Context: an optimization exercise on an open-source flow, tuned for small area, a short achievable clock period and few clock cycles per item. The choices shown serve that exercise and are no tape-out recipe.
The RTL was checked by simulation tests, not by an equivalence proof against the original design.
Some runs may be left out. An edit can pass the tests and still lose a function that they never use.

$ cat flow/design.v
`timescale 1ns/1ps
module accel_top #(
  parameter int N = 4,
  parameter int W = 32
)(
  input  logic clk,
  input  logic rst_n,
  input  logic start,                  
  input  logic [N*W-1:0] a_in,         
  input  logic [N-1:0]   a_valid,
  input  logic [N*W-1:0] b_in,         
  input  logic [N-1:0]   b_valid,
  output logic [N*N*W-1:0] result_flat
);
  logic [N*N*W-1:0] A_right;
  logic [N*N*W-1:0] B_down;
  logic [N*N*W-1:0] acc;
  logic [N*N-1:0]   validA;
  logic [N*N-1:0]   validB;
  genvar gi, gj;
  generate
    for (gi=0; gi<N; gi++) begin : row
      for (gj=0; gj<N; gj++) begin : col
        localparam int IDX = gi*N + gj;
        logic [W-1:0] a_next, b_next;
        logic         va_next, vb_next;
        if (gj == 0) begin : a_edge
          assign a_next  = a_in[gi*W +: W];
          assign va_next = a_valid[gi];
        end else begin : a_mid
          assign a_next  = A_right[(IDX-1)*W +: W];
          assign va_next = validA[IDX-1];
        end
        if (gi == 0) begin : b_edge
          assign b_next  = b_in[gj*W +: W];
          assign vb_next = b_valid[gj];
        end else begin : b_mid
          assign b_next  = B_down[(IDX-N)*W +: W];
          assign vb_next = validB[IDX-N];
        end
        always_ff @(posedge clk or negedge rst_n) begin
          if (!rst_n) begin
            A_right[IDX*W +: W] <= '0;
            B_down[IDX*W +: W]  <= '0;
            validA[IDX]         <= 1'b0;
            validB[IDX]         <= 1'b0;
            acc[IDX*W +: W]     <= '0;
          end else begin
            A_right[IDX*W +: W] <= a_next;
            B_down[IDX*W +: W]  <= b_next;
            validA[IDX]         <= va_next;
            validB[IDX]         <= vb_next;
            if (start)
              acc[IDX*W +: W] <= '0;
            else if (validA[IDX] && validB[IDX])
              acc[IDX*W +: W] <= acc[IDX*W +: W] +
                                 A_right[IDX*W +: W] * B_down[IDX*W +: W];
          end
        end
      end
    end
  endgenerate
  assign result_flat = acc;
endmodule
`timescale 1ns/1ps
module accel_pcpi_wrapper #(
  parameter int N = 4,
  parameter int W = 32
)(
  input  logic clk,
  input  logic rst_n,
  input  logic start_req,
  input  logic [N*N*W-1:0] memA,
  input  logic [N*N*W-1:0] memB,
  output logic done,
  output logic [N*N*W-1:0] result_flat
);
  typedef enum logic [0:0] {IDLE, STREAM} state_t;
  state_t state;
  localparam int STEPS = 3*N - 1;    
  localparam int PW    = $clog2(STEPS);
  logic [PW-1:0] ptr;
  logic start_pulse;
  logic [N*W-1:0] a_in, b_in;
  logic [N-1:0]   a_valid, b_valid;
  assign start_pulse = (state == IDLE) && start_req;
  always_ff @(posedge clk or negedge rst_n) begin
    if (!rst_n) begin
      state <= IDLE;
      ptr   <= '0;
      done  <= 1'b0;
    end else begin
      done <= 1'b0;
      case (state)
        IDLE: begin
          ptr <= '0;
          if (start_req)
            state <= STREAM;
        end
        STREAM: begin
          ptr <= ptr + 1'b1;
          if (ptr == PW'(STEPS-1)) begin
            state <= IDLE;
            done  <= 1'b1;
          end
        end
        default: state <= IDLE;
      endcase
    end
  end
  genvar g;
  generate
    for (g=0; g<N; g++) begin : feed
      logic [W-1:0] a_sel, b_sel;
      logic         a_ok,  b_ok;
      always_comb begin
        a_sel = '0;
        b_sel = '0;
        a_ok  = 1'b0;
        b_ok  = 1'b0;
        for (int kk=0; kk<N; kk++) begin
          if (state == STREAM && ptr == PW'(g+kk)) begin
            a_sel = memA[(g*N+kk)*W +: W];
            b_sel = memB[(kk*N+g)*W +: W];
            a_ok  = 1'b1;
            b_ok  = 1'b1;
          end
        end
      end
      assign a_in[g*W +: W] = a_sel;
      assign b_in[g*W +: W] = b_sel;
      assign a_valid[g]     = a_ok;
      assign b_valid[g]     = b_ok;
    end
  endgenerate
  accel_top #(.N(N),.W(W)) core (
    .clk(clk), .rst_n(rst_n),
    .start(start_pulse),
    .a_in(a_in), .a_valid(a_valid),
    .b_in(b_in), .b_valid(b_valid),
    .result_flat(result_flat)
  );
endmodule
$ cat flow/run.sh
#!/bin/bash
# synth_recipe.tcl (not shown) runs the flow's synth.tcl, then flattens the netlist and writes it again
# the make line also repeats each setting of config.mk as NAME=value (left out here)
make -C /OpenROAD-flow-scripts/flow DESIGN_CONFIG=/design/flow/config.mk WORK_HOME=/design/flow/orfs CLKGATE_MAP_FILE= SYNTH_SCRIPT=/design/flow/synth_recipe.tcl finish
$ cat flow/config.mk
export PLATFORM = sky130hd
export DESIGN_NAME = accel_pcpi_wrapper
export DESIGN_NICKNAME = accel_pcpi_wrapper
export VERILOG_FILES = /design/flow/design.v
export SDC_FILE = /design/flow/constraint.sdc
export NUM_CORES = 8
export LEC_CHECK = 0
export CAP_MARGIN = 20
export CORE_MARGIN = 2
export CORE_UTILIZATION = 40
export SLEW_MARGIN = 20
$ cat flow/constraint.sdc
create_clock -name core_clock -period 10.0 [get_ports {clk}]
set_input_delay 2.0000 -clock core_clock [delete_from_list [all_inputs] [get_ports {clk}]]
set_output_delay 2.0000 -clock core_clock [all_outputs]
set_load 0.01 [all_outputs]
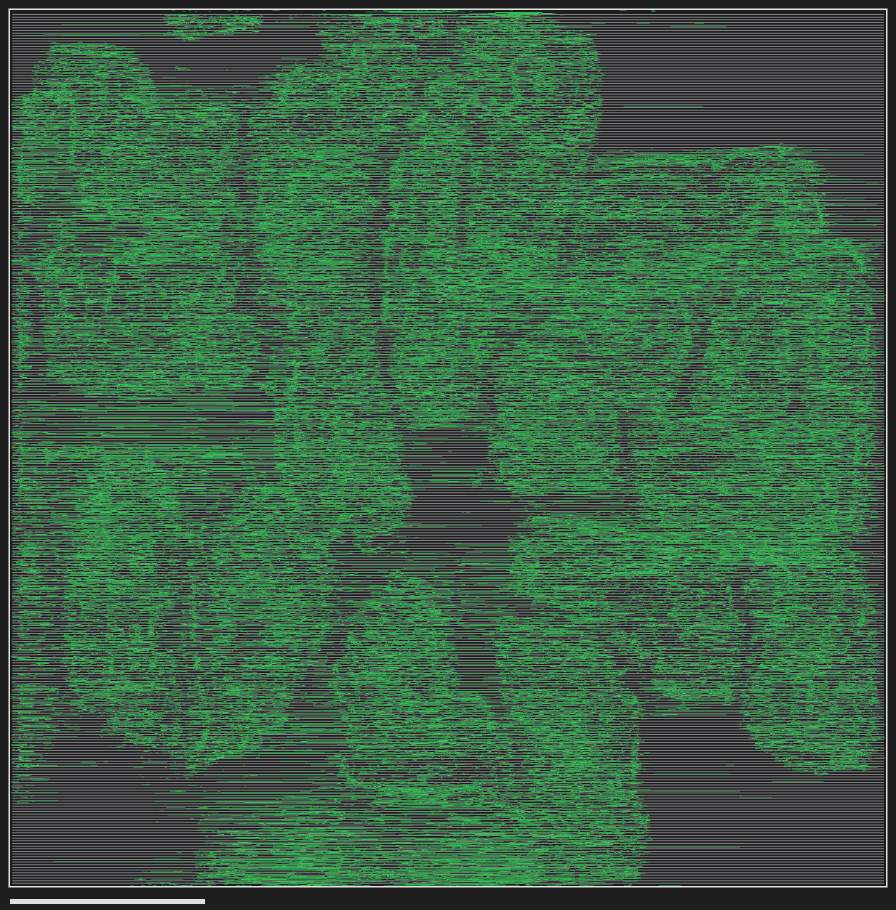
Fig. 1. The metal 1 layer (run 1).
The bar under the picture is 200 um long. Supply wires on this layer in gray.
The layer holds 37% of the routed length. The wires run mostly horizontal. 40,406 nets have wire on it. The longest straight run is 205 um.

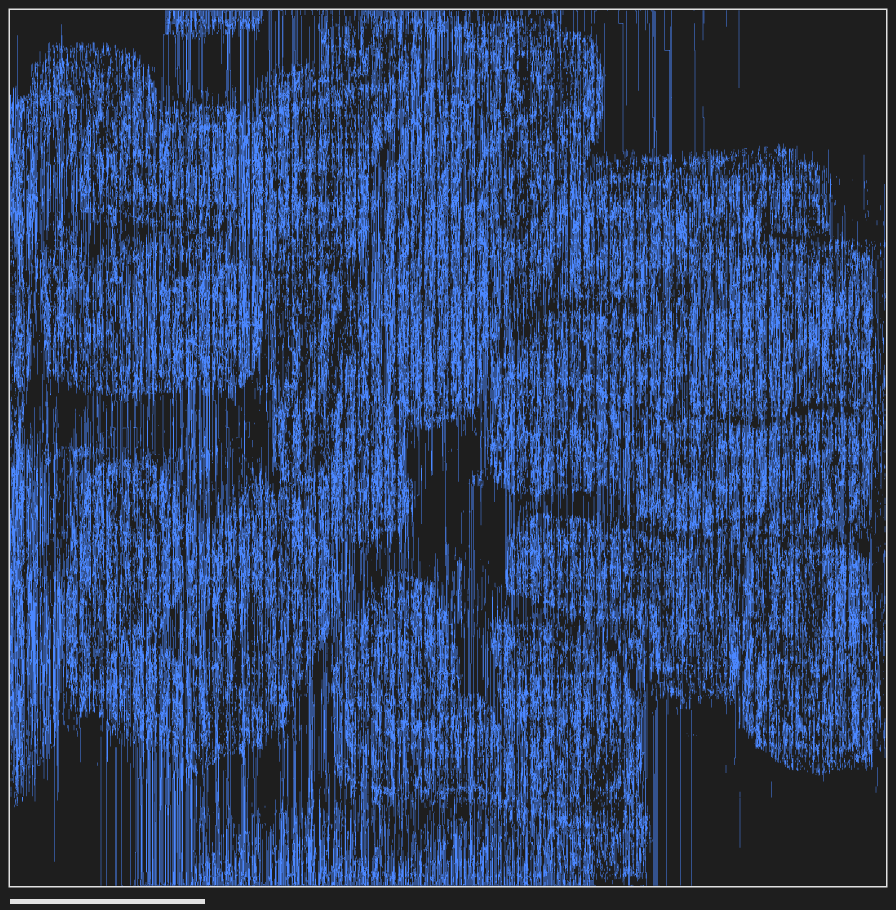
Fig. 2. Met2 routing (run 1).
The bar under the picture is 200 um long.
37,948 nets have wire on it. The wires run mostly vertical. The longest straight run is 263 um.
Vias: 236,000
overall routed net length: 1210 mm
met2 Use GR: 49.9%

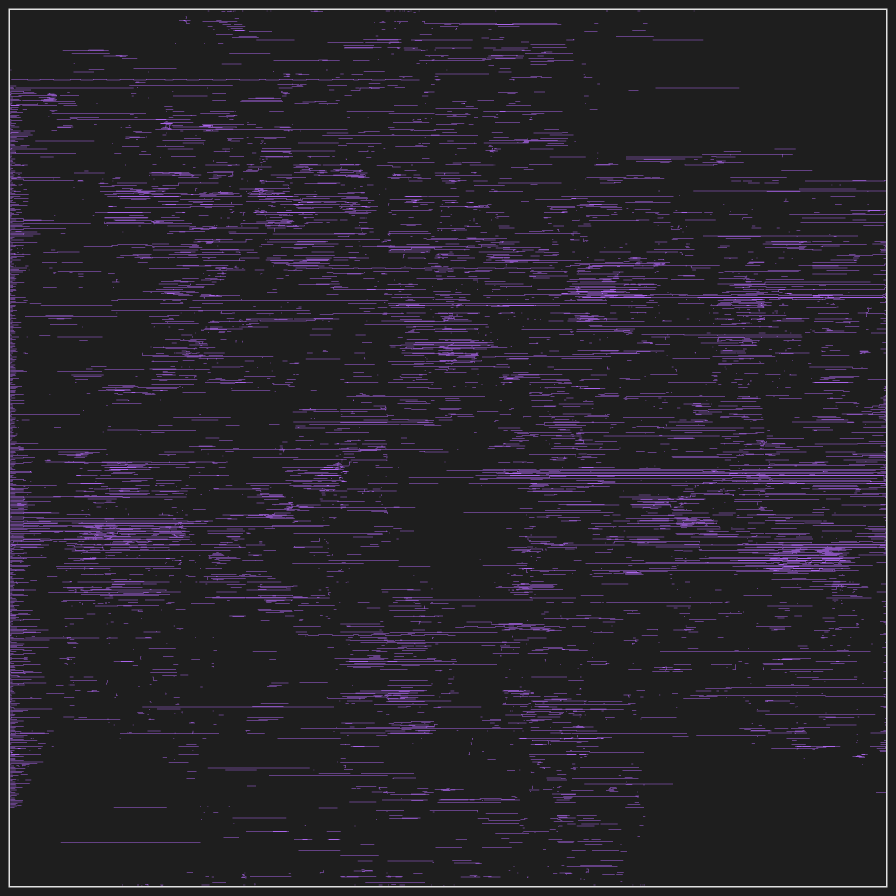
Fig. 3. Metal 3 (run 1).
The wires run mostly horizontal. 2,944 nets have wire on it. The layer carries 88.7 mm of wire. The layer holds 7.4% of the routed length. The longest straight run is 385 um.
met3 Usage GRT: 5.61%

[run 1: per-stage QoR]
stage | instances
2_1_floorplan | 33800
3_3_place_gp | 44800
3_5_place_dp | 44900
4_1_cts | 45300
5_1_grt | 45500
6_report | 45600
[run 1: sequential cells by signal (all words and copies together), names as in the netlist]
signal	cells
core.A_right	512
done	1
core.acc	512
core.B_down	512
core.validB	7
ptr	4
core.validA	9
state	1
[run 1: final cells by class]
| type | instances | area [um2] |
|---|---|---|
| diodes | 293 | 733 |
| clock buffers | 264 | 5850 |
| clock inverters | 146 | 1740 |
| fillers | 76500 | 439000 |
| inverters | 7891 | 29600 |
| multi-input cells | 22700 | 244000 |
| flip-flops and latches | 1558 | 39100 |
| well taps | 10500 | 13200 |
| repair buffers | 2164 | 20400 |
==> impl_metrics.env, run 1 <==
export IMPL_synth_xor_xnor_area_share_pct=3.75
export IMPL_worstPathRequired_ps=10920
export IMPL_gr_max_usage_layer="met2"
export IMPL_ctsResizeCount=0
export IMPL_synth_area_per_cell_um2=9.43
export IMPL_io_pins=1540
export IMPL_viasPerCell=5.18
export IMPL_status="complete, no violations"
export IMPL_crit_path_end="core.acc[383]"
export IMPL_fin_crit_ps=8450
export IMPL_synthTopCellsByArea="fa_1 44%, dfrtp_1 12%, and2_1 10%"
export IMPL_crit_top_cell="fa_1"
export IMPL_min_delay_start="core.B_down[365]"
export IMPL_clockBufferDepth=4
export IMPL_cp_top_family="adder cells"
export IMPL_clk_latency_ps=1070
export IMPL_wl_per_cell_um=26.5
export IMPL_ctsHoldBuffers=0
export IMPL_firstDrtPassIters=8
export IMPL_highest_layer="met5"
export IMPL_drive_gt1_share_pct=3.30
export IMPL_cts_made_buffers=222
export IMPL_drv_slew=0
export IMPL_wl_met1_mm=450
export IMPL_dp_slack_ps=1590
export IMPL_synthTopCellsByCount="7,890 x inv_1, 7,008 x fa_1, 5,104 x and2_1"
export IMPL_synth_edf_count=0
export IMPL_setup_violations=0
export IMPL_hold_slack_ps=389
export IMPL_seq_area_frac_synth_pct=12.2
export IMPL_path_clk_slew_ps=70
export IMPL_finalCritPeriodShare_pct=84.5
export IMPL_synthFlopType="dfrtp_1"
export IMPL_wl_met2_mm=567
export IMPL_dieArea_mm2=0.804
export IMPL_hold_path_endpoint="core.B_down[493]"
export IMPL_most_common_layout_cells="7,890 x inv_1, 7,008 x fa_1, 5,099 x and2_1"
export IMPL_setup_ws_ps=1550
export IMPL_async_flop_share_pct=100
export IMPL_synth_top_family_by_area="adder cells"
export IMPL_syn_area_mm2=0.319
export IMPL_cp_arrival_ps=9370
export IMPL_track_usage_pct=30.4
export IMPL_critPathCaptureType="flop"
export IMPL_synthMuxAreaShare_pct=0.290
export IMPL_hold_depth=0
export IMPL_yosys_area_share_simple_pct=16.2
export IMPL_layout_commonest_cell="inv_1"
export IMPL_antenna_found_initial=144
export IMPL_post_cts_buffers=0
export IMPL_hpwl_mm=984
export IMPL_h_tree_depth=4
export IMPL_cts_sinks=1558
export IMPL_yosysTopAreaCell="fa_1"
export IMPL_startpoint_type="flop"
export IMPL_ant_nets=0
export IMPL_skew_ps=91.8
export IMPL_path_depth=26
export IMPL_tightest_slew_ps=1220
export IMPL_drc=0
export IMPL_area_growth_pct=11.3
export IMPL_hold_path_class="reg2reg"
export IMPL_synth_top_area_share_pct=44.0
export IMPL_synth_compound_area_share_pct=4.49
export IMPL_worstSetupPathType="reg2reg"
export IMPL_nets=44600
export IMPL_ys_warn_count=2
export IMPL_start_util_pct=40.2
Testbench counts for the RTL of run 1, summed over its fixed seeds: cycles 4,616, items 384.
Fig. 4: run 1, final layout
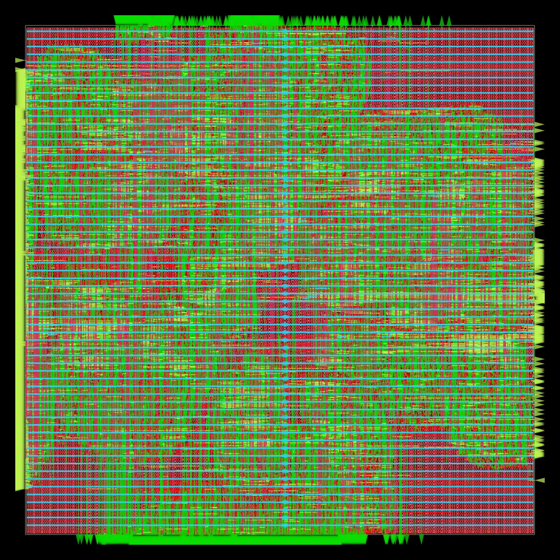

==> run 2: a larger rewrite; changed files in full <==
==> flow/design.v <==
`timescale 1ns/1ps
module accel_dot #(parameter int W = 32) (
  input  logic [31:0] a,      
  input  logic [15:0] x1,    
  input  logic [15:0] x2,    
  input  logic [15:0] ng,    
  input  logic [15:0] ne,    
  input  logic [W-1:0] sf,          
  input  logic [W-1:0] cf,          
  output logic [W-1:0] so,
  output logic [W-1:0] co
);
  logic [31:0] pp0_0;
  logic [29:0] pp0_1;
  logic [27:0] pp0_2;
  logic [25:0] pp0_3;
  logic [23:0] pp0_4;
  logic [21:0] pp0_5;
  logic [19:0] pp0_6;
  logic [17:0] pp0_7;
  logic [15:0] pp0_8;
  logic [13:0] pp0_9;
  logic [11:0] pp0_10;
  logic [9:0] pp0_11;
  logic [7:0] pp0_12;
  logic [5:0] pp0_13;
  logic [3:0] pp0_14;
  logic [1:0] pp0_15;
  genvar g;
  generate
    for (g = 0; g < 16; g++) begin : row
      localparam int MM = g / 16, DD = g % 16, WD = W - 2*DD;
      logic [WD:0] t;    
      assign t = ~({a[MM*W +: WD], 1'b0} ^ {(WD+1){ng[g]}});
      logic [WD-1:0] p;
      assign p = ~(({WD{x1[g]}} & t[WD:1]) | ({WD{x2[g]}} & t[WD-1:0]));
    end
  endgenerate
  assign pp0_0 = row[0].p;
  assign pp0_1 = row[1].p;
  assign pp0_2 = row[2].p;
  assign pp0_3 = row[3].p;
  assign pp0_4 = row[4].p;
  assign pp0_5 = row[5].p;
  assign pp0_6 = row[6].p;
  assign pp0_7 = row[7].p;
  assign pp0_8 = row[8].p;
  assign pp0_9 = row[9].p;
  assign pp0_10 = row[10].p;
  assign pp0_11 = row[11].p;
  assign pp0_12 = row[12].p;
  assign pp0_13 = row[13].p;
  assign pp0_14 = row[14].p;
  assign pp0_15 = row[15].p;
  logic [303:0] fs, fc;
  accel_ha u0 (ne[10], sf[20], fs[0], fc[0]);
  accel_ha u1 (sf[21], cf[21], fs[1], fc[1]);
  accel_fa u2 (ne[11], sf[22], cf[22], fs[2], fc[2]);
  accel_ha u3 (pp0_0[22], pp0_1[20], fs[3], fc[3]);
  accel_fa u4 (sf[23], cf[23], pp0_0[23], fs[4], fc[4]);
  accel_ha u5 (pp0_1[21], pp0_2[19], fs[5], fc[5]);
  accel_fa u6 (ne[12], sf[24], cf[24], fs[6], fc[6]);
  accel_fa u7 (pp0_0[24], pp0_1[22], pp0_2[20], fs[7], fc[7]);
  accel_ha u8 (pp0_3[18], pp0_4[16], fs[8], fc[8]);
  accel_fa u9 (sf[25], cf[25], pp0_0[25], fs[9], fc[9]);
  accel_fa u10 (pp0_1[23], pp0_2[21], pp0_3[19], fs[10], fc[10]);
  accel_ha u11 (pp0_4[17], pp0_5[15], fs[11], fc[11]);
  accel_fa u12 (ne[13], sf[26], cf[26], fs[12], fc[12]);
  accel_fa u13 (pp0_0[26], pp0_1[24], pp0_2[22], fs[13], fc[13]);
  accel_fa u14 (pp0_3[20], pp0_4[18], pp0_5[16], fs[14], fc[14]);
  accel_ha u15 (pp0_6[14], pp0_7[12], fs[15], fc[15]);
  accel_fa u16 (sf[27], cf[27], pp0_0[27], fs[16], fc[16]);
  accel_fa u17 (pp0_1[25], pp0_2[23], pp0_3[21], fs[17], fc[17]);
  accel_fa u18 (pp0_4[19], pp0_5[17], pp0_6[15], fs[18], fc[18]);
  accel_ha u19 (pp0_7[13], pp0_8[11], fs[19], fc[19]);
  accel_fa u20 (ne[14], sf[28], cf[28], fs[20], fc[20]);
  accel_fa u21 (pp0_0[28], pp0_1[26], pp0_2[24], fs[21], fc[21]);
  accel_fa u22 (pp0_3[22], pp0_4[20], pp0_5[18], fs[22], fc[22]);
  accel_fa u23 (pp0_6[16], pp0_7[14], pp0_8[12], fs[23], fc[23]);
  accel_ha u24 (pp0_9[10], pp0_10[8], fs[24], fc[24]);
  accel_fa u25 (sf[29], cf[29], pp0_0[29], fs[25], fc[25]);
  accel_fa u26 (pp0_1[27], pp0_2[25], pp0_3[23], fs[26], fc[26]);
  accel_fa u27 (pp0_4[21], pp0_5[19], pp0_6[17], fs[27], fc[27]);
  accel_fa u28 (pp0_7[15], pp0_8[13], pp0_9[11], fs[28], fc[28]);
  accel_ha u29 (pp0_10[9], pp0_11[7], fs[29], fc[29]);
  accel_fa u30 (ne[15], sf[30], cf[30], fs[30], fc[30]);
  accel_fa u31 (pp0_0[30], pp0_1[28], pp0_2[26], fs[31], fc[31]);
  accel_fa u32 (pp0_3[24], pp0_4[22], pp0_5[20], fs[32], fc[32]);
  accel_fa u33 (pp0_6[18], pp0_7[16], pp0_8[14], fs[33], fc[33]);
  accel_fa u34 (pp0_9[12], pp0_10[10], pp0_11[8], fs[34], fc[34]);
  accel_ha u35 (pp0_12[6], pp0_13[4], fs[35], fc[35]);
  accel_fa u36 (sf[31], cf[31], pp0_0[31], fs[36], fc[36]);
  accel_fa u37 (pp0_1[29], pp0_2[27], pp0_3[25], fs[37], fc[37]);
  accel_fa u38 (pp0_4[23], pp0_5[21], pp0_6[19], fs[38], fc[38]);
  accel_fa u39 (pp0_7[17], pp0_8[15], pp0_9[13], fs[39], fc[39]);
  accel_fa u40 (pp0_10[11], pp0_11[9], pp0_12[7], fs[40], fc[40]);
  assign fs[41] = pp0_13[5] ^ pp0_14[3];
  accel_ha u42 (ne[6], sf[12], fs[42], fc[42]);
  accel_ha u43 (sf[13], cf[13], fs[43], fc[43]);
  accel_fa u44 (ne[7], sf[14], cf[14], fs[44], fc[44]);
  accel_ha u45 (pp0_0[14], pp0_1[12], fs[45], fc[45]);
  accel_fa u46 (sf[15], cf[15], pp0_0[15], fs[46], fc[46]);
  accel_ha u47 (pp0_1[13], pp0_2[11], fs[47], fc[47]);
  accel_fa u48 (ne[8], sf[16], cf[16], fs[48], fc[48]);
  accel_fa u49 (pp0_0[16], pp0_1[14], pp0_2[12], fs[49], fc[49]);
  accel_ha u50 (pp0_3[10], pp0_4[8], fs[50], fc[50]);
  accel_fa u51 (sf[17], cf[17], pp0_0[17], fs[51], fc[51]);
  accel_fa u52 (pp0_1[15], pp0_2[13], pp0_3[11], fs[52], fc[52]);
  accel_ha u53 (pp0_4[9], pp0_5[7], fs[53], fc[53]);
  accel_fa u54 (ne[9], sf[18], cf[18], fs[54], fc[54]);
  accel_fa u55 (pp0_0[18], pp0_1[16], pp0_2[14], fs[55], fc[55]);
  accel_fa u56 (pp0_3[12], pp0_4[10], pp0_5[8], fs[56], fc[56]);
  accel_ha u57 (pp0_6[6], pp0_7[4], fs[57], fc[57]);
  accel_fa u58 (sf[19], cf[19], pp0_0[19], fs[58], fc[58]);
  accel_fa u59 (pp0_1[17], pp0_2[15], pp0_3[13], fs[59], fc[59]);
  accel_fa u60 (pp0_4[11], pp0_5[9], pp0_6[7], fs[60], fc[60]);
  accel_ha u61 (pp0_7[5], pp0_8[3], fs[61], fc[61]);
  accel_fa u62 (cf[20], pp0_0[20], pp0_1[18], fs[62], fc[62]);
  accel_fa u63 (pp0_2[16], pp0_3[14], pp0_4[12], fs[63], fc[63]);
  accel_fa u64 (pp0_5[10], pp0_6[8], pp0_7[6], fs[64], fc[64]);
  accel_fa u65 (pp0_8[4], pp0_9[2], pp0_10[0], fs[65], fc[65]);
  accel_fa u66 (pp0_0[21], pp0_1[19], pp0_2[17], fs[66], fc[66]);
  accel_fa u67 (pp0_3[15], pp0_4[13], pp0_5[11], fs[67], fc[67]);
  accel_fa u68 (pp0_6[9], pp0_7[7], pp0_8[5], fs[68], fc[68]);
  accel_fa u69 (pp0_9[3], pp0_10[1], fc[0], fs[69], fc[69]);
  accel_fa u70 (pp0_2[18], pp0_3[16], pp0_4[14], fs[70], fc[70]);
  accel_fa u71 (pp0_5[12], pp0_6[10], pp0_7[8], fs[71], fc[71]);
  accel_fa u72 (pp0_8[6], pp0_9[4], pp0_10[2], fs[72], fc[72]);
  accel_fa u73 (pp0_11[0], fc[1], fs[3], fs[73], fc[73]);
  accel_fa u74 (pp0_3[17], pp0_4[15], pp0_5[13], fs[74], fc[74]);
  accel_fa u75 (pp0_6[11], pp0_7[9], pp0_8[7], fs[75], fc[75]);
  accel_fa u76 (pp0_9[5], pp0_10[3], pp0_11[1], fs[76], fc[76]);
  accel_fa u77 (fc[3], fs[5], fc[2], fs[77], fc[77]);
  accel_fa u78 (pp0_5[14], pp0_6[12], pp0_7[10], fs[78], fc[78]);
  accel_fa u79 (pp0_8[8], pp0_9[6], pp0_10[4], fs[79], fc[79]);
  accel_fa u80 (pp0_11[2], pp0_12[0], fc[5], fs[80], fc[80]);
  accel_fa u81 (fs[8], fc[4], fs[6], fs[81], fc[81]);
  accel_fa u82 (pp0_6[13], pp0_7[11], pp0_8[9], fs[82], fc[82]);
  accel_fa u83 (pp0_9[7], pp0_10[5], pp0_11[3], fs[83], fc[83]);
  accel_fa u84 (pp0_12[1], fc[8], fs[11], fs[84], fc[84]);
  accel_fa u85 (fc[6], fc[7], fs[9], fs[85], fc[85]);
  accel_fa u86 (pp0_8[10], pp0_9[8], pp0_10[6], fs[86], fc[86]);
  accel_fa u87 (pp0_11[4], pp0_12[2], pp0_13[0], fs[87], fc[87]);
  accel_fa u88 (fc[11], fs[15], fc[9], fs[88], fc[88]);
  accel_fa u89 (fc[10], fs[12], fs[13], fs[89], fc[89]);
  accel_fa u90 (pp0_9[9], pp0_10[7], pp0_11[5], fs[90], fc[90]);
  accel_fa u91 (pp0_12[3], pp0_13[1], fc[15], fs[91], fc[91]);
  accel_fa u92 (fs[19], fc[12], fc[13], fs[92], fc[92]);
  accel_fa u93 (fc[14], fs[16], fs[17], fs[93], fc[93]);
  accel_fa u94 (pp0_11[6], pp0_12[4], pp0_13[2], fs[94], fc[94]);
  accel_fa u95 (pp0_14[0], fc[19], fs[24], fs[95], fc[95]);
  accel_fa u96 (fc[16], fc[17], fc[18], fs[96], fc[96]);
  accel_fa u97 (fs[20], fs[21], fs[22], fs[97], fc[97]);
  accel_fa u98 (pp0_12[5], pp0_13[3], pp0_14[1], fs[98], fc[98]);
  accel_fa u99 (fc[24], fs[29], fc[20], fs[99], fc[99]);
  accel_fa u100 (fc[21], fc[22], fc[23], fs[100], fc[100]);
  accel_fa u101 (fs[25], fs[26], fs[27], fs[101], fc[101]);
  accel_fa u102 (pp0_14[2], pp0_15[0], fc[29], fs[102], fc[102]);
  accel_fa u103 (fs[35], fc[25], fc[26], fs[103], fc[103]);
  accel_fa u104 (fc[27], fc[28], fs[30], fs[104], fc[104]);
  accel_fa u105 (fs[31], fs[32], fs[33], fs[105], fc[105]);
  accel_fa u106 (pp0_15[1], fc[35], fs[41], fs[106], fc[106]);
  accel_fa u107 (fc[30], fc[31], fc[32], fs[107], fc[107]);
  accel_fa u108 (fc[33], fc[34], fs[36], fs[108], fc[108]);
  accel_fa u109 (fs[37], fs[38], fs[39], fs[109], fc[109]);
  accel_ha u110 (ne[3], sf[6], fs[110], fc[110]);
  accel_ha u111 (sf[7], cf[7], fs[111], fc[111]);
  accel_fa u112 (ne[4], sf[8], cf[8], fs[112], fc[112]);
  accel_ha u113 (pp0_0[8], pp0_1[6], fs[113], fc[113]);
  accel_fa u114 (sf[9], cf[9], pp0_0[9], fs[114], fc[114]);
  accel_ha u115 (pp0_1[7], pp0_2[5], fs[115], fc[115]);
  accel_fa u116 (ne[5], sf[10], cf[10], fs[116], fc[116]);
  accel_fa u117 (pp0_0[10], pp0_1[8], pp0_2[6], fs[117], fc[117]);
  accel_ha u118 (pp0_3[4], pp0_4[2], fs[118], fc[118]);
  accel_fa u119 (sf[11], cf[11], pp0_0[11], fs[119], fc[119]);
  accel_fa u120 (pp0_1[9], pp0_2[7], pp0_3[5], fs[120], fc[120]);
  accel_ha u121 (pp0_4[3], pp0_5[1], fs[121], fc[121]);
  accel_fa u122 (cf[12], pp0_0[12], pp0_1[10], fs[122], fc[122]);
  accel_fa u123 (pp0_2[8], pp0_3[6], pp0_4[4], fs[123], fc[123]);
  accel_fa u124 (pp0_5[2], pp0_6[0], fs[42], fs[124], fc[124]);
  accel_fa u125 (pp0_0[13], pp0_1[11], pp0_2[9], fs[125], fc[125]);
  accel_fa u126 (pp0_3[7], pp0_4[5], pp0_5[3], fs[126], fc[126]);
  accel_fa u127 (pp0_6[1], fc[42], fs[43], fs[127], fc[127]);
  accel_fa u128 (pp0_2[10], pp0_3[8], pp0_4[6], fs[128], fc[128]);
  accel_fa u129 (pp0_5[4], pp0_6[2], pp0_7[0], fs[129], fc[129]);
  accel_fa u130 (fc[43], fs[45], fs[44], fs[130], fc[130]);
  accel_fa u131 (pp0_3[9], pp0_4[7], pp0_5[5], fs[131], fc[131]);
  accel_fa u132 (pp0_6[3], pp0_7[1], fc[45], fs[132], fc[132]);
  accel_fa u133 (fs[47], fc[44], fs[46], fs[133], fc[133]);
  accel_fa u134 (pp0_5[6], pp0_6[4], pp0_7[2], fs[134], fc[134]);
  accel_fa u135 (pp0_8[0], fc[47], fs[50], fs[135], fc[135]);
  accel_fa u136 (fc[46], fs[48], fs[49], fs[136], fc[136]);
  accel_fa u137 (pp0_6[5], pp0_7[3], pp0_8[1], fs[137], fc[137]);
  accel_fa u138 (fc[50], fs[53], fc[48], fs[138], fc[138]);
  accel_fa u139 (fc[49], fs[51], fs[52], fs[139], fc[139]);
  accel_fa u140 (pp0_8[2], pp0_9[0], fc[53], fs[140], fc[140]);
  accel_fa u141 (fs[57], fc[51], fc[52], fs[141], fc[141]);
  accel_fa u142 (fs[54], fs[55], fs[56], fs[142], fc[142]);
  accel_fa u143 (pp0_9[1], fc[57], fs[61], fs[143], fc[143]);
  accel_fa u144 (fc[54], fc[55], fc[56], fs[144], fc[144]);
  accel_fa u145 (fs[58], fs[59], fs[60], fs[145], fc[145]);
  accel_fa u146 (fc[61], fs[0], fc[58], fs[146], fc[146]);
  accel_fa u147 (fc[59], fc[60], fs[62], fs[147], fc[147]);
  accel_fa u148 (fs[63], fs[64], fs[65], fs[148], fc[148]);
  accel_fa u149 (fs[1], fc[62], fc[63], fs[149], fc[149]);
  accel_fa u150 (fc[64], fc[65], fs[66], fs[150], fc[150]);
  accel_fa u151 (fs[67], fs[68], fs[69], fs[151], fc[151]);
  accel_fa u152 (fc[66], fc[67], fc[68], fs[152], fc[152]);
  accel_fa u153 (fs[2], fs[70], fs[71], fs[153], fc[153]);
  accel_fa u154 (fs[72], fc[69], fs[73], fs[154], fc[154]);
  accel_fa u155 (fc[70], fc[71], fc[72], fs[155], fc[155]);
  accel_fa u156 (fs[74], fs[75], fs[76], fs[156], fc[156]);
  accel_fa u157 (fs[4], fc[73], fs[77], fs[157], fc[157]);
  accel_fa u158 (fc[74], fc[75], fc[76], fs[158], fc[158]);
  accel_fa u159 (fs[78], fs[79], fs[7], fs[159], fc[159]);
  accel_fa u160 (fc[77], fs[80], fs[81], fs[160], fc[160]);
  accel_fa u161 (fc[78], fc[79], fs[82], fs[161], fc[161]);
  accel_fa u162 (fs[83], fs[10], fc[80], fs[162], fc[162]);
  accel_fa u163 (fs[84], fc[81], fs[85], fs[163], fc[163]);
  accel_fa u164 (fc[82], fc[83], fs[86], fs[164], fc[164]);
  accel_fa u165 (fs[87], fs[14], fc[84], fs[165], fc[165]);
  accel_fa u166 (fc[85], fs[88], fs[89], fs[166], fc[166]);
  accel_fa u167 (fc[86], fc[87], fs[90], fs[167], fc[167]);
  accel_fa u168 (fs[18], fs[91], fc[88], fs[168], fc[168]);
  accel_fa u169 (fc[89], fs[92], fs[93], fs[169], fc[169]);
  accel_fa u170 (fc[90], fs[94], fs[23], fs[170], fc[170]);
  accel_fa u171 (fc[91], fc[92], fs[95], fs[171], fc[171]);
  accel_fa u172 (fc[93], fs[96], fs[97], fs[172], fc[172]);
  accel_fa u173 (fc[94], fs[98], fs[28], fs[173], fc[173]);
  accel_fa u174 (fc[95], fc[96], fs[99], fs[174], fc[174]);
  accel_fa u175 (fc[97], fs[100], fs[101], fs[175], fc[175]);
  accel_fa u176 (fc[98], fs[34], fc[99], fs[176], fc[176]);
  accel_fa u177 (fs[102], fc[100], fc[101], fs[177], fc[177]);
  accel_fa u178 (fs[103], fs[104], fs[105], fs[178], fc[178]);
  accel_fa u179 (fs[40], fc[102], fc[103], fs[179], fc[179]);
  accel_fa u180 (fs[106], fc[104], fc[105], fs[180], fc[180]);
  accel_fa u181 (fs[107], fs[108], fs[109], fs[181], fc[181]);
  accel_ha u182 (ne[1], sf[2], fs[182], fc[182]);
  accel_ha u183 (sf[3], cf[3], fs[183], fc[183]);
  accel_fa u184 (ne[2], sf[4], cf[4], fs[184], fc[184]);
  accel_ha u185 (pp0_0[4], pp0_1[2], fs[185], fc[185]);
  accel_fa u186 (sf[5], cf[5], pp0_0[5], fs[186], fc[186]);
  accel_ha u187 (pp0_1[3], pp0_2[1], fs[187], fc[187]);
  accel_fa u188 (cf[6], pp0_0[6], pp0_1[4], fs[188], fc[188]);
  accel_fa u189 (pp0_2[2], pp0_3[0], fs[110], fs[189], fc[189]);
  accel_fa u190 (pp0_0[7], pp0_1[5], pp0_2[3], fs[190], fc[190]);
  accel_fa u191 (pp0_3[1], fc[110], fs[111], fs[191], fc[191]);
  accel_fa u192 (pp0_2[4], pp0_3[2], pp0_4[0], fs[192], fc[192]);
  accel_fa u193 (fc[111], fs[113], fs[112], fs[193], fc[193]);
  accel_fa u194 (pp0_3[3], pp0_4[1], fc[113], fs[194], fc[194]);
  accel_fa u195 (fs[115], fc[112], fs[114], fs[195], fc[195]);
  accel_fa u196 (pp0_5[0], fc[115], fs[118], fs[196], fc[196]);
  accel_fa u197 (fc[114], fs[116], fs[117], fs[197], fc[197]);
  accel_fa u198 (fc[118], fs[121], fc[116], fs[198], fc[198]);
  accel_fa u199 (fc[117], fs[119], fs[120], fs[199], fc[199]);
  accel_fa u200 (fc[121], fc[119], fc[120], fs[200], fc[200]);
  accel_fa u201 (fs[122], fs[123], fs[124], fs[201], fc[201]);
  accel_fa u202 (fc[122], fc[123], fs[125], fs[202], fc[202]);
  accel_fa u203 (fs[126], fc[124], fs[127], fs[203], fc[203]);
  accel_fa u204 (fc[125], fc[126], fs[128], fs[204], fc[204]);
  accel_fa u205 (fs[129], fc[127], fs[130], fs[205], fc[205]);
  accel_fa u206 (fc[128], fc[129], fs[131], fs[206], fc[206]);
  accel_fa u207 (fs[132], fc[130], fs[133], fs[207], fc[207]);
  accel_fa u208 (fc[131], fs[134], fc[132], fs[208], fc[208]);
  accel_fa u209 (fs[135], fc[133], fs[136], fs[209], fc[209]);
  accel_fa u210 (fc[134], fs[137], fc[135], fs[210], fc[210]);
  accel_fa u211 (fs[138], fc[136], fs[139], fs[211], fc[211]);
  accel_fa u212 (fc[137], fc[138], fs[140], fs[212], fc[212]);
  accel_fa u213 (fc[139], fs[141], fs[142], fs[213], fc[213]);
  accel_fa u214 (fc[140], fc[141], fs[143], fs[214], fc[214]);
  accel_fa u215 (fc[142], fs[144], fs[145], fs[215], fc[215]);
  accel_fa u216 (fc[143], fc[144], fc[145], fs[216], fc[216]);
  accel_fa u217 (fs[146], fs[147], fs[148], fs[217], fc[217]);
  accel_fa u218 (fc[146], fc[147], fc[148], fs[218], fc[218]);
  accel_fa u219 (fs[149], fs[150], fs[151], fs[219], fc[219]);
  accel_fa u220 (fc[149], fc[150], fs[152], fs[220], fc[220]);
  accel_fa u221 (fs[153], fc[151], fs[154], fs[221], fc[221]);
  accel_fa u222 (fc[152], fc[153], fs[155], fs[222], fc[222]);
  accel_fa u223 (fs[156], fc[154], fs[157], fs[223], fc[223]);
  accel_fa u224 (fc[155], fc[156], fs[158], fs[224], fc[224]);
  accel_fa u225 (fs[159], fc[157], fs[160], fs[225], fc[225]);
  accel_fa u226 (fc[158], fc[159], fs[161], fs[226], fc[226]);
  accel_fa u227 (fs[162], fc[160], fs[163], fs[227], fc[227]);
  accel_fa u228 (fc[161], fs[164], fc[162], fs[228], fc[228]);
  accel_fa u229 (fs[165], fc[163], fs[166], fs[229], fc[229]);
  accel_fa u230 (fc[164], fs[167], fc[165], fs[230], fc[230]);
  accel_fa u231 (fs[168], fc[166], fs[169], fs[231], fc[231]);
  accel_fa u232 (fc[167], fs[170], fc[168], fs[232], fc[232]);
  accel_fa u233 (fs[171], fc[169], fs[172], fs[233], fc[233]);
  accel_fa u234 (fc[170], fs[173], fc[171], fs[234], fc[234]);
  accel_fa u235 (fs[174], fc[172], fs[175], fs[235], fc[235]);
  accel_fa u236 (fc[173], fc[174], fs[176], fs[236], fc[236]);
  accel_fa u237 (fc[175], fs[177], fs[178], fs[237], fc[237]);
  accel_fa u238 (fc[176], fc[177], fs[179], fs[238], fc[238]);
  accel_fa u239 (fc[178], fs[180], fs[181], fs[239], fc[239]);
  accel_ha u240 (ne[0], sf[0], fs[240], fc[240]);
  accel_ha u241 (sf[1], cf[1], fs[241], fc[241]);
  accel_fa u242 (cf[2], pp0_0[2], pp0_1[0], fs[242], fc[242]);
  accel_fa u243 (pp0_0[3], pp0_1[1], fc[182], fs[243], fc[243]);
  accel_fa u244 (pp0_2[0], fc[183], fs[185], fs[244], fc[244]);
  accel_fa u245 (fc[185], fs[187], fc[184], fs[245], fc[245]);
  accel_fa u246 (fc[187], fc[186], fs[188], fs[246], fc[246]);
  accel_fa u247 (fc[188], fs[190], fc[189], fs[247], fc[247]);
  accel_fa u248 (fc[190], fs[192], fc[191], fs[248], fc[248]);
  accel_fa u249 (fc[192], fs[194], fc[193], fs[249], fc[249]);
  accel_fa u250 (fc[194], fs[196], fc[195], fs[250], fc[250]);
  accel_fa u251 (fc[196], fs[198], fc[197], fs[251], fc[251]);
  accel_fa u252 (fc[198], fc[199], fs[200], fs[252], fc[252]);
  accel_fa u253 (fc[200], fs[202], fc[201], fs[253], fc[253]);
  accel_fa u254 (fc[202], fs[204], fc[203], fs[254], fc[254]);
  accel_fa u255 (fc[204], fs[206], fc[205], fs[255], fc[255]);
  accel_fa u256 (fc[206], fs[208], fc[207], fs[256], fc[256]);
  accel_fa u257 (fc[208], fs[210], fc[209], fs[257], fc[257]);
  accel_fa u258 (fc[210], fs[212], fc[211], fs[258], fc[258]);
  accel_fa u259 (fc[212], fs[214], fc[213], fs[259], fc[259]);
  accel_fa u260 (fc[214], fc[215], fs[216], fs[260], fc[260]);
  accel_fa u261 (fc[216], fc[217], fs[218], fs[261], fc[261]);
  accel_fa u262 (fc[218], fs[220], fc[219], fs[262], fc[262]);
  accel_fa u263 (fc[220], fs[222], fc[221], fs[263], fc[263]);
  accel_fa u264 (fc[222], fs[224], fc[223], fs[264], fc[264]);
  accel_fa u265 (fc[224], fs[226], fc[225], fs[265], fc[265]);
  accel_fa u266 (fc[226], fs[228], fc[227], fs[266], fc[266]);
  accel_fa u267 (fc[228], fs[230], fc[229], fs[267], fc[267]);
  accel_fa u268 (fc[230], fs[232], fc[231], fs[268], fc[268]);
  accel_fa u269 (fc[232], fs[234], fc[233], fs[269], fc[269]);
  accel_fa u270 (fc[234], fs[236], fc[235], fs[270], fc[270]);
  accel_fa u271 (fc[236], fs[238], fc[237], fs[271], fc[271]);
  accel_ha u272 (cf[0], pp0_0[0], fs[272], fc[272]);
  accel_fa u273 (pp0_0[1], fc[240], fs[241], fs[273], fc[273]);
  accel_fa u274 (fc[241], fs[182], fs[242], fs[274], fc[274]);
  accel_fa u275 (fs[183], fc[242], fs[243], fs[275], fc[275]);
  accel_fa u276 (fs[184], fc[243], fs[244], fs[276], fc[276]);
  accel_fa u277 (fs[186], fc[244], fs[245], fs[277], fc[277]);
  accel_fa u278 (fc[245], fs[189], fs[246], fs[278], fc[278]);
  accel_fa u279 (fs[191], fc[246], fs[247], fs[279], fc[279]);
  accel_fa u280 (fs[193], fc[247], fs[248], fs[280], fc[280]);
  accel_fa u281 (fs[195], fc[248], fs[249], fs[281], fc[281]);
  accel_fa u282 (fs[197], fc[249], fs[250], fs[282], fc[282]);
  accel_fa u283 (fs[199], fc[250], fs[251], fs[283], fc[283]);
  accel_fa u284 (fs[201], fc[251], fs[252], fs[284], fc[284]);
  accel_fa u285 (fs[203], fc[252], fs[253], fs[285], fc[285]);
  accel_fa u286 (fs[205], fc[253], fs[254], fs[286], fc[286]);
  accel_fa u287 (fs[207], fc[254], fs[255], fs[287], fc[287]);
  accel_fa u288 (fs[209], fc[255], fs[256], fs[288], fc[288]);
  accel_fa u289 (fs[211], fc[256], fs[257], fs[289], fc[289]);
  accel_fa u290 (fs[213], fc[257], fs[258], fs[290], fc[290]);
  accel_fa u291 (fs[215], fc[258], fs[259], fs[291], fc[291]);
  accel_fa u292 (fs[217], fc[259], fs[260], fs[292], fc[292]);
  accel_fa u293 (fs[219], fc[260], fs[261], fs[293], fc[293]);
  accel_fa u294 (fc[261], fs[221], fs[262], fs[294], fc[294]);
  accel_fa u295 (fs[223], fc[262], fs[263], fs[295], fc[295]);
  accel_fa u296 (fs[225], fc[263], fs[264], fs[296], fc[296]);
  accel_fa u297 (fs[227], fc[264], fs[265], fs[297], fc[297]);
  accel_fa u298 (fs[229], fc[265], fs[266], fs[298], fc[298]);
  accel_fa u299 (fs[231], fc[266], fs[267], fs[299], fc[299]);
  accel_fa u300 (fs[233], fc[267], fs[268], fs[300], fc[300]);
  accel_fa u301 (fs[235], fc[268], fs[269], fs[301], fc[301]);
  accel_fa u302 (fs[237], fc[269], fs[270], fs[302], fc[302]);
  accel_fa u303 (fs[239], fc[270], fs[271], fs[303], fc[303]);
  assign so = {fc[302], fc[301], fc[300], fc[299], fc[298], fc[297], fc[296], fc[295], fc[294], fc[293], fc[292], fc[291], fc[290], fc[289], fc[288], fc[287], fc[286], fc[285], fc[284], fc[283], fc[282], fc[281], fc[280], fc[279], fc[278], fc[277], fc[276], fc[275], fc[274], fc[273], fc[272], fs[272]};
  assign co = {fs[303], fs[302], fs[301], fs[300], fs[299], fs[298], fs[297], fs[296], fs[295], fs[294], fs[293], fs[292], fs[291], fs[290], fs[289], fs[288], fs[287], fs[286], fs[285], fs[284], fs[283], fs[282], fs[281], fs[280], fs[279], fs[278], fs[277], fs[276], fs[275], fs[274], fs[273], fs[240]};
endmodule
module accel_fa (input logic a, b, c, output logic s, co);
  assign s  = a ^ b ^ c;
  assign co = (a & b) | (c & (a ^ b));
endmodule
module accel_ha (input logic a, b, output logic s, co);
  assign s  = a ^ b;
  assign co = a & b;
endmodule
`timescale 1ns/1ps
module accel_pcpi_wrapper #(
  parameter int N = 4,
  parameter int W = 32
)(
  input  logic clk,
  input  logic rst_n,
  input  logic start_req,
  input  logic [N*N*W-1:0] memA,
  input  logic [N*N*W-1:0] memB,
  output logic done,
  output logic [N*N*W-1:0] result_flat
);
  localparam int K  = 4;           
  localparam int M  = N / K;       
  localparam int ND = W / 2;       
  logic [2:0] cnt;
  logic       first_q;             
  logic       idle, ld;
  logic [1:0] sel;               
  assign idle = (cnt == '0);
  assign ld   = idle ? start_req : (cnt != 3'(K));
  assign sel  = cnt[1:0];
  always_ff @(posedge clk or negedge rst_n) begin
    if (!rst_n) begin
      cnt     <= '0;
      first_q <= 1'b0;
      done    <= 1'b0;
    end else begin
      first_q <= idle & start_req;
      done    <= (cnt == 3'(K));
      if (idle)
        cnt <= start_req ? 3'(1) : '0;
      else if (cnt == 3'(K))
        cnt <= '0;
      else
        cnt <= cnt + 3'(1);
    end
  end
  genvar gi, gj, gm, gd;
  generate
    for (gi = 0; gi < N; gi++) begin : ar
      logic [M*W-1:0] a_q;
      for (gm = 0; gm < M; gm++) begin : m
        logic [W-1:0] av;
        always_comb begin
          av = memA[(gi*N+gm*K)*W +: W];
          for (int p = 1; p < K; p++)
            if (sel == 2'(p)) av = memA[(gi*N+gm*K+p)*W +: W];
        end
        always_ff @(posedge clk) a_q[gm*W +: W] <= av;
      end
    end
    for (gj = 0; gj < N; gj++) begin : br
      logic [M*ND-1:0] x1_q, x2_q, ng_q, ne;
      for (gm = 0; gm < M; gm++) begin : m
        logic [W-1:0] bv;
        always_comb begin
          bv = memB[((gm*K)*N+gj)*W +: W];
          for (int p = 1; p < K; p++)
            if (sel == 2'(p)) bv = memB[((gm*K+p)*N+gj)*W +: W];
        end
        logic [W:0] b;
        assign b = {bv, 1'b0};
        for (gd = 0; gd < ND; gd++) begin : d
          always_ff @(posedge clk) begin
            x1_q[gm*ND+gd] <= ld & (b[2*gd+1] ^ b[2*gd]);
            x2_q[gm*ND+gd] <= ld & (b[2*gd+2] ? ~(b[2*gd+1] | b[2*gd]) : (b[2*gd+1] & b[2*gd]));
            ng_q[gm*ND+gd] <= b[2*gd+2];
          end
        end
      end
      assign ne = ng_q | ~(x1_q | x2_q);
    end
    for (gi = 0; gi < N; gi++) begin : row
      for (gj = 0; gj < N; gj++) begin : col
        logic [W-1:0] s_q, c_q, s_d, c_d;
        accel_dot #(.W(W)) dot (
          .a(ar[gi].a_q),
          .x1(br[gj].x1_q), .x2(br[gj].x2_q), .ng(br[gj].ng_q), .ne(br[gj].ne),
          .sf(first_q ? '0 : s_q), .cf(first_q ? '0 : c_q),
          .so(s_d), .co(c_d));
        always_ff @(posedge clk) begin
          s_q <= s_d;
          c_q <= c_d;
        end
        assign result_flat[(gi*N+gj)*W +: W] = s_q + c_q;
      end
    end
  endgenerate
endmodule
==> flow/config.mk <==
export PLATFORM = sky130hd
export DESIGN_NAME = accel_pcpi_wrapper
export DESIGN_NICKNAME = accel_pcpi_wrapper
export VERILOG_FILES = /design/flow/design.v
export SDC_FILE = /design/flow/constraint.sdc
export NUM_CORES = 8
export LEC_CHECK = 0
export CAP_MARGIN = 20
export CORE_MARGIN = 2
export CORE_UTILIZATION = 40
export SLEW_MARGIN = 20
export SYNTH_HIERARCHICAL = 1
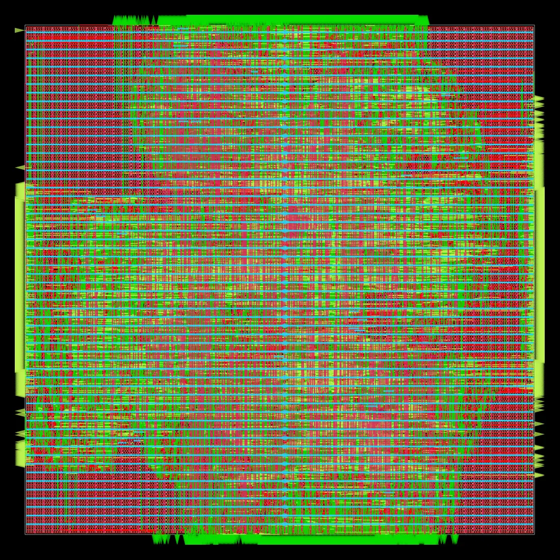
Fig. 5. Final layout (run 2).
Final Non-Filler Cells: 32,400
post-route cell area: 0.273 mm2
overall routed net length: 1120 mm
Die Width: 803 um
die height: 803 um

==> impl_metrics.env, run 2 <==
export IMPL_cts_sinks=1349
export IMPL_firstDrtPassIters=7
export IMPL_numSequentialCells=1349
export IMPL_use_met3_pct=10.5
export IMPL_synth_top_family_by_area="adder cells"
export IMPL_dieArea_mm2=0.645
export IMPL_drive_gt1_share_pct=5.41
export IMPL_hold_slack_ps=571
export IMPL_synthMuxAreaShare_pct=0.988
export IMPL_hold_path_endpoint="cnt[2]"
export IMPL_area_growth_pct=7.00
export IMPL_post_cts_buffers=0
export IMPL_worstSetupPathType="reg2out"
export IMPL_antenna_found_initial=109
export IMPL_dp_cells=31900
export IMPL_cp_top_family="compound AO/OA/AOI/OAI gates"
export IMPL_tapCellCount=8407
export IMPL_drc=0
export IMPL_multi_input_area_mm2=0.207
export IMPL_ant_nets=0
export IMPL_met2_usage_pct=48.7
export IMPL_crit_top_cell="a21oi_1"
export IMPL_worstPathRequired_ps=8000
export IMPL_ctsHoldBuffers=0
export IMPL_syn_area_mm2=0.255
export IMPL_n_all_buffers=2026
export IMPL_hold_path_class="reg2reg"
export IMPL_status="complete, no violations"
export IMPL_wl_met2_mm=463
export IMPL_clock_cell_area_share_pct=2.52
export IMPL_yosysTopAreaCell="fa_1"
export IMPL_hold_depth=2
export IMPL_ctsResizeCount=0
export IMPL_n_all_inverters=244
export IMPL_synth_top_area_share_pct=34.1
export IMPL_cp_arrival_ps=5500
export IMPL_nFillCells=61300
export IMPL_clkbuf_count=241
export IMPL_drv_slew=0
export IMPL_synth_compound_area_share_pct=17.7
export IMPL_start_util_pct=40.1
export IMPL_reg_top3="row.col.c_q: 512 flops, row.col.s_q: 512 flops, ar.a_q: 128 flops"
Testbench counts for the RTL of run 2, summed over its fixed seeds: cycles 1,928, items 384.
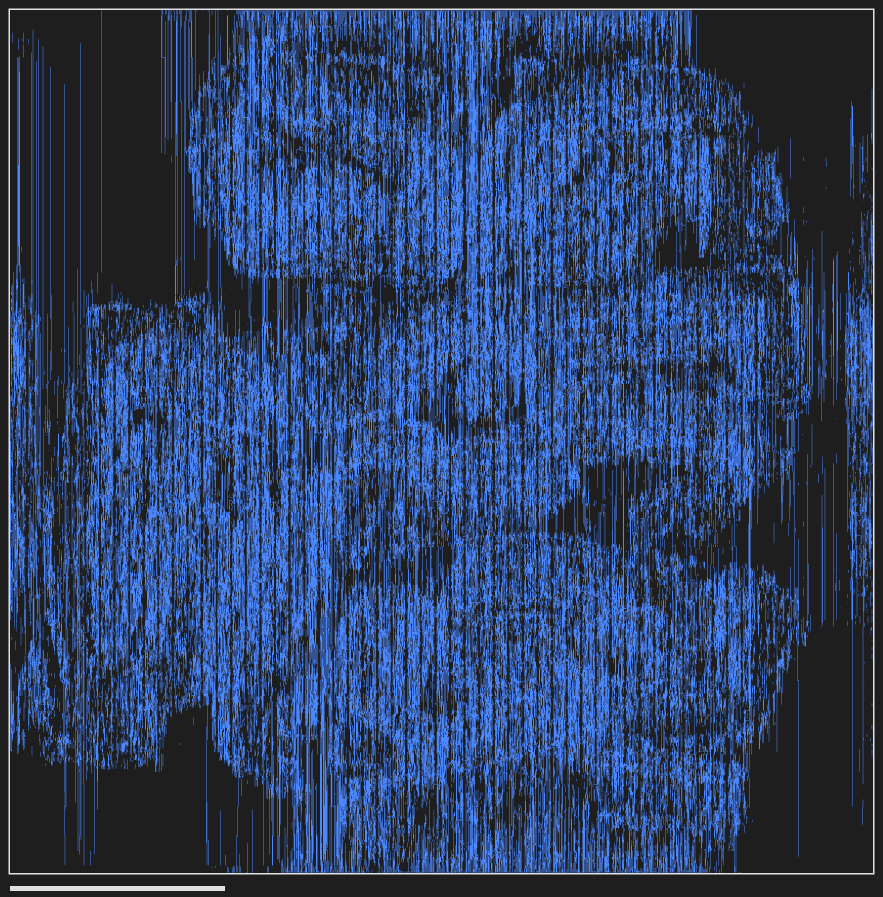
Fig. 6. Met2 routing (run 2).
The bar under the picture is 200 um long.
The layer carries 463 mm of wire. The layer holds 41% of the routed length. 26,547 nets have wire on it.

-- run 2: cell types whose count changed after synthesis, moves of 627 or more --
| cell | previous run | this run |
|---|---|---|
| a22oi_1 | 18 | 4096 |
| and2_1 | 5104 | 77 |
| buf_4 | 0 | 1472 |
| clkbuf_1 | 1580 | 953 |
| dfrtp_1 | 1558 | 5 |
| dfxtp_1 | 0 | 1344 |
| fa_1 | 7008 | 4352 |
| ha_1 | 1988 | 1132 |
| inv_1 | 7890 | 244 |
| nand2_1 | 4060 | 417 |
| nor2b_1 | 53 | 1475 |
| xnor2_1 | 1022 | 4654 |
-- run 2: worst max-delay path by stage --
stage | endpoint | slack (ps) | startpoint | depth (start not counted)
global placement | result_flat[159] | 3590 | row[1].col[0].s_q[1] | 11
floorplan | result_flat[222] | 5360 | row[1].col[2].s_q[0] | 11
finish | result_flat[159] | 2500 | row[1].col[0].s_q[1] | 11
detailed placement | result_flat[159] | 3640 | row[1].col[0].s_q[1] | 11
CTS | result_flat[159] | 2480 | row[1].col[0].s_q[1] | 11
global route | result_flat[159] | 2310 | row[1].col[0].s_q[1] | 11
Fig. 7: run 2, metal 4
Supply wires on this layer in gray. Cells faint in the background.
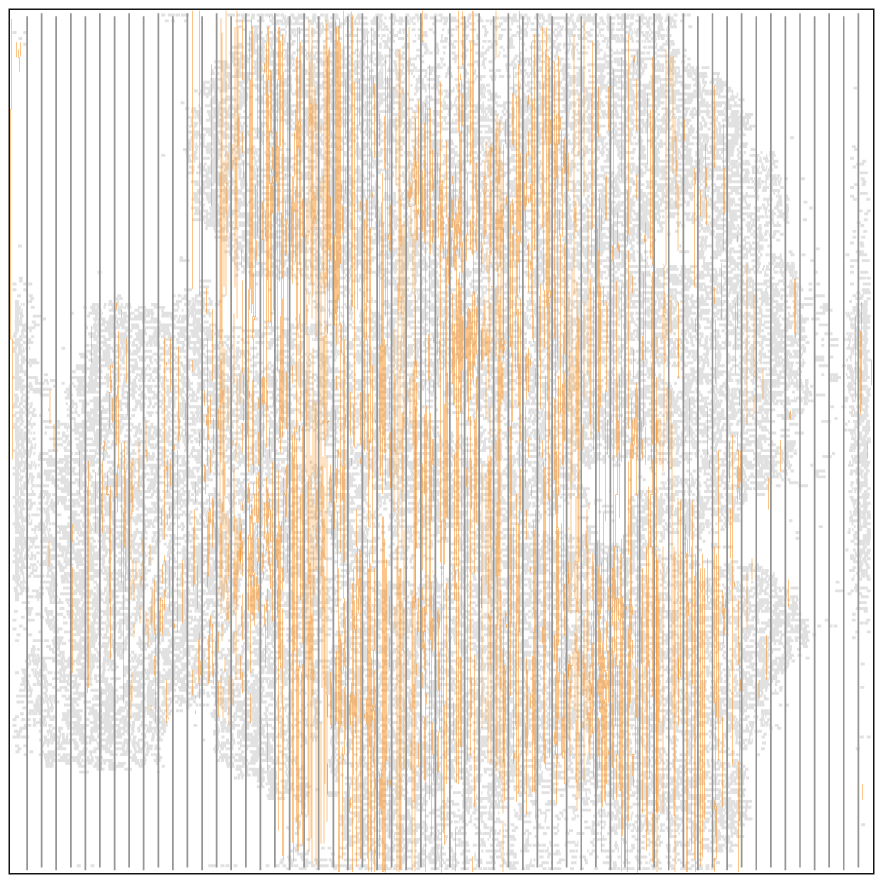

## Run 3: files that changed since run 2, shown whole
==> flow/design.v <==
`timescale 1ns/1ps
module accel_dot #(parameter int W = 32) (
  input  logic [31:0] a,      
  input  logic [15:0] x1,    
  input  logic [15:0] x2,    
  input  logic [15:0] ng,    
  input  logic [15:0] ne,    
  input  logic [W-1:0] sf,          
  input  logic [W-2:0] cf,          
  output logic [W-1:0] so,          
  output logic [W-2:0] co           
);
  logic [31:0] pp0_0;
  logic [29:0] pp0_1;
  logic [27:0] pp0_2;
  logic [25:0] pp0_3;
  logic [23:0] pp0_4;
  logic [21:0] pp0_5;
  logic [19:0] pp0_6;
  logic [17:0] pp0_7;
  logic [15:0] pp0_8;
  logic [13:0] pp0_9;
  logic [11:0] pp0_10;
  logic [9:0] pp0_11;
  logic [7:0] pp0_12;
  logic [5:0] pp0_13;
  logic [3:0] pp0_14;
  logic [1:0] pp0_15;
  genvar g;
  generate
    for (g = 0; g < 16; g++) begin : row
      localparam int MM = g / 16, DD = g % 16, WD = W - 2*DD;
      logic [WD:0] t;    
      assign t = ~({a[MM*W +: WD], 1'b0} ^ {(WD+1){ng[g]}});
      logic [WD-1:0] p;
      assign p = ~(({WD{x1[g]}} & t[WD:1]) | ({WD{x2[g]}} & t[WD-1:0]));
    end
  endgenerate
  assign pp0_0 = row[0].p;
  assign pp0_1 = row[1].p;
  assign pp0_2 = row[2].p;
  assign pp0_3 = row[3].p;
  assign pp0_4 = row[4].p;
  assign pp0_5 = row[5].p;
  assign pp0_6 = row[6].p;
  assign pp0_7 = row[7].p;
  assign pp0_8 = row[8].p;
  assign pp0_9 = row[9].p;
  assign pp0_10 = row[10].p;
  assign pp0_11 = row[11].p;
  assign pp0_12 = row[12].p;
  assign pp0_13 = row[13].p;
  assign pp0_14 = row[14].p;
  assign pp0_15 = row[15].p;
  logic [333:0] fs, fc;
  accel_ha u0 (ne[10], sf[20], fs[0], fc[0]);
  accel_ha u1 (sf[21], cf[20], fs[1], fc[1]);
  accel_fa u2 (ne[11], sf[22], cf[21], fs[2], fc[2]);
  accel_ha u3 (pp0_0[22], pp0_1[20], fs[3], fc[3]);
  accel_fa u4 (sf[23], cf[22], pp0_0[23], fs[4], fc[4]);
  accel_ha u5 (pp0_1[21], pp0_2[19], fs[5], fc[5]);
  accel_fa u6 (ne[12], sf[24], cf[23], fs[6], fc[6]);
  accel_fa u7 (pp0_0[24], pp0_1[22], pp0_2[20], fs[7], fc[7]);
  accel_ha u8 (pp0_3[18], pp0_4[16], fs[8], fc[8]);
  accel_fa u9 (sf[25], cf[24], pp0_0[25], fs[9], fc[9]);
  accel_fa u10 (pp0_1[23], pp0_2[21], pp0_3[19], fs[10], fc[10]);
  accel_ha u11 (pp0_4[17], pp0_5[15], fs[11], fc[11]);
  accel_fa u12 (ne[13], sf[26], cf[25], fs[12], fc[12]);
  accel_fa u13 (pp0_0[26], pp0_1[24], pp0_2[22], fs[13], fc[13]);
  accel_fa u14 (pp0_3[20], pp0_4[18], pp0_5[16], fs[14], fc[14]);
  accel_ha u15 (pp0_6[14], pp0_7[12], fs[15], fc[15]);
  accel_fa u16 (sf[27], cf[26], pp0_0[27], fs[16], fc[16]);
  accel_fa u17 (pp0_1[25], pp0_2[23], pp0_3[21], fs[17], fc[17]);
  accel_fa u18 (pp0_4[19], pp0_5[17], pp0_6[15], fs[18], fc[18]);
  accel_ha u19 (pp0_7[13], pp0_8[11], fs[19], fc[19]);
  accel_fa u20 (ne[14], sf[28], cf[27], fs[20], fc[20]);
  accel_fa u21 (pp0_0[28], pp0_1[26], pp0_2[24], fs[21], fc[21]);
  accel_fa u22 (pp0_3[22], pp0_4[20], pp0_5[18], fs[22], fc[22]);
  accel_fa u23 (pp0_6[16], pp0_7[14], pp0_8[12], fs[23], fc[23]);
  accel_ha u24 (pp0_9[10], pp0_10[8], fs[24], fc[24]);
  accel_fa u25 (sf[29], cf[28], pp0_0[29], fs[25], fc[25]);
  accel_fa u26 (pp0_1[27], pp0_2[25], pp0_3[23], fs[26], fc[26]);
  accel_fa u27 (pp0_4[21], pp0_5[19], pp0_6[17], fs[27], fc[27]);
  accel_fa u28 (pp0_7[15], pp0_8[13], pp0_9[11], fs[28], fc[28]);
  accel_ha u29 (pp0_10[9], pp0_11[7], fs[29], fc[29]);
  accel_fa u30 (ne[15], sf[30], cf[29], fs[30], fc[30]);
  accel_fa u31 (pp0_0[30], pp0_1[28], pp0_2[26], fs[31], fc[31]);
  accel_fa u32 (pp0_3[24], pp0_4[22], pp0_5[20], fs[32], fc[32]);
  accel_fa u33 (pp0_6[18], pp0_7[16], pp0_8[14], fs[33], fc[33]);
  accel_fa u34 (pp0_9[12], pp0_10[10], pp0_11[8], fs[34], fc[34]);
  accel_ha u35 (pp0_12[6], pp0_13[4], fs[35], fc[35]);
  accel_fa u36 (sf[31], cf[30], pp0_0[31], fs[36], fc[36]);
  accel_fa u37 (pp0_1[29], pp0_2[27], pp0_3[25], fs[37], fc[37]);
  accel_fa u38 (pp0_4[23], pp0_5[21], pp0_6[19], fs[38], fc[38]);
  accel_fa u39 (pp0_7[17], pp0_8[15], pp0_9[13], fs[39], fc[39]);
  accel_fa u40 (pp0_10[11], pp0_11[9], pp0_12[7], fs[40], fc[40]);
  assign fs[41] = pp0_13[5] ^ pp0_14[3];
  accel_ha u42 (ne[6], sf[12], fs[42], fc[42]);
  accel_ha u43 (sf[13], cf[12], fs[43], fc[43]);
  accel_fa u44 (ne[7], sf[14], cf[13], fs[44], fc[44]);
  accel_ha u45 (pp0_0[14], pp0_1[12], fs[45], fc[45]);
  accel_fa u46 (sf[15], cf[14], pp0_0[15], fs[46], fc[46]);
  accel_ha u47 (pp0_1[13], pp0_2[11], fs[47], fc[47]);
  accel_fa u48 (ne[8], sf[16], cf[15], fs[48], fc[48]);
  accel_fa u49 (pp0_0[16], pp0_1[14], pp0_2[12], fs[49], fc[49]);
  accel_ha u50 (pp0_3[10], pp0_4[8], fs[50], fc[50]);
  accel_fa u51 (sf[17], cf[16], pp0_0[17], fs[51], fc[51]);
  accel_fa u52 (pp0_1[15], pp0_2[13], pp0_3[11], fs[52], fc[52]);
  accel_ha u53 (pp0_4[9], pp0_5[7], fs[53], fc[53]);
  accel_fa u54 (ne[9], sf[18], cf[17], fs[54], fc[54]);
  accel_fa u55 (pp0_0[18], pp0_1[16], pp0_2[14], fs[55], fc[55]);
  accel_fa u56 (pp0_3[12], pp0_4[10], pp0_5[8], fs[56], fc[56]);
  accel_ha u57 (pp0_6[6], pp0_7[4], fs[57], fc[57]);
  accel_fa u58 (sf[19], cf[18], pp0_0[19], fs[58], fc[58]);
  accel_fa u59 (pp0_1[17], pp0_2[15], pp0_3[13], fs[59], fc[59]);
  accel_fa u60 (pp0_4[11], pp0_5[9], pp0_6[7], fs[60], fc[60]);
  accel_ha u61 (pp0_7[5], pp0_8[3], fs[61], fc[61]);
  accel_fa u62 (cf[19], pp0_0[20], pp0_1[18], fs[62], fc[62]);
  accel_fa u63 (pp0_2[16], pp0_3[14], pp0_4[12], fs[63], fc[63]);
  accel_fa u64 (pp0_5[10], pp0_6[8], pp0_7[6], fs[64], fc[64]);
  accel_fa u65 (pp0_8[4], pp0_9[2], pp0_10[0], fs[65], fc[65]);
  accel_fa u66 (pp0_0[21], pp0_1[19], pp0_2[17], fs[66], fc[66]);
  accel_fa u67 (pp0_3[15], pp0_4[13], pp0_5[11], fs[67], fc[67]);
  accel_fa u68 (pp0_6[9], pp0_7[7], pp0_8[5], fs[68], fc[68]);
  accel_fa u69 (pp0_9[3], pp0_10[1], fc[0], fs[69], fc[69]);
  accel_fa u70 (pp0_2[18], pp0_3[16], pp0_4[14], fs[70], fc[70]);
  accel_fa u71 (pp0_5[12], pp0_6[10], pp0_7[8], fs[71], fc[71]);
  accel_fa u72 (pp0_8[6], pp0_9[4], pp0_10[2], fs[72], fc[72]);
  accel_fa u73 (pp0_11[0], fc[1], fs[3], fs[73], fc[73]);
  accel_fa u74 (pp0_3[17], pp0_4[15], pp0_5[13], fs[74], fc[74]);
  accel_fa u75 (pp0_6[11], pp0_7[9], pp0_8[7], fs[75], fc[75]);
  accel_fa u76 (pp0_9[5], pp0_10[3], pp0_11[1], fs[76], fc[76]);
  accel_fa u77 (fc[3], fs[5], fc[2], fs[77], fc[77]);
  accel_fa u78 (pp0_5[14], pp0_6[12], pp0_7[10], fs[78], fc[78]);
  accel_fa u79 (pp0_8[8], pp0_9[6], pp0_10[4], fs[79], fc[79]);
  accel_fa u80 (pp0_11[2], pp0_12[0], fc[5], fs[80], fc[80]);
  accel_fa u81 (fs[8], fc[4], fs[6], fs[81], fc[81]);
  accel_fa u82 (pp0_6[13], pp0_7[11], pp0_8[9], fs[82], fc[82]);
  accel_fa u83 (pp0_9[7], pp0_10[5], pp0_11[3], fs[83], fc[83]);
  accel_fa u84 (pp0_12[1], fc[8], fs[11], fs[84], fc[84]);
  accel_fa u85 (fc[6], fc[7], fs[9], fs[85], fc[85]);
  accel_fa u86 (pp0_8[10], pp0_9[8], pp0_10[6], fs[86], fc[86]);
  accel_fa u87 (pp0_11[4], pp0_12[2], pp0_13[0], fs[87], fc[87]);
  accel_fa u88 (fc[11], fs[15], fc[9], fs[88], fc[88]);
  accel_fa u89 (fc[10], fs[12], fs[13], fs[89], fc[89]);
  accel_fa u90 (pp0_9[9], pp0_10[7], pp0_11[5], fs[90], fc[90]);
  accel_fa u91 (pp0_12[3], pp0_13[1], fc[15], fs[91], fc[91]);
  accel_fa u92 (fs[19], fc[12], fc[13], fs[92], fc[92]);
  accel_fa u93 (fc[14], fs[16], fs[17], fs[93], fc[93]);
  accel_fa u94 (pp0_11[6], pp0_12[4], pp0_13[2], fs[94], fc[94]);
  accel_fa u95 (pp0_14[0], fc[19], fs[24], fs[95], fc[95]);
  accel_fa u96 (fc[16], fc[17], fc[18], fs[96], fc[96]);
  accel_fa u97 (fs[20], fs[21], fs[22], fs[97], fc[97]);
  accel_fa u98 (pp0_12[5], pp0_13[3], pp0_14[1], fs[98], fc[98]);
  accel_fa u99 (fc[24], fs[29], fc[20], fs[99], fc[99]);
  accel_fa u100 (fc[21], fc[22], fc[23], fs[100], fc[100]);
  accel_fa u101 (fs[25], fs[26], fs[27], fs[101], fc[101]);
  accel_fa u102 (pp0_14[2], pp0_15[0], fc[29], fs[102], fc[102]);
  accel_fa u103 (fs[35], fc[25], fc[26], fs[103], fc[103]);
  accel_fa u104 (fc[27], fc[28], fs[30], fs[104], fc[104]);
  accel_fa u105 (fs[31], fs[32], fs[33], fs[105], fc[105]);
  accel_fa u106 (pp0_15[1], fc[35], fs[41], fs[106], fc[106]);
  accel_fa u107 (fc[30], fc[31], fc[32], fs[107], fc[107]);
  accel_fa u108 (fc[33], fc[34], fs[36], fs[108], fc[108]);
  accel_fa u109 (fs[37], fs[38], fs[39], fs[109], fc[109]);
  accel_ha u110 (ne[3], sf[6], fs[110], fc[110]);
  accel_ha u111 (sf[7], cf[6], fs[111], fc[111]);
  accel_fa u112 (ne[4], sf[8], cf[7], fs[112], fc[112]);
  accel_ha u113 (pp0_0[8], pp0_1[6], fs[113], fc[113]);
  accel_fa u114 (sf[9], cf[8], pp0_0[9], fs[114], fc[114]);
  accel_ha u115 (pp0_1[7], pp0_2[5], fs[115], fc[115]);
  accel_fa u116 (ne[5], sf[10], cf[9], fs[116], fc[116]);
  accel_fa u117 (pp0_0[10], pp0_1[8], pp0_2[6], fs[117], fc[117]);
  accel_ha u118 (pp0_3[4], pp0_4[2], fs[118], fc[118]);
  accel_fa u119 (sf[11], cf[10], pp0_0[11], fs[119], fc[119]);
  accel_fa u120 (pp0_1[9], pp0_2[7], pp0_3[5], fs[120], fc[120]);
  accel_ha u121 (pp0_4[3], pp0_5[1], fs[121], fc[121]);
  accel_fa u122 (cf[11], pp0_0[12], pp0_1[10], fs[122], fc[122]);
  accel_fa u123 (pp0_2[8], pp0_3[6], pp0_4[4], fs[123], fc[123]);
  accel_fa u124 (pp0_5[2], pp0_6[0], fs[42], fs[124], fc[124]);
  accel_fa u125 (pp0_0[13], pp0_1[11], pp0_2[9], fs[125], fc[125]);
  accel_fa u126 (pp0_3[7], pp0_4[5], pp0_5[3], fs[126], fc[126]);
  accel_fa u127 (pp0_6[1], fc[42], fs[43], fs[127], fc[127]);
  accel_fa u128 (pp0_2[10], pp0_3[8], pp0_4[6], fs[128], fc[128]);
  accel_fa u129 (pp0_5[4], pp0_6[2], pp0_7[0], fs[129], fc[129]);
  accel_fa u130 (fc[43], fs[45], fs[44], fs[130], fc[130]);
  accel_fa u131 (pp0_3[9], pp0_4[7], pp0_5[5], fs[131], fc[131]);
  accel_fa u132 (pp0_6[3], pp0_7[1], fc[45], fs[132], fc[132]);
  accel_fa u133 (fs[47], fc[44], fs[46], fs[133], fc[133]);
  accel_fa u134 (pp0_5[6], pp0_6[4], pp0_7[2], fs[134], fc[134]);
  accel_fa u135 (pp0_8[0], fc[47], fs[50], fs[135], fc[135]);
  accel_fa u136 (fc[46], fs[48], fs[49], fs[136], fc[136]);
  accel_fa u137 (pp0_6[5], pp0_7[3], pp0_8[1], fs[137], fc[137]);
  accel_fa u138 (fc[50], fs[53], fc[48], fs[138], fc[138]);
  accel_fa u139 (fc[49], fs[51], fs[52], fs[139], fc[139]);
  accel_fa u140 (pp0_8[2], pp0_9[0], fc[53], fs[140], fc[140]);
  accel_fa u141 (fs[57], fc[51], fc[52], fs[141], fc[141]);
  accel_fa u142 (fs[54], fs[55], fs[56], fs[142], fc[142]);
  accel_fa u143 (pp0_9[1], fc[57], fs[61], fs[143], fc[143]);
  accel_fa u144 (fc[54], fc[55], fc[56], fs[144], fc[144]);
  accel_fa u145 (fs[58], fs[59], fs[60], fs[145], fc[145]);
  accel_fa u146 (fc[61], fs[0], fc[58], fs[146], fc[146]);
  accel_fa u147 (fc[59], fc[60], fs[62], fs[147], fc[147]);
  accel_fa u148 (fs[63], fs[64], fs[65], fs[148], fc[148]);
  accel_fa u149 (fs[1], fc[62], fc[63], fs[149], fc[149]);
  accel_fa u150 (fc[64], fc[65], fs[66], fs[150], fc[150]);
  accel_fa u151 (fs[67], fs[68], fs[69], fs[151], fc[151]);
  accel_fa u152 (fc[66], fc[67], fc[68], fs[152], fc[152]);
  accel_fa u153 (fs[2], fs[70], fs[71], fs[153], fc[153]);
  accel_fa u154 (fs[72], fc[69], fs[73], fs[154], fc[154]);
  accel_fa u155 (fc[70], fc[71], fc[72], fs[155], fc[155]);
  accel_fa u156 (fs[74], fs[75], fs[76], fs[156], fc[156]);
  accel_fa u157 (fs[4], fc[73], fs[77], fs[157], fc[157]);
  accel_fa u158 (fc[74], fc[75], fc[76], fs[158], fc[158]);
  accel_fa u159 (fs[78], fs[79], fs[7], fs[159], fc[159]);
  accel_fa u160 (fc[77], fs[80], fs[81], fs[160], fc[160]);
  accel_fa u161 (fc[78], fc[79], fs[82], fs[161], fc[161]);
  accel_fa u162 (fs[83], fs[10], fc[80], fs[162], fc[162]);
  accel_fa u163 (fs[84], fc[81], fs[85], fs[163], fc[163]);
  accel_fa u164 (fc[82], fc[83], fs[86], fs[164], fc[164]);
  accel_fa u165 (fs[87], fs[14], fc[84], fs[165], fc[165]);
  accel_fa u166 (fc[85], fs[88], fs[89], fs[166], fc[166]);
  accel_fa u167 (fc[86], fc[87], fs[90], fs[167], fc[167]);
  accel_fa u168 (fs[18], fs[91], fc[88], fs[168], fc[168]);
  accel_fa u169 (fc[89], fs[92], fs[93], fs[169], fc[169]);
  accel_fa u170 (fc[90], fs[94], fs[23], fs[170], fc[170]);
  accel_fa u171 (fc[91], fc[92], fs[95], fs[171], fc[171]);
  accel_fa u172 (fc[93], fs[96], fs[97], fs[172], fc[172]);
  accel_fa u173 (fc[94], fs[98], fs[28], fs[173], fc[173]);
  accel_fa u174 (fc[95], fc[96], fs[99], fs[174], fc[174]);
  accel_fa u175 (fc[97], fs[100], fs[101], fs[175], fc[175]);
  accel_fa u176 (fc[98], fs[34], fc[99], fs[176], fc[176]);
  accel_fa u177 (fs[102], fc[100], fc[101], fs[177], fc[177]);
  accel_fa u178 (fs[103], fs[104], fs[105], fs[178], fc[178]);
  accel_fa u179 (fs[40], fc[102], fc[103], fs[179], fc[179]);
  accel_fa u180 (fs[106], fc[104], fc[105], fs[180], fc[180]);
  accel_fa u181 (fs[107], fs[108], fs[109], fs[181], fc[181]);
  accel_ha u182 (ne[1], sf[2], fs[182], fc[182]);
  accel_ha u183 (sf[3], cf[2], fs[183], fc[183]);
  accel_fa u184 (ne[2], sf[4], cf[3], fs[184], fc[184]);
  accel_ha u185 (pp0_0[4], pp0_1[2], fs[185], fc[185]);
  accel_fa u186 (sf[5], cf[4], pp0_0[5], fs[186], fc[186]);
  accel_ha u187 (pp0_1[3], pp0_2[1], fs[187], fc[187]);
  accel_fa u188 (cf[5], pp0_0[6], pp0_1[4], fs[188], fc[188]);
  accel_fa u189 (pp0_2[2], pp0_3[0], fs[110], fs[189], fc[189]);
  accel_fa u190 (pp0_0[7], pp0_1[5], pp0_2[3], fs[190], fc[190]);
  accel_fa u191 (pp0_3[1], fc[110], fs[111], fs[191], fc[191]);
  accel_fa u192 (pp0_2[4], pp0_3[2], pp0_4[0], fs[192], fc[192]);
  accel_fa u193 (fc[111], fs[113], fs[112], fs[193], fc[193]);
  accel_fa u194 (pp0_3[3], pp0_4[1], fc[113], fs[194], fc[194]);
  accel_fa u195 (fs[115], fc[112], fs[114], fs[195], fc[195]);
  accel_fa u196 (pp0_5[0], fc[115], fs[118], fs[196], fc[196]);
  accel_fa u197 (fc[114], fs[116], fs[117], fs[197], fc[197]);
  accel_fa u198 (fc[118], fs[121], fc[116], fs[198], fc[198]);
  accel_fa u199 (fc[117], fs[119], fs[120], fs[199], fc[199]);
  accel_fa u200 (fc[121], fc[119], fc[120], fs[200], fc[200]);
  accel_fa u201 (fs[122], fs[123], fs[124], fs[201], fc[201]);
  accel_fa u202 (fc[122], fc[123], fs[125], fs[202], fc[202]);
  accel_fa u203 (fs[126], fc[124], fs[127], fs[203], fc[203]);
  accel_fa u204 (fc[125], fc[126], fs[128], fs[204], fc[204]);
  accel_fa u205 (fs[129], fc[127], fs[130], fs[205], fc[205]);
  accel_fa u206 (fc[128], fc[129], fs[131], fs[206], fc[206]);
  accel_fa u207 (fs[132], fc[130], fs[133], fs[207], fc[207]);
  accel_fa u208 (fc[131], fs[134], fc[132], fs[208], fc[208]);
  accel_fa u209 (fs[135], fc[133], fs[136], fs[209], fc[209]);
  accel_fa u210 (fc[134], fs[137], fc[135], fs[210], fc[210]);
  accel_fa u211 (fs[138], fc[136], fs[139], fs[211], fc[211]);
  accel_fa u212 (fc[137], fc[138], fs[140], fs[212], fc[212]);
  accel_fa u213 (fc[139], fs[141], fs[142], fs[213], fc[213]);
  accel_fa u214 (fc[140], fc[141], fs[143], fs[214], fc[214]);
  accel_fa u215 (fc[142], fs[144], fs[145], fs[215], fc[215]);
  accel_fa u216 (fc[143], fc[144], fc[145], fs[216], fc[216]);
  accel_fa u217 (fs[146], fs[147], fs[148], fs[217], fc[217]);
  accel_fa u218 (fc[146], fc[147], fc[148], fs[218], fc[218]);
  accel_fa u219 (fs[149], fs[150], fs[151], fs[219], fc[219]);
  accel_fa u220 (fc[149], fc[150], fs[152], fs[220], fc[220]);
  accel_fa u221 (fs[153], fc[151], fs[154], fs[221], fc[221]);
  accel_fa u222 (fc[152], fc[153], fs[155], fs[222], fc[222]);
  accel_fa u223 (fs[156], fc[154], fs[157], fs[223], fc[223]);
  accel_fa u224 (fc[155], fc[156], fs[158], fs[224], fc[224]);
  accel_fa u225 (fs[159], fc[157], fs[160], fs[225], fc[225]);
  accel_fa u226 (fc[158], fc[159], fs[161], fs[226], fc[226]);
  accel_fa u227 (fs[162], fc[160], fs[163], fs[227], fc[227]);
  accel_fa u228 (fc[161], fs[164], fc[162], fs[228], fc[228]);
  accel_fa u229 (fs[165], fc[163], fs[166], fs[229], fc[229]);
  accel_fa u230 (fc[164], fs[167], fc[165], fs[230], fc[230]);
  accel_fa u231 (fs[168], fc[166], fs[169], fs[231], fc[231]);
  accel_fa u232 (fc[167], fs[170], fc[168], fs[232], fc[232]);
  accel_fa u233 (fs[171], fc[169], fs[172], fs[233], fc[233]);
  accel_fa u234 (fc[170], fs[173], fc[171], fs[234], fc[234]);
  accel_fa u235 (fs[174], fc[172], fs[175], fs[235], fc[235]);
  accel_fa u236 (fc[173], fc[174], fs[176], fs[236], fc[236]);
  accel_fa u237 (fc[175], fs[177], fs[178], fs[237], fc[237]);
  accel_fa u238 (fc[176], fc[177], fs[179], fs[238], fc[238]);
  accel_fa u239 (fc[178], fs[180], fs[181], fs[239], fc[239]);
  accel_ha u240 (cf[1], pp0_0[2], fs[240], fc[240]);
  accel_fa u241 (pp0_0[3], pp0_1[1], fc[182], fs[241], fc[241]);
  accel_fa u242 (pp0_2[0], fc[183], fs[185], fs[242], fc[242]);
  accel_fa u243 (fc[185], fs[187], fc[184], fs[243], fc[243]);
  accel_fa u244 (fc[187], fc[186], fs[188], fs[244], fc[244]);
  accel_fa u245 (fc[188], fs[190], fc[189], fs[245], fc[245]);
  accel_fa u246 (fc[190], fs[192], fc[191], fs[246], fc[246]);
  accel_fa u247 (fc[192], fs[194], fc[193], fs[247], fc[247]);
  accel_fa u248 (fc[194], fs[196], fc[195], fs[248], fc[248]);
  accel_fa u249 (fc[196], fs[198], fc[197], fs[249], fc[249]);
  accel_fa u250 (fc[198], fc[199], fs[200], fs[250], fc[250]);
  accel_fa u251 (fc[200], fs[202], fc[201], fs[251], fc[251]);
  accel_fa u252 (fc[202], fs[204], fc[203], fs[252], fc[252]);
  accel_fa u253 (fc[204], fs[206], fc[205], fs[253], fc[253]);
  accel_fa u254 (fc[206], fs[208], fc[207], fs[254], fc[254]);
  accel_fa u255 (fc[208], fs[210], fc[209], fs[255], fc[255]);
  accel_fa u256 (fc[210], fs[212], fc[211], fs[256], fc[256]);
  accel_fa u257 (fc[212], fs[214], fc[213], fs[257], fc[257]);
  accel_fa u258 (fc[214], fc[215], fs[216], fs[258], fc[258]);
  accel_fa u259 (fc[216], fc[217], fs[218], fs[259], fc[259]);
  accel_fa u260 (fc[218], fs[220], fc[219], fs[260], fc[260]);
  accel_fa u261 (fc[220], fs[222], fc[221], fs[261], fc[261]);
  accel_fa u262 (fc[222], fs[224], fc[223], fs[262], fc[262]);
  accel_fa u263 (fc[224], fs[226], fc[225], fs[263], fc[263]);
  accel_fa u264 (fc[226], fs[228], fc[227], fs[264], fc[264]);
  accel_fa u265 (fc[228], fs[230], fc[229], fs[265], fc[265]);
  accel_fa u266 (fc[230], fs[232], fc[231], fs[266], fc[266]);
  accel_fa u267 (fc[232], fs[234], fc[233], fs[267], fc[267]);
  accel_fa u268 (fc[234], fs[236], fc[235], fs[268], fc[268]);
  accel_fa u269 (fc[236], fs[238], fc[237], fs[269], fc[269]);
  accel_ha u270 (ne[0], sf[0], fs[270], fc[270]);
  accel_fa u271 (sf[1], cf[0], pp0_0[1], fs[271], fc[271]);
  accel_fa u272 (pp0_1[0], fs[182], fs[240], fs[272], fc[272]);
  accel_fa u273 (fc[240], fs[183], fs[241], fs[273], fc[273]);
  accel_fa u274 (fs[184], fc[241], fs[242], fs[274], fc[274]);
  accel_fa u275 (fs[186], fc[242], fs[243], fs[275], fc[275]);
  accel_fa u276 (fc[243], fs[189], fs[244], fs[276], fc[276]);
  accel_fa u277 (fs[191], fc[244], fs[245], fs[277], fc[277]);
  accel_fa u278 (fs[193], fc[245], fs[246], fs[278], fc[278]);
  accel_fa u279 (fs[195], fc[246], fs[247], fs[279], fc[279]);
  accel_fa u280 (fs[197], fc[247], fs[248], fs[280], fc[280]);
  accel_fa u281 (fs[199], fc[248], fs[249], fs[281], fc[281]);
  accel_fa u282 (fs[201], fc[249], fs[250], fs[282], fc[282]);
  accel_fa u283 (fs[203], fc[250], fs[251], fs[283], fc[283]);
  accel_fa u284 (fs[205], fc[251], fs[252], fs[284], fc[284]);
  accel_fa u285 (fs[207], fc[252], fs[253], fs[285], fc[285]);
  accel_fa u286 (fs[209], fc[253], fs[254], fs[286], fc[286]);
  accel_fa u287 (fs[211], fc[254], fs[255], fs[287], fc[287]);
  accel_fa u288 (fs[213], fc[255], fs[256], fs[288], fc[288]);
  accel_fa u289 (fs[215], fc[256], fs[257], fs[289], fc[289]);
  accel_fa u290 (fs[217], fc[257], fs[258], fs[290], fc[290]);
  accel_fa u291 (fs[219], fc[258], fs[259], fs[291], fc[291]);
  accel_fa u292 (fc[259], fs[221], fs[260], fs[292], fc[292]);
  accel_fa u293 (fs[223], fc[260], fs[261], fs[293], fc[293]);
  accel_fa u294 (fs[225], fc[261], fs[262], fs[294], fc[294]);
  accel_fa u295 (fs[227], fc[262], fs[263], fs[295], fc[295]);
  accel_fa u296 (fs[229], fc[263], fs[264], fs[296], fc[296]);
  accel_fa u297 (fs[231], fc[264], fs[265], fs[297], fc[297]);
  accel_fa u298 (fs[233], fc[265], fs[266], fs[298], fc[298]);
  accel_fa u299 (fs[235], fc[266], fs[267], fs[299], fc[299]);
  accel_fa u300 (fs[237], fc[267], fs[268], fs[300], fc[300]);
  accel_fa u301 (fs[239], fc[268], fs[269], fs[301], fc[301]);
  accel_ha u302 (fs[270], pp0_0[0], fs[302], fc[302]);
  accel_ha u303 (fc[270], fs[271], fs[303], fc[303]);
  accel_ha u304 (fc[271], fs[272], fs[304], fc[304]);
  accel_ha u305 (fc[272], fs[273], fs[305], fc[305]);
  accel_ha u306 (fc[273], fs[274], fs[306], fc[306]);
  accel_ha u307 (fc[274], fs[275], fs[307], fc[307]);
  accel_ha u308 (fc[275], fs[276], fs[308], fc[308]);
  accel_ha u309 (fc[276], fs[277], fs[309], fc[309]);
  accel_ha u310 (fc[277], fs[278], fs[310], fc[310]);
  accel_ha u311 (fc[278], fs[279], fs[311], fc[311]);
  accel_ha u312 (fc[279], fs[280], fs[312], fc[312]);
  accel_ha u313 (fc[280], fs[281], fs[313], fc[313]);
  accel_ha u314 (fc[281], fs[282], fs[314], fc[314]);
  accel_ha u315 (fc[282], fs[283], fs[315], fc[315]);
  accel_ha u316 (fc[283], fs[284], fs[316], fc[316]);
  accel_ha u317 (fc[284], fs[285], fs[317], fc[317]);
  accel_ha u318 (fc[285], fs[286], fs[318], fc[318]);
  accel_ha u319 (fc[286], fs[287], fs[319], fc[319]);
  accel_ha u320 (fc[287], fs[288], fs[320], fc[320]);
  accel_ha u321 (fc[288], fs[289], fs[321], fc[321]);
  accel_ha u322 (fc[289], fs[290], fs[322], fc[322]);
  accel_ha u323 (fc[290], fs[291], fs[323], fc[323]);
  accel_ha u324 (fc[291], fs[292], fs[324], fc[324]);
  accel_ha u325 (fc[292], fs[293], fs[325], fc[325]);
  accel_ha u326 (fc[293], fs[294], fs[326], fc[326]);
  accel_ha u327 (fc[294], fs[295], fs[327], fc[327]);
  accel_ha u328 (fc[295], fs[296], fs[328], fc[328]);
  accel_ha u329 (fc[296], fs[297], fs[329], fc[329]);
  accel_ha u330 (fc[297], fs[298], fs[330], fc[330]);
  accel_ha u331 (fc[298], fs[299], fs[331], fc[331]);
  accel_ha u332 (fc[299], fs[300], fs[332], fc[332]);
  assign fs[333] = fc[300] ^ fs[301];
  assign so = {fs[333], fs[332], fs[331], fs[330], fs[329], fs[328], fs[327], fs[326], fs[325], fs[324], fs[323], fs[322], fs[321], fs[320], fs[319], fs[318], fs[317], fs[316], fs[315], fs[314], fs[313], fs[312], fs[311], fs[310], fs[309], fs[308], fs[307], fs[306], fs[305], fs[304], fs[303], fs[302]};
  assign co = {fc[332], fc[331], fc[330], fc[329], fc[328], fc[327], fc[326], fc[325], fc[324], fc[323], fc[322], fc[321], fc[320], fc[319], fc[318], fc[317], fc[316], fc[315], fc[314], fc[313], fc[312], fc[311], fc[310], fc[309], fc[308], fc[307], fc[306], fc[305], fc[304], fc[303], fc[302]};
endmodule
module accel_fa (input logic a, b, c, output logic s, co);
  assign s  = a ^ b ^ c;
  assign co = (a & b) | (c & (a ^ b));
endmodule
module accel_ha (input logic a, b, output logic s, co);
  assign s  = a ^ b;
  assign co = a & b;
endmodule
module accel_cpa (
  input  logic [31:0] p,
  input  logic [30:0] g,
  output logic [31:0] y
);
  logic [30:0] g0, p0;
  assign g0 = g;
  assign p0 = p[30:0];
  logic [30:0] g1, p1;
  assign g1 = g0 | (p0 & {g0[29:0], 1'b0});
  assign p1 = p0 & {p0[29:0], 1'b0};
  logic [30:0] g2, p2;
  assign g2 = g1 | (p1 & {g1[28:0], 2'b0});
  assign p2 = p1 & {p1[28:0], 2'b0};
  logic [30:0] g3, p3;
  assign g3 = g2 | (p2 & {g2[26:0], 4'b0});
  assign p3 = p2 & {p2[26:0], 4'b0};
  logic [30:0] g4, p4;
  assign g4 = g3 | (p3 & {g3[22:0], 8'b0});
  assign p4 = p3 & {p3[22:0], 8'b0};
  logic [30:0] g5, p5;
  assign g5 = g4 | (p4 & {g4[14:0], 16'b0});
  assign p5 = p4 & {p4[14:0], 16'b0};
  assign y = p ^ {g5, 1'b0};
endmodule
`timescale 1ns/1ps
module accel_pcpi_wrapper #(
  parameter int N = 4,
  parameter int W = 32
)(
  input  logic clk,
  input  logic rst_n,
  input  logic start_req,
  input  logic [N*N*W-1:0] memA,
  input  logic [N*N*W-1:0] memB,
  output logic done,
  output logic [N*N*W-1:0] result_flat
);
  localparam int K  = 4;           
  localparam int M  = N / K;       
  localparam int ND = W / 2;       
  logic [2:0] cnt;
  logic       first_q;             
  logic       idle, ld;
  logic [1:0] sel;               
  assign idle = (cnt == '0);
  assign ld   = idle ? start_req : (cnt != 3'(K));
  assign sel  = cnt[1:0];
  always_ff @(posedge clk or negedge rst_n) begin
    if (!rst_n) begin
      cnt     <= '0;
      first_q <= 1'b0;
      done    <= 1'b0;
    end else begin
      first_q <= idle & start_req;
      done    <= (cnt == 3'(K));
      if (idle)
        cnt <= start_req ? 3'(1) : '0;
      else if (cnt == 3'(K))
        cnt <= '0;
      else
        cnt <= cnt + 3'(1);
    end
  end
  genvar gi, gj, gm, gd;
  generate
    for (gi = 0; gi < N; gi++) begin : ar
      logic [M*W-1:0] a_q;
      for (gm = 0; gm < M; gm++) begin : m
        logic [W-1:0] av;
        always_comb begin
          av = memA[(gi*N+gm*K)*W +: W];
          for (int p = 1; p < K; p++)
            if (sel == 2'(p)) av = memA[(gi*N+gm*K+p)*W +: W];
        end
        always_ff @(posedge clk) a_q[gm*W +: W] <= av;
      end
    end
    for (gj = 0; gj < N; gj++) begin : br
      logic [M*ND-1:0] x1_q, x2_q, ng_q, ne;
      for (gm = 0; gm < M; gm++) begin : m
        logic [W-1:0] bv;
        always_comb begin
          bv = memB[((gm*K)*N+gj)*W +: W];
          for (int p = 1; p < K; p++)
            if (sel == 2'(p)) bv = memB[((gm*K+p)*N+gj)*W +: W];
        end
        logic [W:0] b;
        assign b = {bv, 1'b0};
        for (gd = 0; gd < ND; gd++) begin : d
          always_ff @(posedge clk) begin
            x1_q[gm*ND+gd] <= ld & (b[2*gd+1] ^ b[2*gd]);
            x2_q[gm*ND+gd] <= ld & (b[2*gd+2] ? ~(b[2*gd+1] | b[2*gd]) : (b[2*gd+1] & b[2*gd]));
            ng_q[gm*ND+gd] <= b[2*gd+2];
          end
        end
      end
      assign ne = ng_q | ~(x1_q | x2_q);
    end
    for (gi = 0; gi < N; gi++) begin : row
      for (gj = 0; gj < N; gj++) begin : col
        logic [W-1:0] s_q, s_d;
        logic [W-2:0] c_q, c_d;
        accel_dot #(.W(W)) dot (
          .a(ar[gi].a_q),
          .x1(br[gj].x1_q), .x2(br[gj].x2_q), .ng(br[gj].ng_q), .ne(br[gj].ne),
          .sf(first_q ? '0 : s_q), .cf(first_q ? '0 : c_q),
          .so(s_d), .co(c_d));
        always_ff @(posedge clk) begin
          s_q <= s_d;
          c_q <= c_d;
        end
        accel_cpa cpa (.p(s_q), .g(c_q), .y(result_flat[(gi*N+gj)*W +: W]));
      end
    end
  endgenerate
endmodule
==> flow/config.mk <==
export PLATFORM = sky130hd
export DESIGN_NAME = accel_pcpi_wrapper
export DESIGN_NICKNAME = accel_pcpi_wrapper
export VERILOG_FILES = /design/flow/design.v
export SDC_FILE = /design/flow/constraint.sdc
export NUM_CORES = 8
export LEC_CHECK = 0
export CAP_MARGIN = 20
export CORE_MARGIN = 2
export CORE_UTILIZATION = 40
export SETUP_SLACK_MARGIN = 5
export SLEW_MARGIN = 20
export SYNTH_HIERARCHICAL = 1
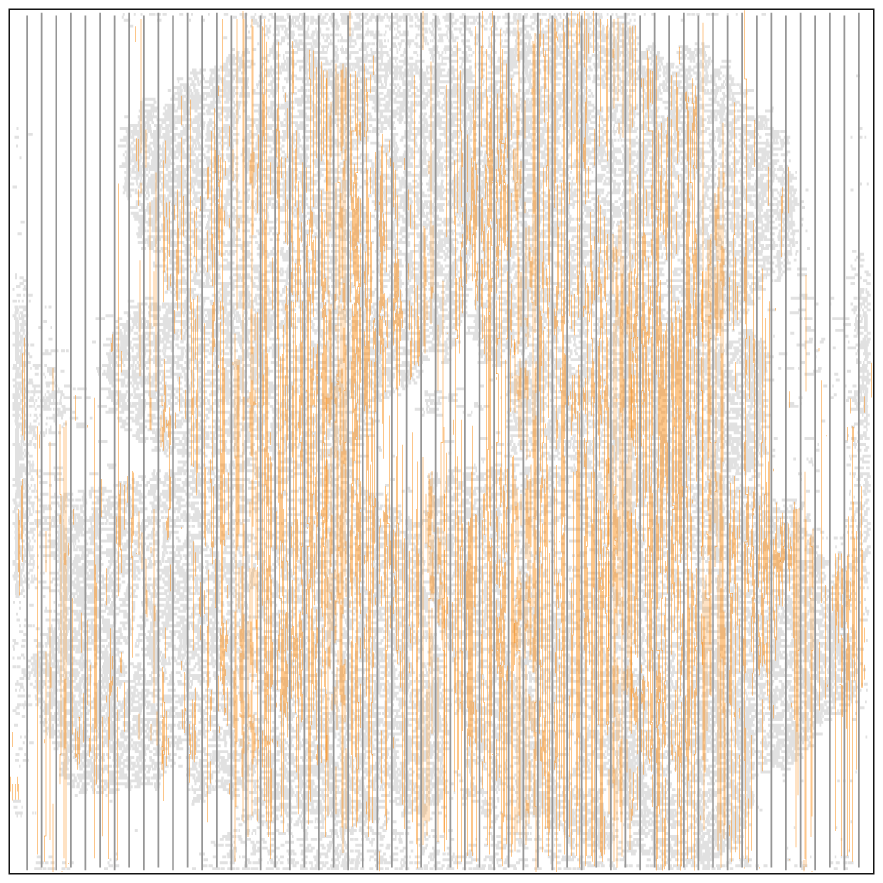
Fig. 8. Metal 4 (run 3).
Supply wires on this layer in gray. Cells faint in the background.
The wires run mostly vertical. The layer carries 134 mm of wire. The layer holds 10% of the routed length. The longest straight run is 753 um. 996 nets have wire on it.
overall routed net length: 1280 mm
Vias: 211,000

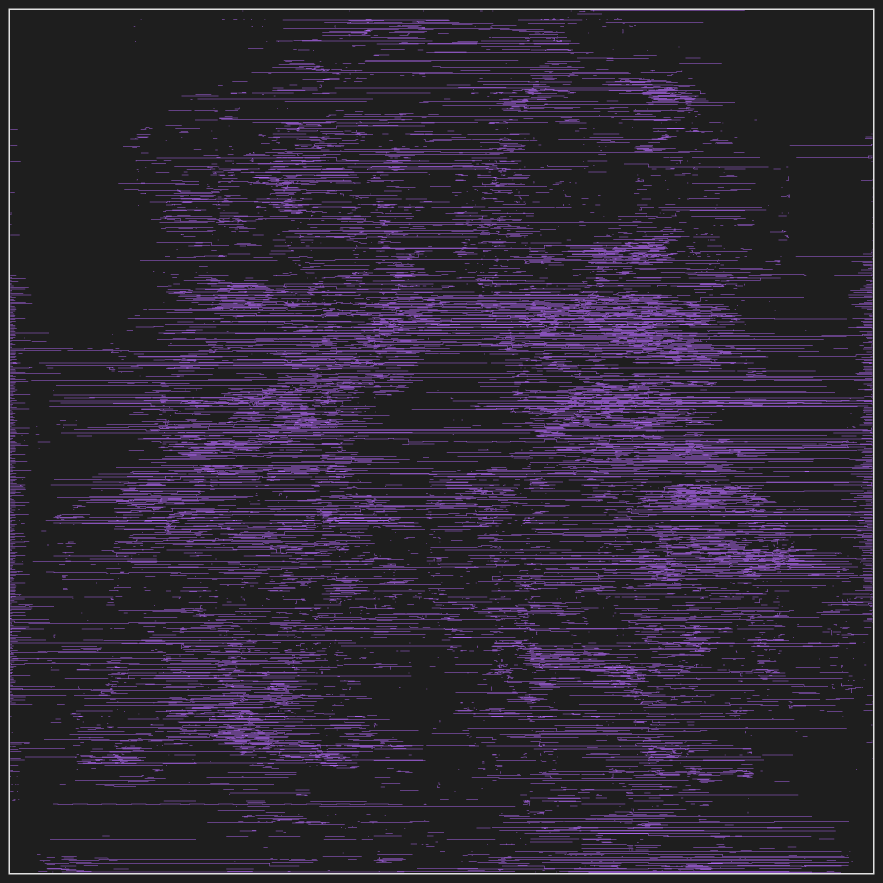
Fig. 9. Metal 3 (run 3).
4,006 nets have wire on it. The layer carries 157 mm of wire. The layer holds 12% of the routed length. The longest straight run is 662 um. The wires run mostly horizontal.

==> impl_metrics.env, run 3 <==
export IMPL_startpoint_type="flop"
export IMPL_clkbuf_count=244
export IMPL_multi_input_cells=20000
export IMPL_nFillCells=59500
export IMPL_start_util_pct=40.1
export IMPL_critPathCaptureType="primary output"
export IMPL_synth_edf_count=0
export IMPL_firstDrtPassIters=11
export IMPL_grt_max_degree=153
export IMPL_drv_cap=0
export IMPL_area_growth_pct=13.9
export IMPL_diodes=133
export IMPL_multi_input_area_share_pct=74.6
export IMPL_path_cells="a211oi_2 -> o21ai_2 -> a31oi_4 -> buf_6 -> a211oi_4 -> o2111ai_4 -> a21oi_4 -> xor2_4 -> buf_6"
export IMPL_synth_top_family_by_area="adder cells"
export IMPL_final_cells=33100
export IMPL_n_all_buffers=2622
export IMPL_drv_slew=0
export IMPL_ant_nets=0
export IMPL_yosys_area_share_simple_pct=6.12
export IMPL_synth_area_per_cell_um2=10.2
export IMPL_place_congestion=1.04
export IMPL_worstPathRequired_ps=8000
export IMPL_crit_buf_inv=2
export IMPL_slew_limit_headroom_pct=11.8
export IMPL_largest_reg_flops=512
export IMPL_reg_top3="row.col.s_q: 512 flops, row.col.c_q: 496 flops, ar.a_q: 128 flops"
export IMPL_numSequentialCells=1333
export IMPL_tapCellCount=8407
export IMPL_largestClassByArea="multi-input combinational cells"
export IMPL_seq_share_pct=9.76
export IMPL_ctsHoldBuffers=0
export IMPL_dieWidth_um=802
export IMPL_viasPerCell=6.38
export IMPL_drive_gt1_share_pct=15.0
export IMPL_ys_warn_count=7
export IMPL_io_pins=1540
export IMPL_synthMuxAreaShare_pct=1.07
export IMPL_hold_path_class="reg2reg"
export IMPL_status="complete, no violations"
export IMPL_wl_per_cell_um=38.7
export IMPL_fmaxAchievable_mhz=181
export IMPL_dp_cells=32100
export IMPL_fin_crit_ps=5520
export IMPL_setup_violations=0
export IMPL_synthTopCellsByCount="4,697 x xnor2_1, 4,320 x fa_1, 4,112 x a22oi_1"
export IMPL_multi_input_area_mm2=0.217
export IMPL_crit_top_cell="buf_6"
export IMPL_cp_startpoint="row[0].col[0].s_q[1]"
export IMPL_tightest_slew_ps=1320
export IMPL_finalCritPeriodShare_pct=55.2
export IMPL_track_usage_pct=38.1
export IMPL_hold_slack_ps=546
export IMPL_h_tree_depth=4
export IMPL_yosysTopAreaCell="fa_1"
export IMPL_most_common_layout_cells="4,513 x xnor2_1, 4,320 x fa_1, 4,109 x a22oi_1"
export IMPL_skew_ps=107
export IMPL_syn_area_mm2=0.255
export IMPL_path_clk_slew_ps=60
export IMPL_cts_sinks=1333
export IMPL_synth_xor_xnor_area_share_pct=16.7
export IMPL_clk_latency_ps=1030
export IMPL_synthTopCellsByArea="fa_1 34%, xnor2_1 16%, a22oi_1 12%"
export IMPL_use_met3_pct=14.3
export IMPL_n_all_inverters=327
export IMPL_fp_dieH_um=802
export IMPL_dieArea_mm2=0.644
export IMPL_clock_cell_area_share_pct=2.40
export IMPL_async_flop_share_pct=0.375
export IMPL_regMostFlops="row.col.s_q"
export IMPL_cp_top_family="compound AO/OA/AOI/OAI gates"
export IMPL_seqCellArea_mm2=0.0284
export IMPL_clockBufferDepth=4
export IMPL_hpwl_mm=960
export IMPL_gr_max_usage_layer="met2"
export IMPL_worstSetupPathType="reg2out"
export IMPL_cts_made_buffers=195
export IMPL_synthFlopType="dfxtp_1"
export IMPL_synth_top_area_share_pct=33.9
export IMPL_min_delay_start="cnt[2]"
export IMPL_post_cts_buffers=279
export IMPL_nets=30800
export IMPL_fin_setup_tns_ps=0
export IMPL_drc=0
export IMPL_layout_commonest_cell="xnor2_1"
export IMPL_antenna_found_initial=152
export IMPL_ctsResizeCount=3690
export IMPL_cp_arrival_ps=3520
export IMPL_met2_usage_pct=55.3
export IMPL_buf_share_pct=9.04
export IMPL_seq_area_frac_synth_pct=10.5
export IMPL_synth_compound_area_share_pct=18.2
Testbench counts for the RTL of run 3, summed over its fixed seeds: cycles 1,928, items 384.
==> run 3: changes by cell type after synthesis, sizes merged, moves of 49 or more <==
cell | previous run | this run
nor2b | 1475 | 1325
nand2 | 417 | 553
ha | 1132 | 1012
a21o | 261 | 160
a222oi | 0 | 88
o21bai | 164 | 80
inv | 244 | 327
o31a | 70 | 0
and3 | 49 | 112
nor3 | 62 | 0
a31oi | 43 | 96
a31o | 9 | 60
nand2b | 21 | 70
==> run 3: path summary, 6_finish.rpt <==
path                       slack, ps  cells past startpoint               endpoint
hold / removal                   550                      1                   done
hold reg to reg                  550                      1                   done
min in group asynchronous       1200                      1                first_q
setup reg to reg                4940                      9  row[2].col[3].s_q[24]
setup / recovery                4480                      9        result_flat[31]
max in group asynchronous       8570                      1                first_q
==> run 3: metal layers <==
layer	part of all wire [%]	wire [um]
met3	12	157000
met5	0.042	538
met4	10	134000
met1	36	461000
met2	41	529000
==> run 3: through the flow <==
stage / instance area, um2 / setup WS [ps]
global route: 290000 / 4480
floorplan: 255000 / 5270
detailed placement: 265000 / 4270
global placement: 265000 / 4180
finish: 290000 / 4480
CTS: 284000 / 4490
Fig. 10: run 3, final layout
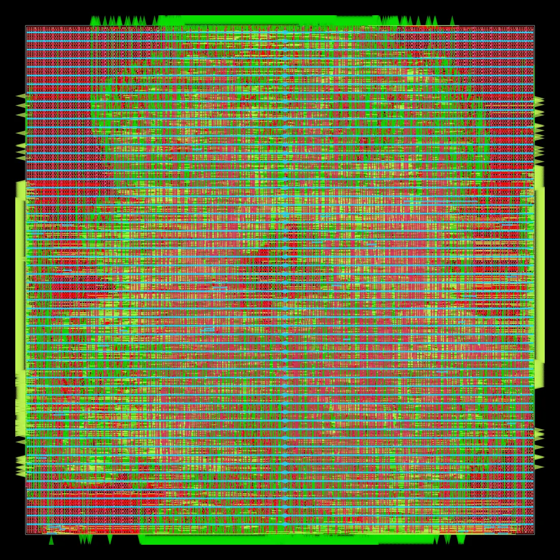

## Run 4: large edit since run 3, in outline
flow/design.v: 517 -> 835 lines; modules unchanged: 3
  accel_cpa: edited, 25 -> 325 lines
  accel_aoi21: new, 3 lines
  accel_oai21: new, 3 lines
  accel_nand2: new, 3 lines
  accel_nor2: new, 3 lines
  accel_pcpi_wrapper: edited, 91 -> 97 lines
==> module accel_pcpi_wrapper as of run 4 <==
module accel_pcpi_wrapper #(
  parameter int N = 4,
  parameter int W = 32
)(
  input  logic clk,
  input  logic rst_n,
  input  logic start_req,
  input  logic [N*N*W-1:0] memA,
  input  logic [N*N*W-1:0] memB,
  output logic done,
  output logic [N*N*W-1:0] result_flat
);
  localparam int K  = 4;           
  localparam int M  = N / K;       
  localparam int ND = W / 2;       
  localparam int DUP = 1;         
  logic [2:0] cnt;
  logic       first_q;             
  logic       idle, ld;
  logic [1:0] sel;               
  assign idle = (cnt == '0);
  assign ld   = idle ? start_req : (cnt != 3'(K));
  assign sel  = cnt[1:0];
  always_ff @(posedge clk or negedge rst_n) begin
    if (!rst_n) begin
      cnt     <= '0;
      first_q <= 1'b0;
      done    <= 1'b0;
    end else begin
      first_q <= idle & start_req;
      done    <= (cnt == 3'(K));
      if (idle)
        cnt <= start_req ? 3'(1) : '0;
      else if (cnt == 3'(K))
        cnt <= '0;
      else
        cnt <= cnt + 3'(1);
    end
  end
  genvar gi, gj, gm, gd, gc;
  generate
    for (gi = 0; gi < N; gi++) begin : ar
      logic [M*W-1:0] a_q;
      for (gm = 0; gm < M; gm++) begin : m
        logic [W-1:0] av;
        always_comb begin
          av = memA[(gi*N+gm*K)*W +: W];
          for (int p = 1; p < K; p++)
            if (sel == 2'(p)) av = memA[(gi*N+gm*K+p)*W +: W];
        end
        always_ff @(posedge clk) a_q[gm*W +: W] <= av;
      end
    end
    for (gj = 0; gj < N; gj++) begin : br
      logic [M*W-1:0] bv;
      for (gm = 0; gm < M; gm++) begin : m
        always_comb begin
          bv[gm*W +: W] = memB[((gm*K)*N+gj)*W +: W];
          for (int p = 1; p < K; p++)
            if (sel == 2'(p)) bv[gm*W +: W] = memB[((gm*K+p)*N+gj)*W +: W];
        end
      end
      for (gc = 0; gc < DUP; gc++) begin : cp
        logic [M*ND-1:0] x1_q, x2_q, ng_q, ne;
        for (gm = 0; gm < M; gm++) begin : m
          logic [W:0] b;
          assign b = {bv[gm*W +: W], 1'b0};
          for (gd = 0; gd < ND; gd++) begin : d
            always_ff @(posedge clk) begin
              x1_q[gm*ND+gd] <= ld & (b[2*gd+1] ^ b[2*gd]);
              x2_q[gm*ND+gd] <= ld & (b[2*gd+2] ? ~(b[2*gd+1] | b[2*gd]) : (b[2*gd+1] & b[2*gd]));
              ng_q[gm*ND+gd] <= b[2*gd+2];
            end
          end
        end
        assign ne = ng_q | ~(x1_q | x2_q);
      end
    end
    for (gi = 0; gi < N; gi++) begin : row
      for (gj = 0; gj < N; gj++) begin : col
        logic [W-1:0] s_q, s_d;
        logic [W-2:0] c_q, c_d;
        accel_dot #(.W(W)) dot (
          .a(ar[gi].a_q),
          .x1(br[gj].cp[gi*DUP/N].x1_q), .x2(br[gj].cp[gi*DUP/N].x2_q),
          .ng(br[gj].cp[gi*DUP/N].ng_q), .ne(br[gj].cp[gi*DUP/N].ne),
          .sf(first_q ? '0 : s_q), .cf(first_q ? '0 : c_q),
          .so(s_d), .co(c_d));
        always_ff @(posedge clk) begin
          s_q <= s_d;
          c_q <= c_d;
        end
        accel_cpa cpa (.p(s_q), .g(c_q), .y(result_flat[(gi*N+gj)*W +: W]));
      end
    end
  endgenerate
endmodule
==> module accel_nand2 as of run 4 <==
module accel_nand2 (input logic a, b, output logic y);
  assign y = ~(a & b);
endmodule
==> module accel_oai21 as of run 4 <==
module accel_oai21 (input logic a1, a2, b, output logic y);
  assign y = ~((a1 | a2) & b);
endmodule
==> module accel_aoi21 as of run 4 <==
module accel_aoi21 (input logic a1, a2, b, output logic y);
  assign y = ~((a1 & a2) | b);
endmodule
==> module accel_nor2 as of run 4 <==
module accel_nor2 (input logic a, b, output logic y);
  assign y = ~(a | b);
endmodule
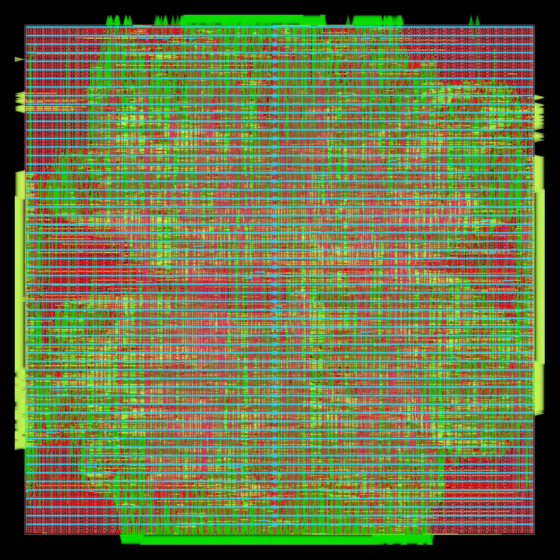
Fig. 11. Final layout (run 4).
Core Util, Final: 44.7%
die area: 0.653 mm2
die height: 808 um
overall routed net length: 1280 mm
I/O Pins: 1,540

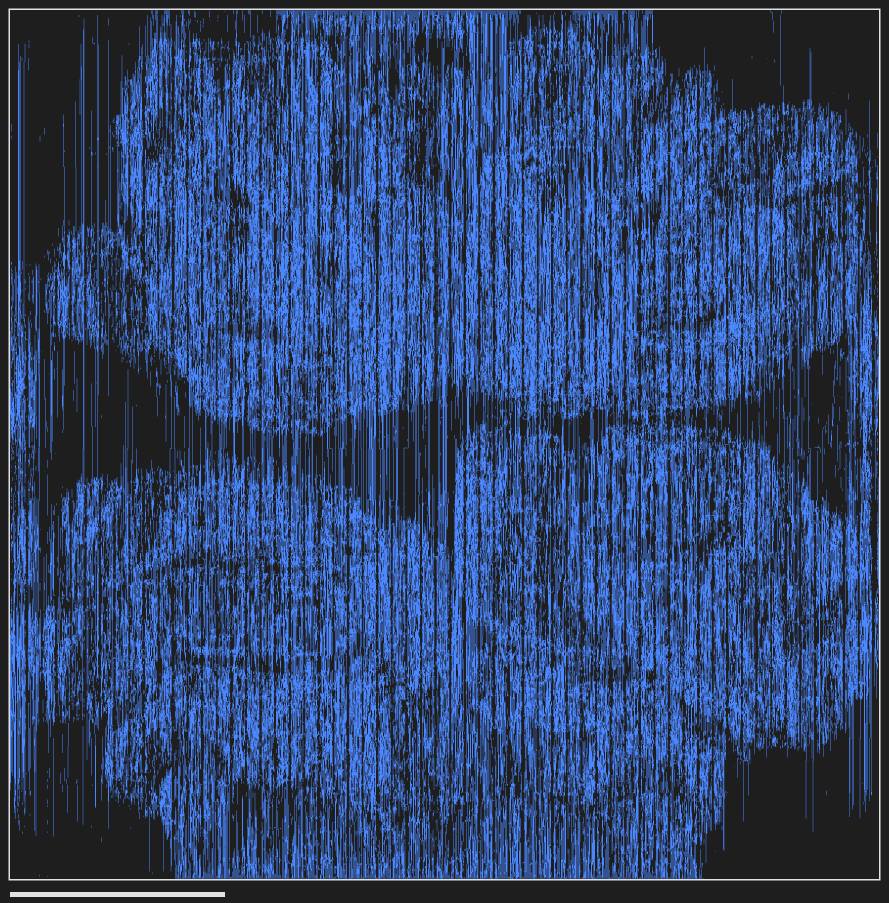
Fig. 12. Met2 routing (run 4).
The bar under the picture is 200 um long.
The wires run mostly vertical. The longest straight run is 390 um. The layer holds 42% of the routed length. 27,636 nets have wire on it. The layer carries 540 mm of wire.

==> impl_metrics.env, run 4 <==
export IMPL_nFillCells=61800
export IMPL_synthFlopType="dfxtp_1"
export IMPL_reg_top3="row.col.s_q: 512 flops, row.col.c_q: 496 flops, ar.a_q: 128 flops"
export IMPL_finalCritPeriodShare_pct=51.2
export IMPL_status="complete, no violations"
export IMPL_dieWidth_um=808
export IMPL_wl_met2_mm=540
export IMPL_routed_wl_met3_mm=138
export IMPL_area_growth_pct=11.5
export IMPL_path_clk_slew_ps=70
export IMPL_firstDrtPassIters=13
export IMPL_yosys_area_share_simple_pct=6.11
export IMPL_wl_per_cell_um=37.6
export IMPL_synthMuxAreaShare_pct=0.994
export IMPL_fin_crit_ps=5120
export IMPL_async_flop_share_pct=0.375
export IMPL_startpoint_type="flop"
export IMPL_hpwl_mm=978
export IMPL_cts_made_buffers=190
export IMPL_drc=0
export IMPL_place_congestion=1.02
export IMPL_critPathCaptureType="flop"
export IMPL_fmaxAchievable_mhz=195
export IMPL_dp_slack_ps=4190
export IMPL_wl_met1_mm=472
export IMPL_regMostFlops="row.col.s_q"
export IMPL_final_cells=34000
export IMPL_synth_compound_area_share_pct=19.2
export IMPL_setup_ws_ps=4880
export IMPL_most_common_layout_cells="4,592 x xnor2_1, 4,320 x fa_1, 4,096 x a22oi_1"
export IMPL_synth_area_per_cell_um2=10.1
export IMPL_seqCellArea_mm2=0.0285
export IMPL_path_cells="buf_4 -> buf_8 -> xnor2_1 -> a22oi_1 -> fa_1 -> fa_1 -> fa_1 -> fa_1 -> fa_1 -> ha_1"
export IMPL_use_met3_pct=11.9
export IMPL_synthTopCellsByArea="fa_1 33%, xnor2_1 16%, a22oi_1 12%"
Testbench counts for the RTL of run 4, summed over its fixed seeds: cycles 1,928, items 384.
-- run 4: cell types whose count changed after synthesis, sizes merged, moves of 160 or more --
cell   delta
nor2    +320
a21o    -160
o21ai   +576
a21oi   +528
nand2   +416
-- run 4: layout make-up --
type	instances	share of cell area (%)
antenna	459	0.398
timing repair buffer	2270	8.05
clock inverter	83	0.352
clock buffer	264	1.97
multi-input combinational	20600	75.1
tap	8613	3.74
inverter	375	0.488
sequential	1333	9.88
-- run 4: worst paths after layout --
path	startpoint	end	slack, ps	cells past startpoint
worst max-delay path	ar[1].a_q[8]	row[1].col[2].s_q[21]	4880	10
min in group asynchronous	rst_n	first_q	1290	1
worst max register to register	ar[1].a_q[8]	row[1].col[2].s_q[21]	4880	10
worst min-delay path	cnt[2]	done	570	1
max in group asynchronous	rst_n	first_q	8340	1
worst min register to register	cnt[2]	done	570	1
-- run 4: timing repair --
action                     4_1_cts  5_1_grt
setup endpoints to repair      794      394
pin swaps                      150       61
gates cloned                     9        5
gates resized for setup       1925      528
buffers inserted                73       88
-- run 4: worst register-to-register path: cells and delay by family, from the launching register on --
kind	cells	cell delay, ps
fa+ha+maj	6	2730
buf+inv	2	920
compound gates	1	550
flops	1	510
xor+xnor	1	350
Fig. 13: run 4, metal 4
Supply wires on this layer in gray. Cells faint in the background.
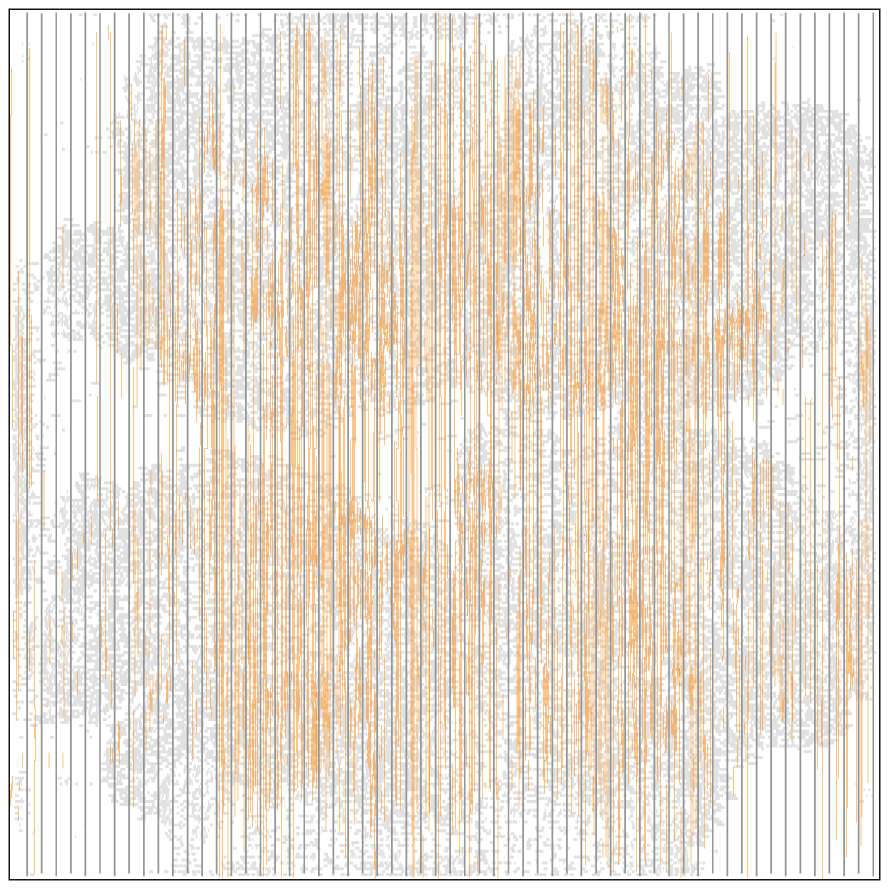

--- run 5: outline of the changes from run 4 ---
flow/design.v: 835 -> 906 lines; modules unchanged: 7
  accel_dot: edited, 391 -> 385 lines
  accel_hi: new, 41 lines
  accel_pp: new, 9 lines
  accel_enc: new, 17 lines
  accel_ex1: new, 3 lines
  accel_ex2: new, 3 lines
  accel_hp: new, 3 lines
  accel_hg: new, 3 lines
  accel_pcpi_wrapper: edited, 97 -> 95 lines
==> module accel_pcpi_wrapper as of run 5 <==
module accel_pcpi_wrapper #(
  parameter int N = 4,
  parameter int W = 32
)(
  input  logic clk,
  input  logic rst_n,
  input  logic start_req,
  input  logic [N*N*W-1:0] memA,
  input  logic [N*N*W-1:0] memB,
  output logic done,
  output logic [N*N*W-1:0] result_flat
);
  localparam int K  = 4;           
  localparam int LD = 11;          
  logic [2:0] cnt, cnt_d;
  logic [K-1:0] sel_q, bsel;
  logic       idle, clr;
  assign idle = (cnt == '0);
  assign clr  = idle & start_req;    
  assign bsel = {sel_q[K-1:1], sel_q[0] & start_req};
  always_comb begin
    if (idle)
      cnt_d = start_req ? 3'(1) : '0;
    else if (cnt == 3'(K))
      cnt_d = '0;
    else
      cnt_d = cnt + 3'(1);
  end
  always_ff @(posedge clk or negedge rst_n) begin
    if (!rst_n) begin
      cnt   <= '0;
      sel_q <= K'(1);
      done  <= 1'b0;
    end else begin
      cnt  <= cnt_d;
      done <= (cnt == 3'(K));
      for (int p = 0; p < K; p++)
        sel_q[p] <= (cnt_d == 3'(p));
    end
  end
  genvar gi, gj;
  generate
    for (gi = 0; gi < N; gi++) begin : ar
      logic [W-1:0] av, a_q;
      always_comb begin
        av = '0;
        for (int p = 0; p < K; p++)
          av = av | ({W{sel_q[p]}} & memA[(gi*N+p)*W +: W]);
      end
      always_ff @(posedge clk) a_q <= av;
    end
    for (gj = 0; gj < N; gj++) begin : br
      logic [W-1:0] bv;
      always_comb begin
        bv = '0;
        for (int p = 0; p < K; p++)
          bv = bv | ({W{bsel[p]}} & memB[(p*N+gj)*W +: W]);
      end
      logic [15:0] x1, x2, ng;
      accel_enc enc (.b(bv), .x1(x1), .x2(x2), .ng(ng));
      logic [LD-1:0] x1_q, x2_q, ng_q;
      always_ff @(posedge clk) begin
        x1_q <= x1[LD-1:0];
        x2_q <= x2[LD-1:0];
        ng_q <= ng[LD-1:0];
      end
    end
    for (gi = 0; gi < N; gi++) begin : row
      for (gj = 0; gj < N; gj++) begin : col
        logic [W-2*LD-1:0] h0, h1, h0_q, h1_q;
        accel_hi hi (
          .a(ar[gi].av[W-2*LD-1:0]),
          .x1(br[gj].x1[15:LD]), .x2(br[gj].x2[15:LD]), .ng(br[gj].ng[15:LD]),
          .h0(h0), .h1(h1));
        always_ff @(posedge clk) begin
          h0_q <= h0;
          h1_q <= h1;
        end
        logic [W-1:0] s_q, s_d;
        logic [W-2:0] c_q, c_d;
        accel_dot dot (
          .a(ar[gi].a_q),
          .x1(br[gj].x1_q), .x2(br[gj].x2_q), .ng(br[gj].ng_q),
          .h0(h0_q), .h1(h1_q),
          .sf(s_q), .cf(c_q), .clr(clr),
          .so(s_d), .co(c_d));
        always_ff @(posedge clk) begin
          s_q <= s_d;
          c_q <= c_d;
        end
        accel_cpa cpa (.p(s_q), .g(c_q), .y(result_flat[(gi*N+gj)*W +: W]));
      end
    end
  endgenerate
endmodule
==> module accel_enc as of run 5 <==
module accel_enc (
  input  logic [31:0] b,
  output logic [15:0] x1,    
  output logic [15:0] x2,    
  output logic [15:0] ng     
);
  logic [32:0] bb;
  assign bb = {b, 1'b0};
  genvar d;
  generate
    for (d = 0; d < 16; d++) begin : dig
      accel_ex1 e1 (.b1(bb[2*d+1]), .b0(bb[2*d]), .y(x1[d]));
      accel_ex2 e2 (.b2(bb[2*d+2]), .b1(bb[2*d+1]), .b0(bb[2*d]), .y(x2[d]));
      assign ng[d] = bb[2*d+2];
    end
  endgenerate
endmodule
==> module accel_ex1 as of run 5 <==
module accel_ex1 (input logic b1, b0, output logic y);
  assign y = b1 ^ b0;
endmodule
==> module accel_hg as of run 5 <==
module accel_hg (input logic a, b, clr, output logic y);
  assign y = a & b & ~clr;
endmodule
==> module accel_ex2 as of run 5 <==
module accel_ex2 (input logic b2, b1, b0, output logic y);
  assign y = b2 ? ~(b1 | b0) : (b1 & b0);
endmodule
==> module accel_hp as of run 5 <==
module accel_hp (input logic a, b, clr, output logic y);
  assign y = (a ^ b) & ~clr;
endmodule
==> module accel_pp as of run 5 <==
module accel_pp #(parameter int WD = 32) (
  input  logic [WD-1:0] a,
  input  logic x1, x2, ng,
  output logic [WD-1:0] p
);
  logic [WD:0] t;    
  assign t = ~({a, 1'b0} ^ {(WD+1){ng}});
  assign p = ~(({WD{x1}} & t[WD:1]) | ({WD{x2}} & t[WD-1:0]));
endmodule
==> flow/flow/run.sh (new file) <==
#!/bin/bash
set -euo pipefail
bash standard.sh synth > synth.log 2>&1
bash standard.sh "BUFFER_PORTS_ARGS=-buffer_cell sky130_fd_sc_hd__buf_2" finish > layout.log 2>&1
mkdir -p step_logs
cp orfs/logs/*/*/*/*.log step_logs/ 2>/dev/null || true
==> flow/standard.sh (new file) <==
#!/bin/bash
# synth_recipe.tcl (not shown) runs the flow's synth.tcl, then flattens the netlist and writes it again
# the make line also repeats each setting of config.mk as NAME=value (left out here)
make -C /OpenROAD-flow-scripts/flow DESIGN_CONFIG=/design/flow/config.mk WORK_HOME=/design/flow/orfs CLKGATE_MAP_FILE= SYNTH_SCRIPT=/design/flow/synth_recipe.tcl "${@:-finish}"
--- a/flow/config.mk
+++ b/flow/config.mk
@@ -8,5 +8,5 @@
 export CAP_MARGIN = 20
 export CORE_MARGIN = 2
-export CORE_UTILIZATION = 40
+export CORE_UTILIZATION = 55
 export SETUP_SLACK_MARGIN = 5
 export SLEW_MARGIN = 20
removed: flow/run.sh
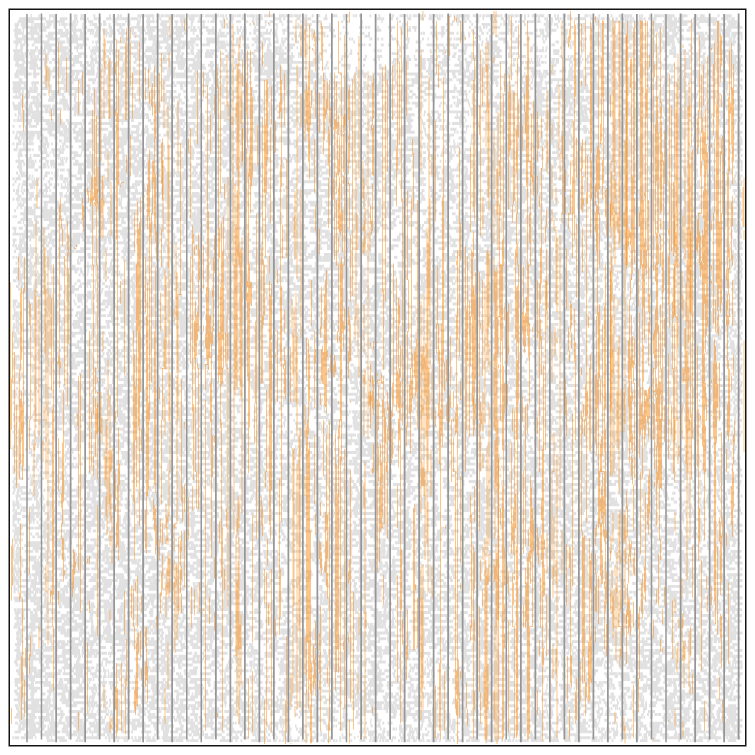
Fig. 14. Metal 4 (run 5).
Supply wires on this layer in gray. Cells faint in the background.
The layer carries 98.3 mm of wire. 888 nets have wire on it. The wires run mostly vertical.
Vias: 214,000
overall routed net length: 1160 mm

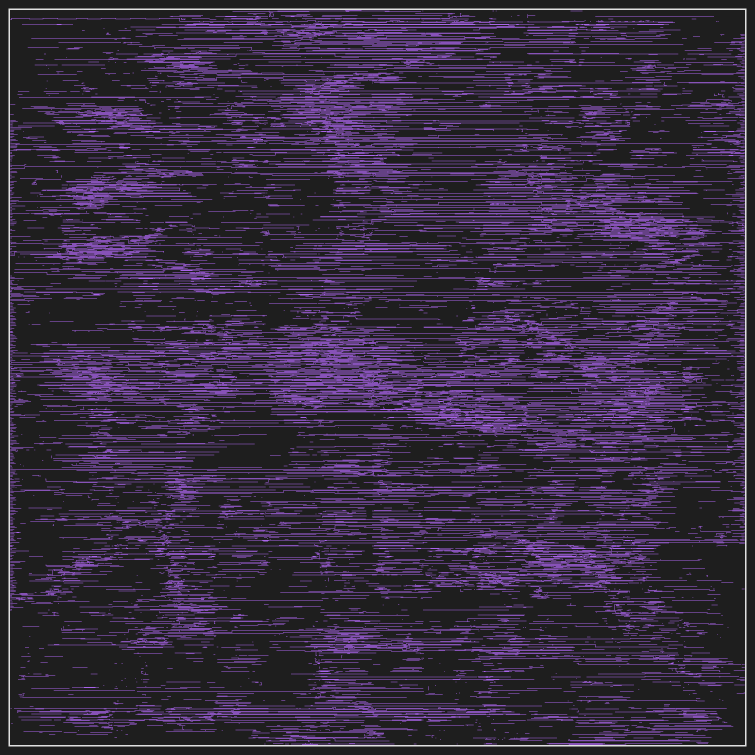
Fig. 15. Metal 3 (run 5).
The layer carries 169 mm of wire. The wires run mostly horizontal.
met3 Usage GRT: 20.9%

==> impl_metrics.env, run 5 <==
export IMPL_drc=0
export IMPL_clk_latency_ps=1020
export IMPL_yosysTopAreaCell="fa_1"
export IMPL_status="complete, no violations"
export IMPL_h_tree_depth=4
export IMPL_fp_dieH_um=687
export IMPL_fin_area_mm2=0.273
export IMPL_critPathCaptureType="primary output"
export IMPL_async_flop_share_pct=0.501
export IMPL_synth_top_area_share_pct=33.9
export IMPL_synth_edf_count=0
export IMPL_setup_ws_ps=4930
export IMPL_nets=30400
export IMPL_cp_startpoint="row[2].col[2].c_q[0]"
export IMPL_worstSetupPathType="reg2out"
export IMPL_cp_top_family="compound AO/OA/AOI/OAI gates"
export IMPL_finalCritPeriodShare_pct=50.7
export IMPL_dieArea_mm2=0.472
export IMPL_final_cells=31100
export IMPL_ant_nets=0
export IMPL_synthMuxAreaShare_pct=0
export IMPL_start_util_pct=55.3
export IMPL_setup_violations=0
export IMPL_r2r_cells=10
export IMPL_r2r_start="ar[1].a_q[4]"
export IMPL_dieWidth_um=687
export IMPL_skew_ps=66.5
export IMPL_place_congestion=1.03
export IMPL_ctsHoldBuffers=0
export IMPL_fin_crit_ps=5070
export IMPL_rrSetupSlack_ps=4950
export IMPL_synthFlopType="dfxtp_1"
export IMPL_highest_layer="met5"
export IMPL_tightest_slew_ps=1240
export IMPL_path_depth=6
export IMPL_dp_cells=30500
export IMPL_synth_top_family_by_area="adder cells"
export IMPL_clockBufferDepth=4
export IMPL_syn_area_mm2=0.256
export IMPL_area_growth_pct=6.60
export IMPL_gr_max_usage_layer="met2"
export IMPL_reg_top3="row.col.s_q: 512 flops, row.col.c_q: 496 flops"
export IMPL_worstPathRequired_ps=8000
export IMPL_synth_xor_xnor_area_share_pct=18.6
export IMPL_yosys_area_share_simple_pct=6.24
export IMPL_regMostFlops="row.col.s_q"
export IMPL_fmaxAchievable_mhz=197
export IMPL_drv_slew=0
export IMPL_wl_per_cell_um=37.2
export IMPL_synth_area_per_cell_um2=10.6
export IMPL_firstDrtPassIters=14
export IMPL_synthTopCellsByCount="5,185 x xnor2_1, 4,352 x a22oi_1, 4,336 x fa_1"
export IMPL_layout_commonest_cell="xnor2_1"
export IMPL_seq_area_frac_synth_pct=12.5
export IMPL_grt_max_degree=172
export IMPL_post_cts_buffers=29
Testbench counts for the RTL of run 5, summed over its fixed seeds: cycles 1,928, items 384.
[run 5: cell types whose count changed after synthesis, sizes merged, moves of 295 or more]
cell,delta
and3b,+496
buf,-1061
clkbuf,-302
ha,-513
nand2,+312
nor2,+295
nor2b,-1180
xnor2,+456
[run 5: layout make-up]
type	instances	area [um2]	share of cell area, %
Timing Repair Buffer	2017	12600	4.60
Tap cell	6174	7720	2.83
Clock buffer	288	6180	2.26
Multi-Input combinational cell	20600	212000	77.4
Clock inverter	109	1370	0.503
Sequential cell	1596	33100	12.1
Inverter	130	488	0.179
Antenna cell	111	278	0.102
[run 5: how the worst min path moves through the flow]
stage / from / end / slack (ps) / cells past startpoint
finish: cnt[2] / done / 590 / 1
global route: cnt[2] / done / 630 / 1
CTS: cnt[2] / done / 590 / 1
detailed placement: cnt[2] / done / 580 / 1
global placement: cnt[2] / done / 590 / 1
floorplan: cnt[2] / done / 560 / 1

port drivers added, routing unchanged:
The flow's constraints put no driver on any port. The routed layouts listed below were extracted and timed again, unchanged, in two steps.
Step 1: set_driving_cell puts a clkbuf_16 on clk and a buf_2 on each other input, an assumption about the parent block.
Step 2, shift: input delay + t, output delay - t, t = (earliest + latest rising clock arrival at the registers) / 2. This alone moves slack from input paths to output paths.
Slacks: ideal / step 1 / step 2; pairs: ideal / step 1.
run	t (ns)	setup slack, ns	worst setup path at the end	clock arrival spread, ns	worst slew at a driven data input, ns
run 1	1.188	1.554 / 1.554 / 1.554	register to register	0.097 / 0.097	0.92
run 2	1.125	2.496 / 2.349 / 3.474	register to output	0.104 / 0.104	0.83
run 3	1.119	4.481 / 4.341 / 4.848	input to register	0.117 / 0.117	0.92
run 4	1.135	4.882 / 4.784 / 4.817	input to register	0.091 / 0.090	0.80
run 5	1.125	4.931 / 4.788 / 3.912	input to register	0.070 / 0.070	0.67
After both steps every run listed still meets setup and hold. For run 5, which loses most, drivers alone change the setup slack by -0.143 ns; drivers and shift together by -1.019 ns.
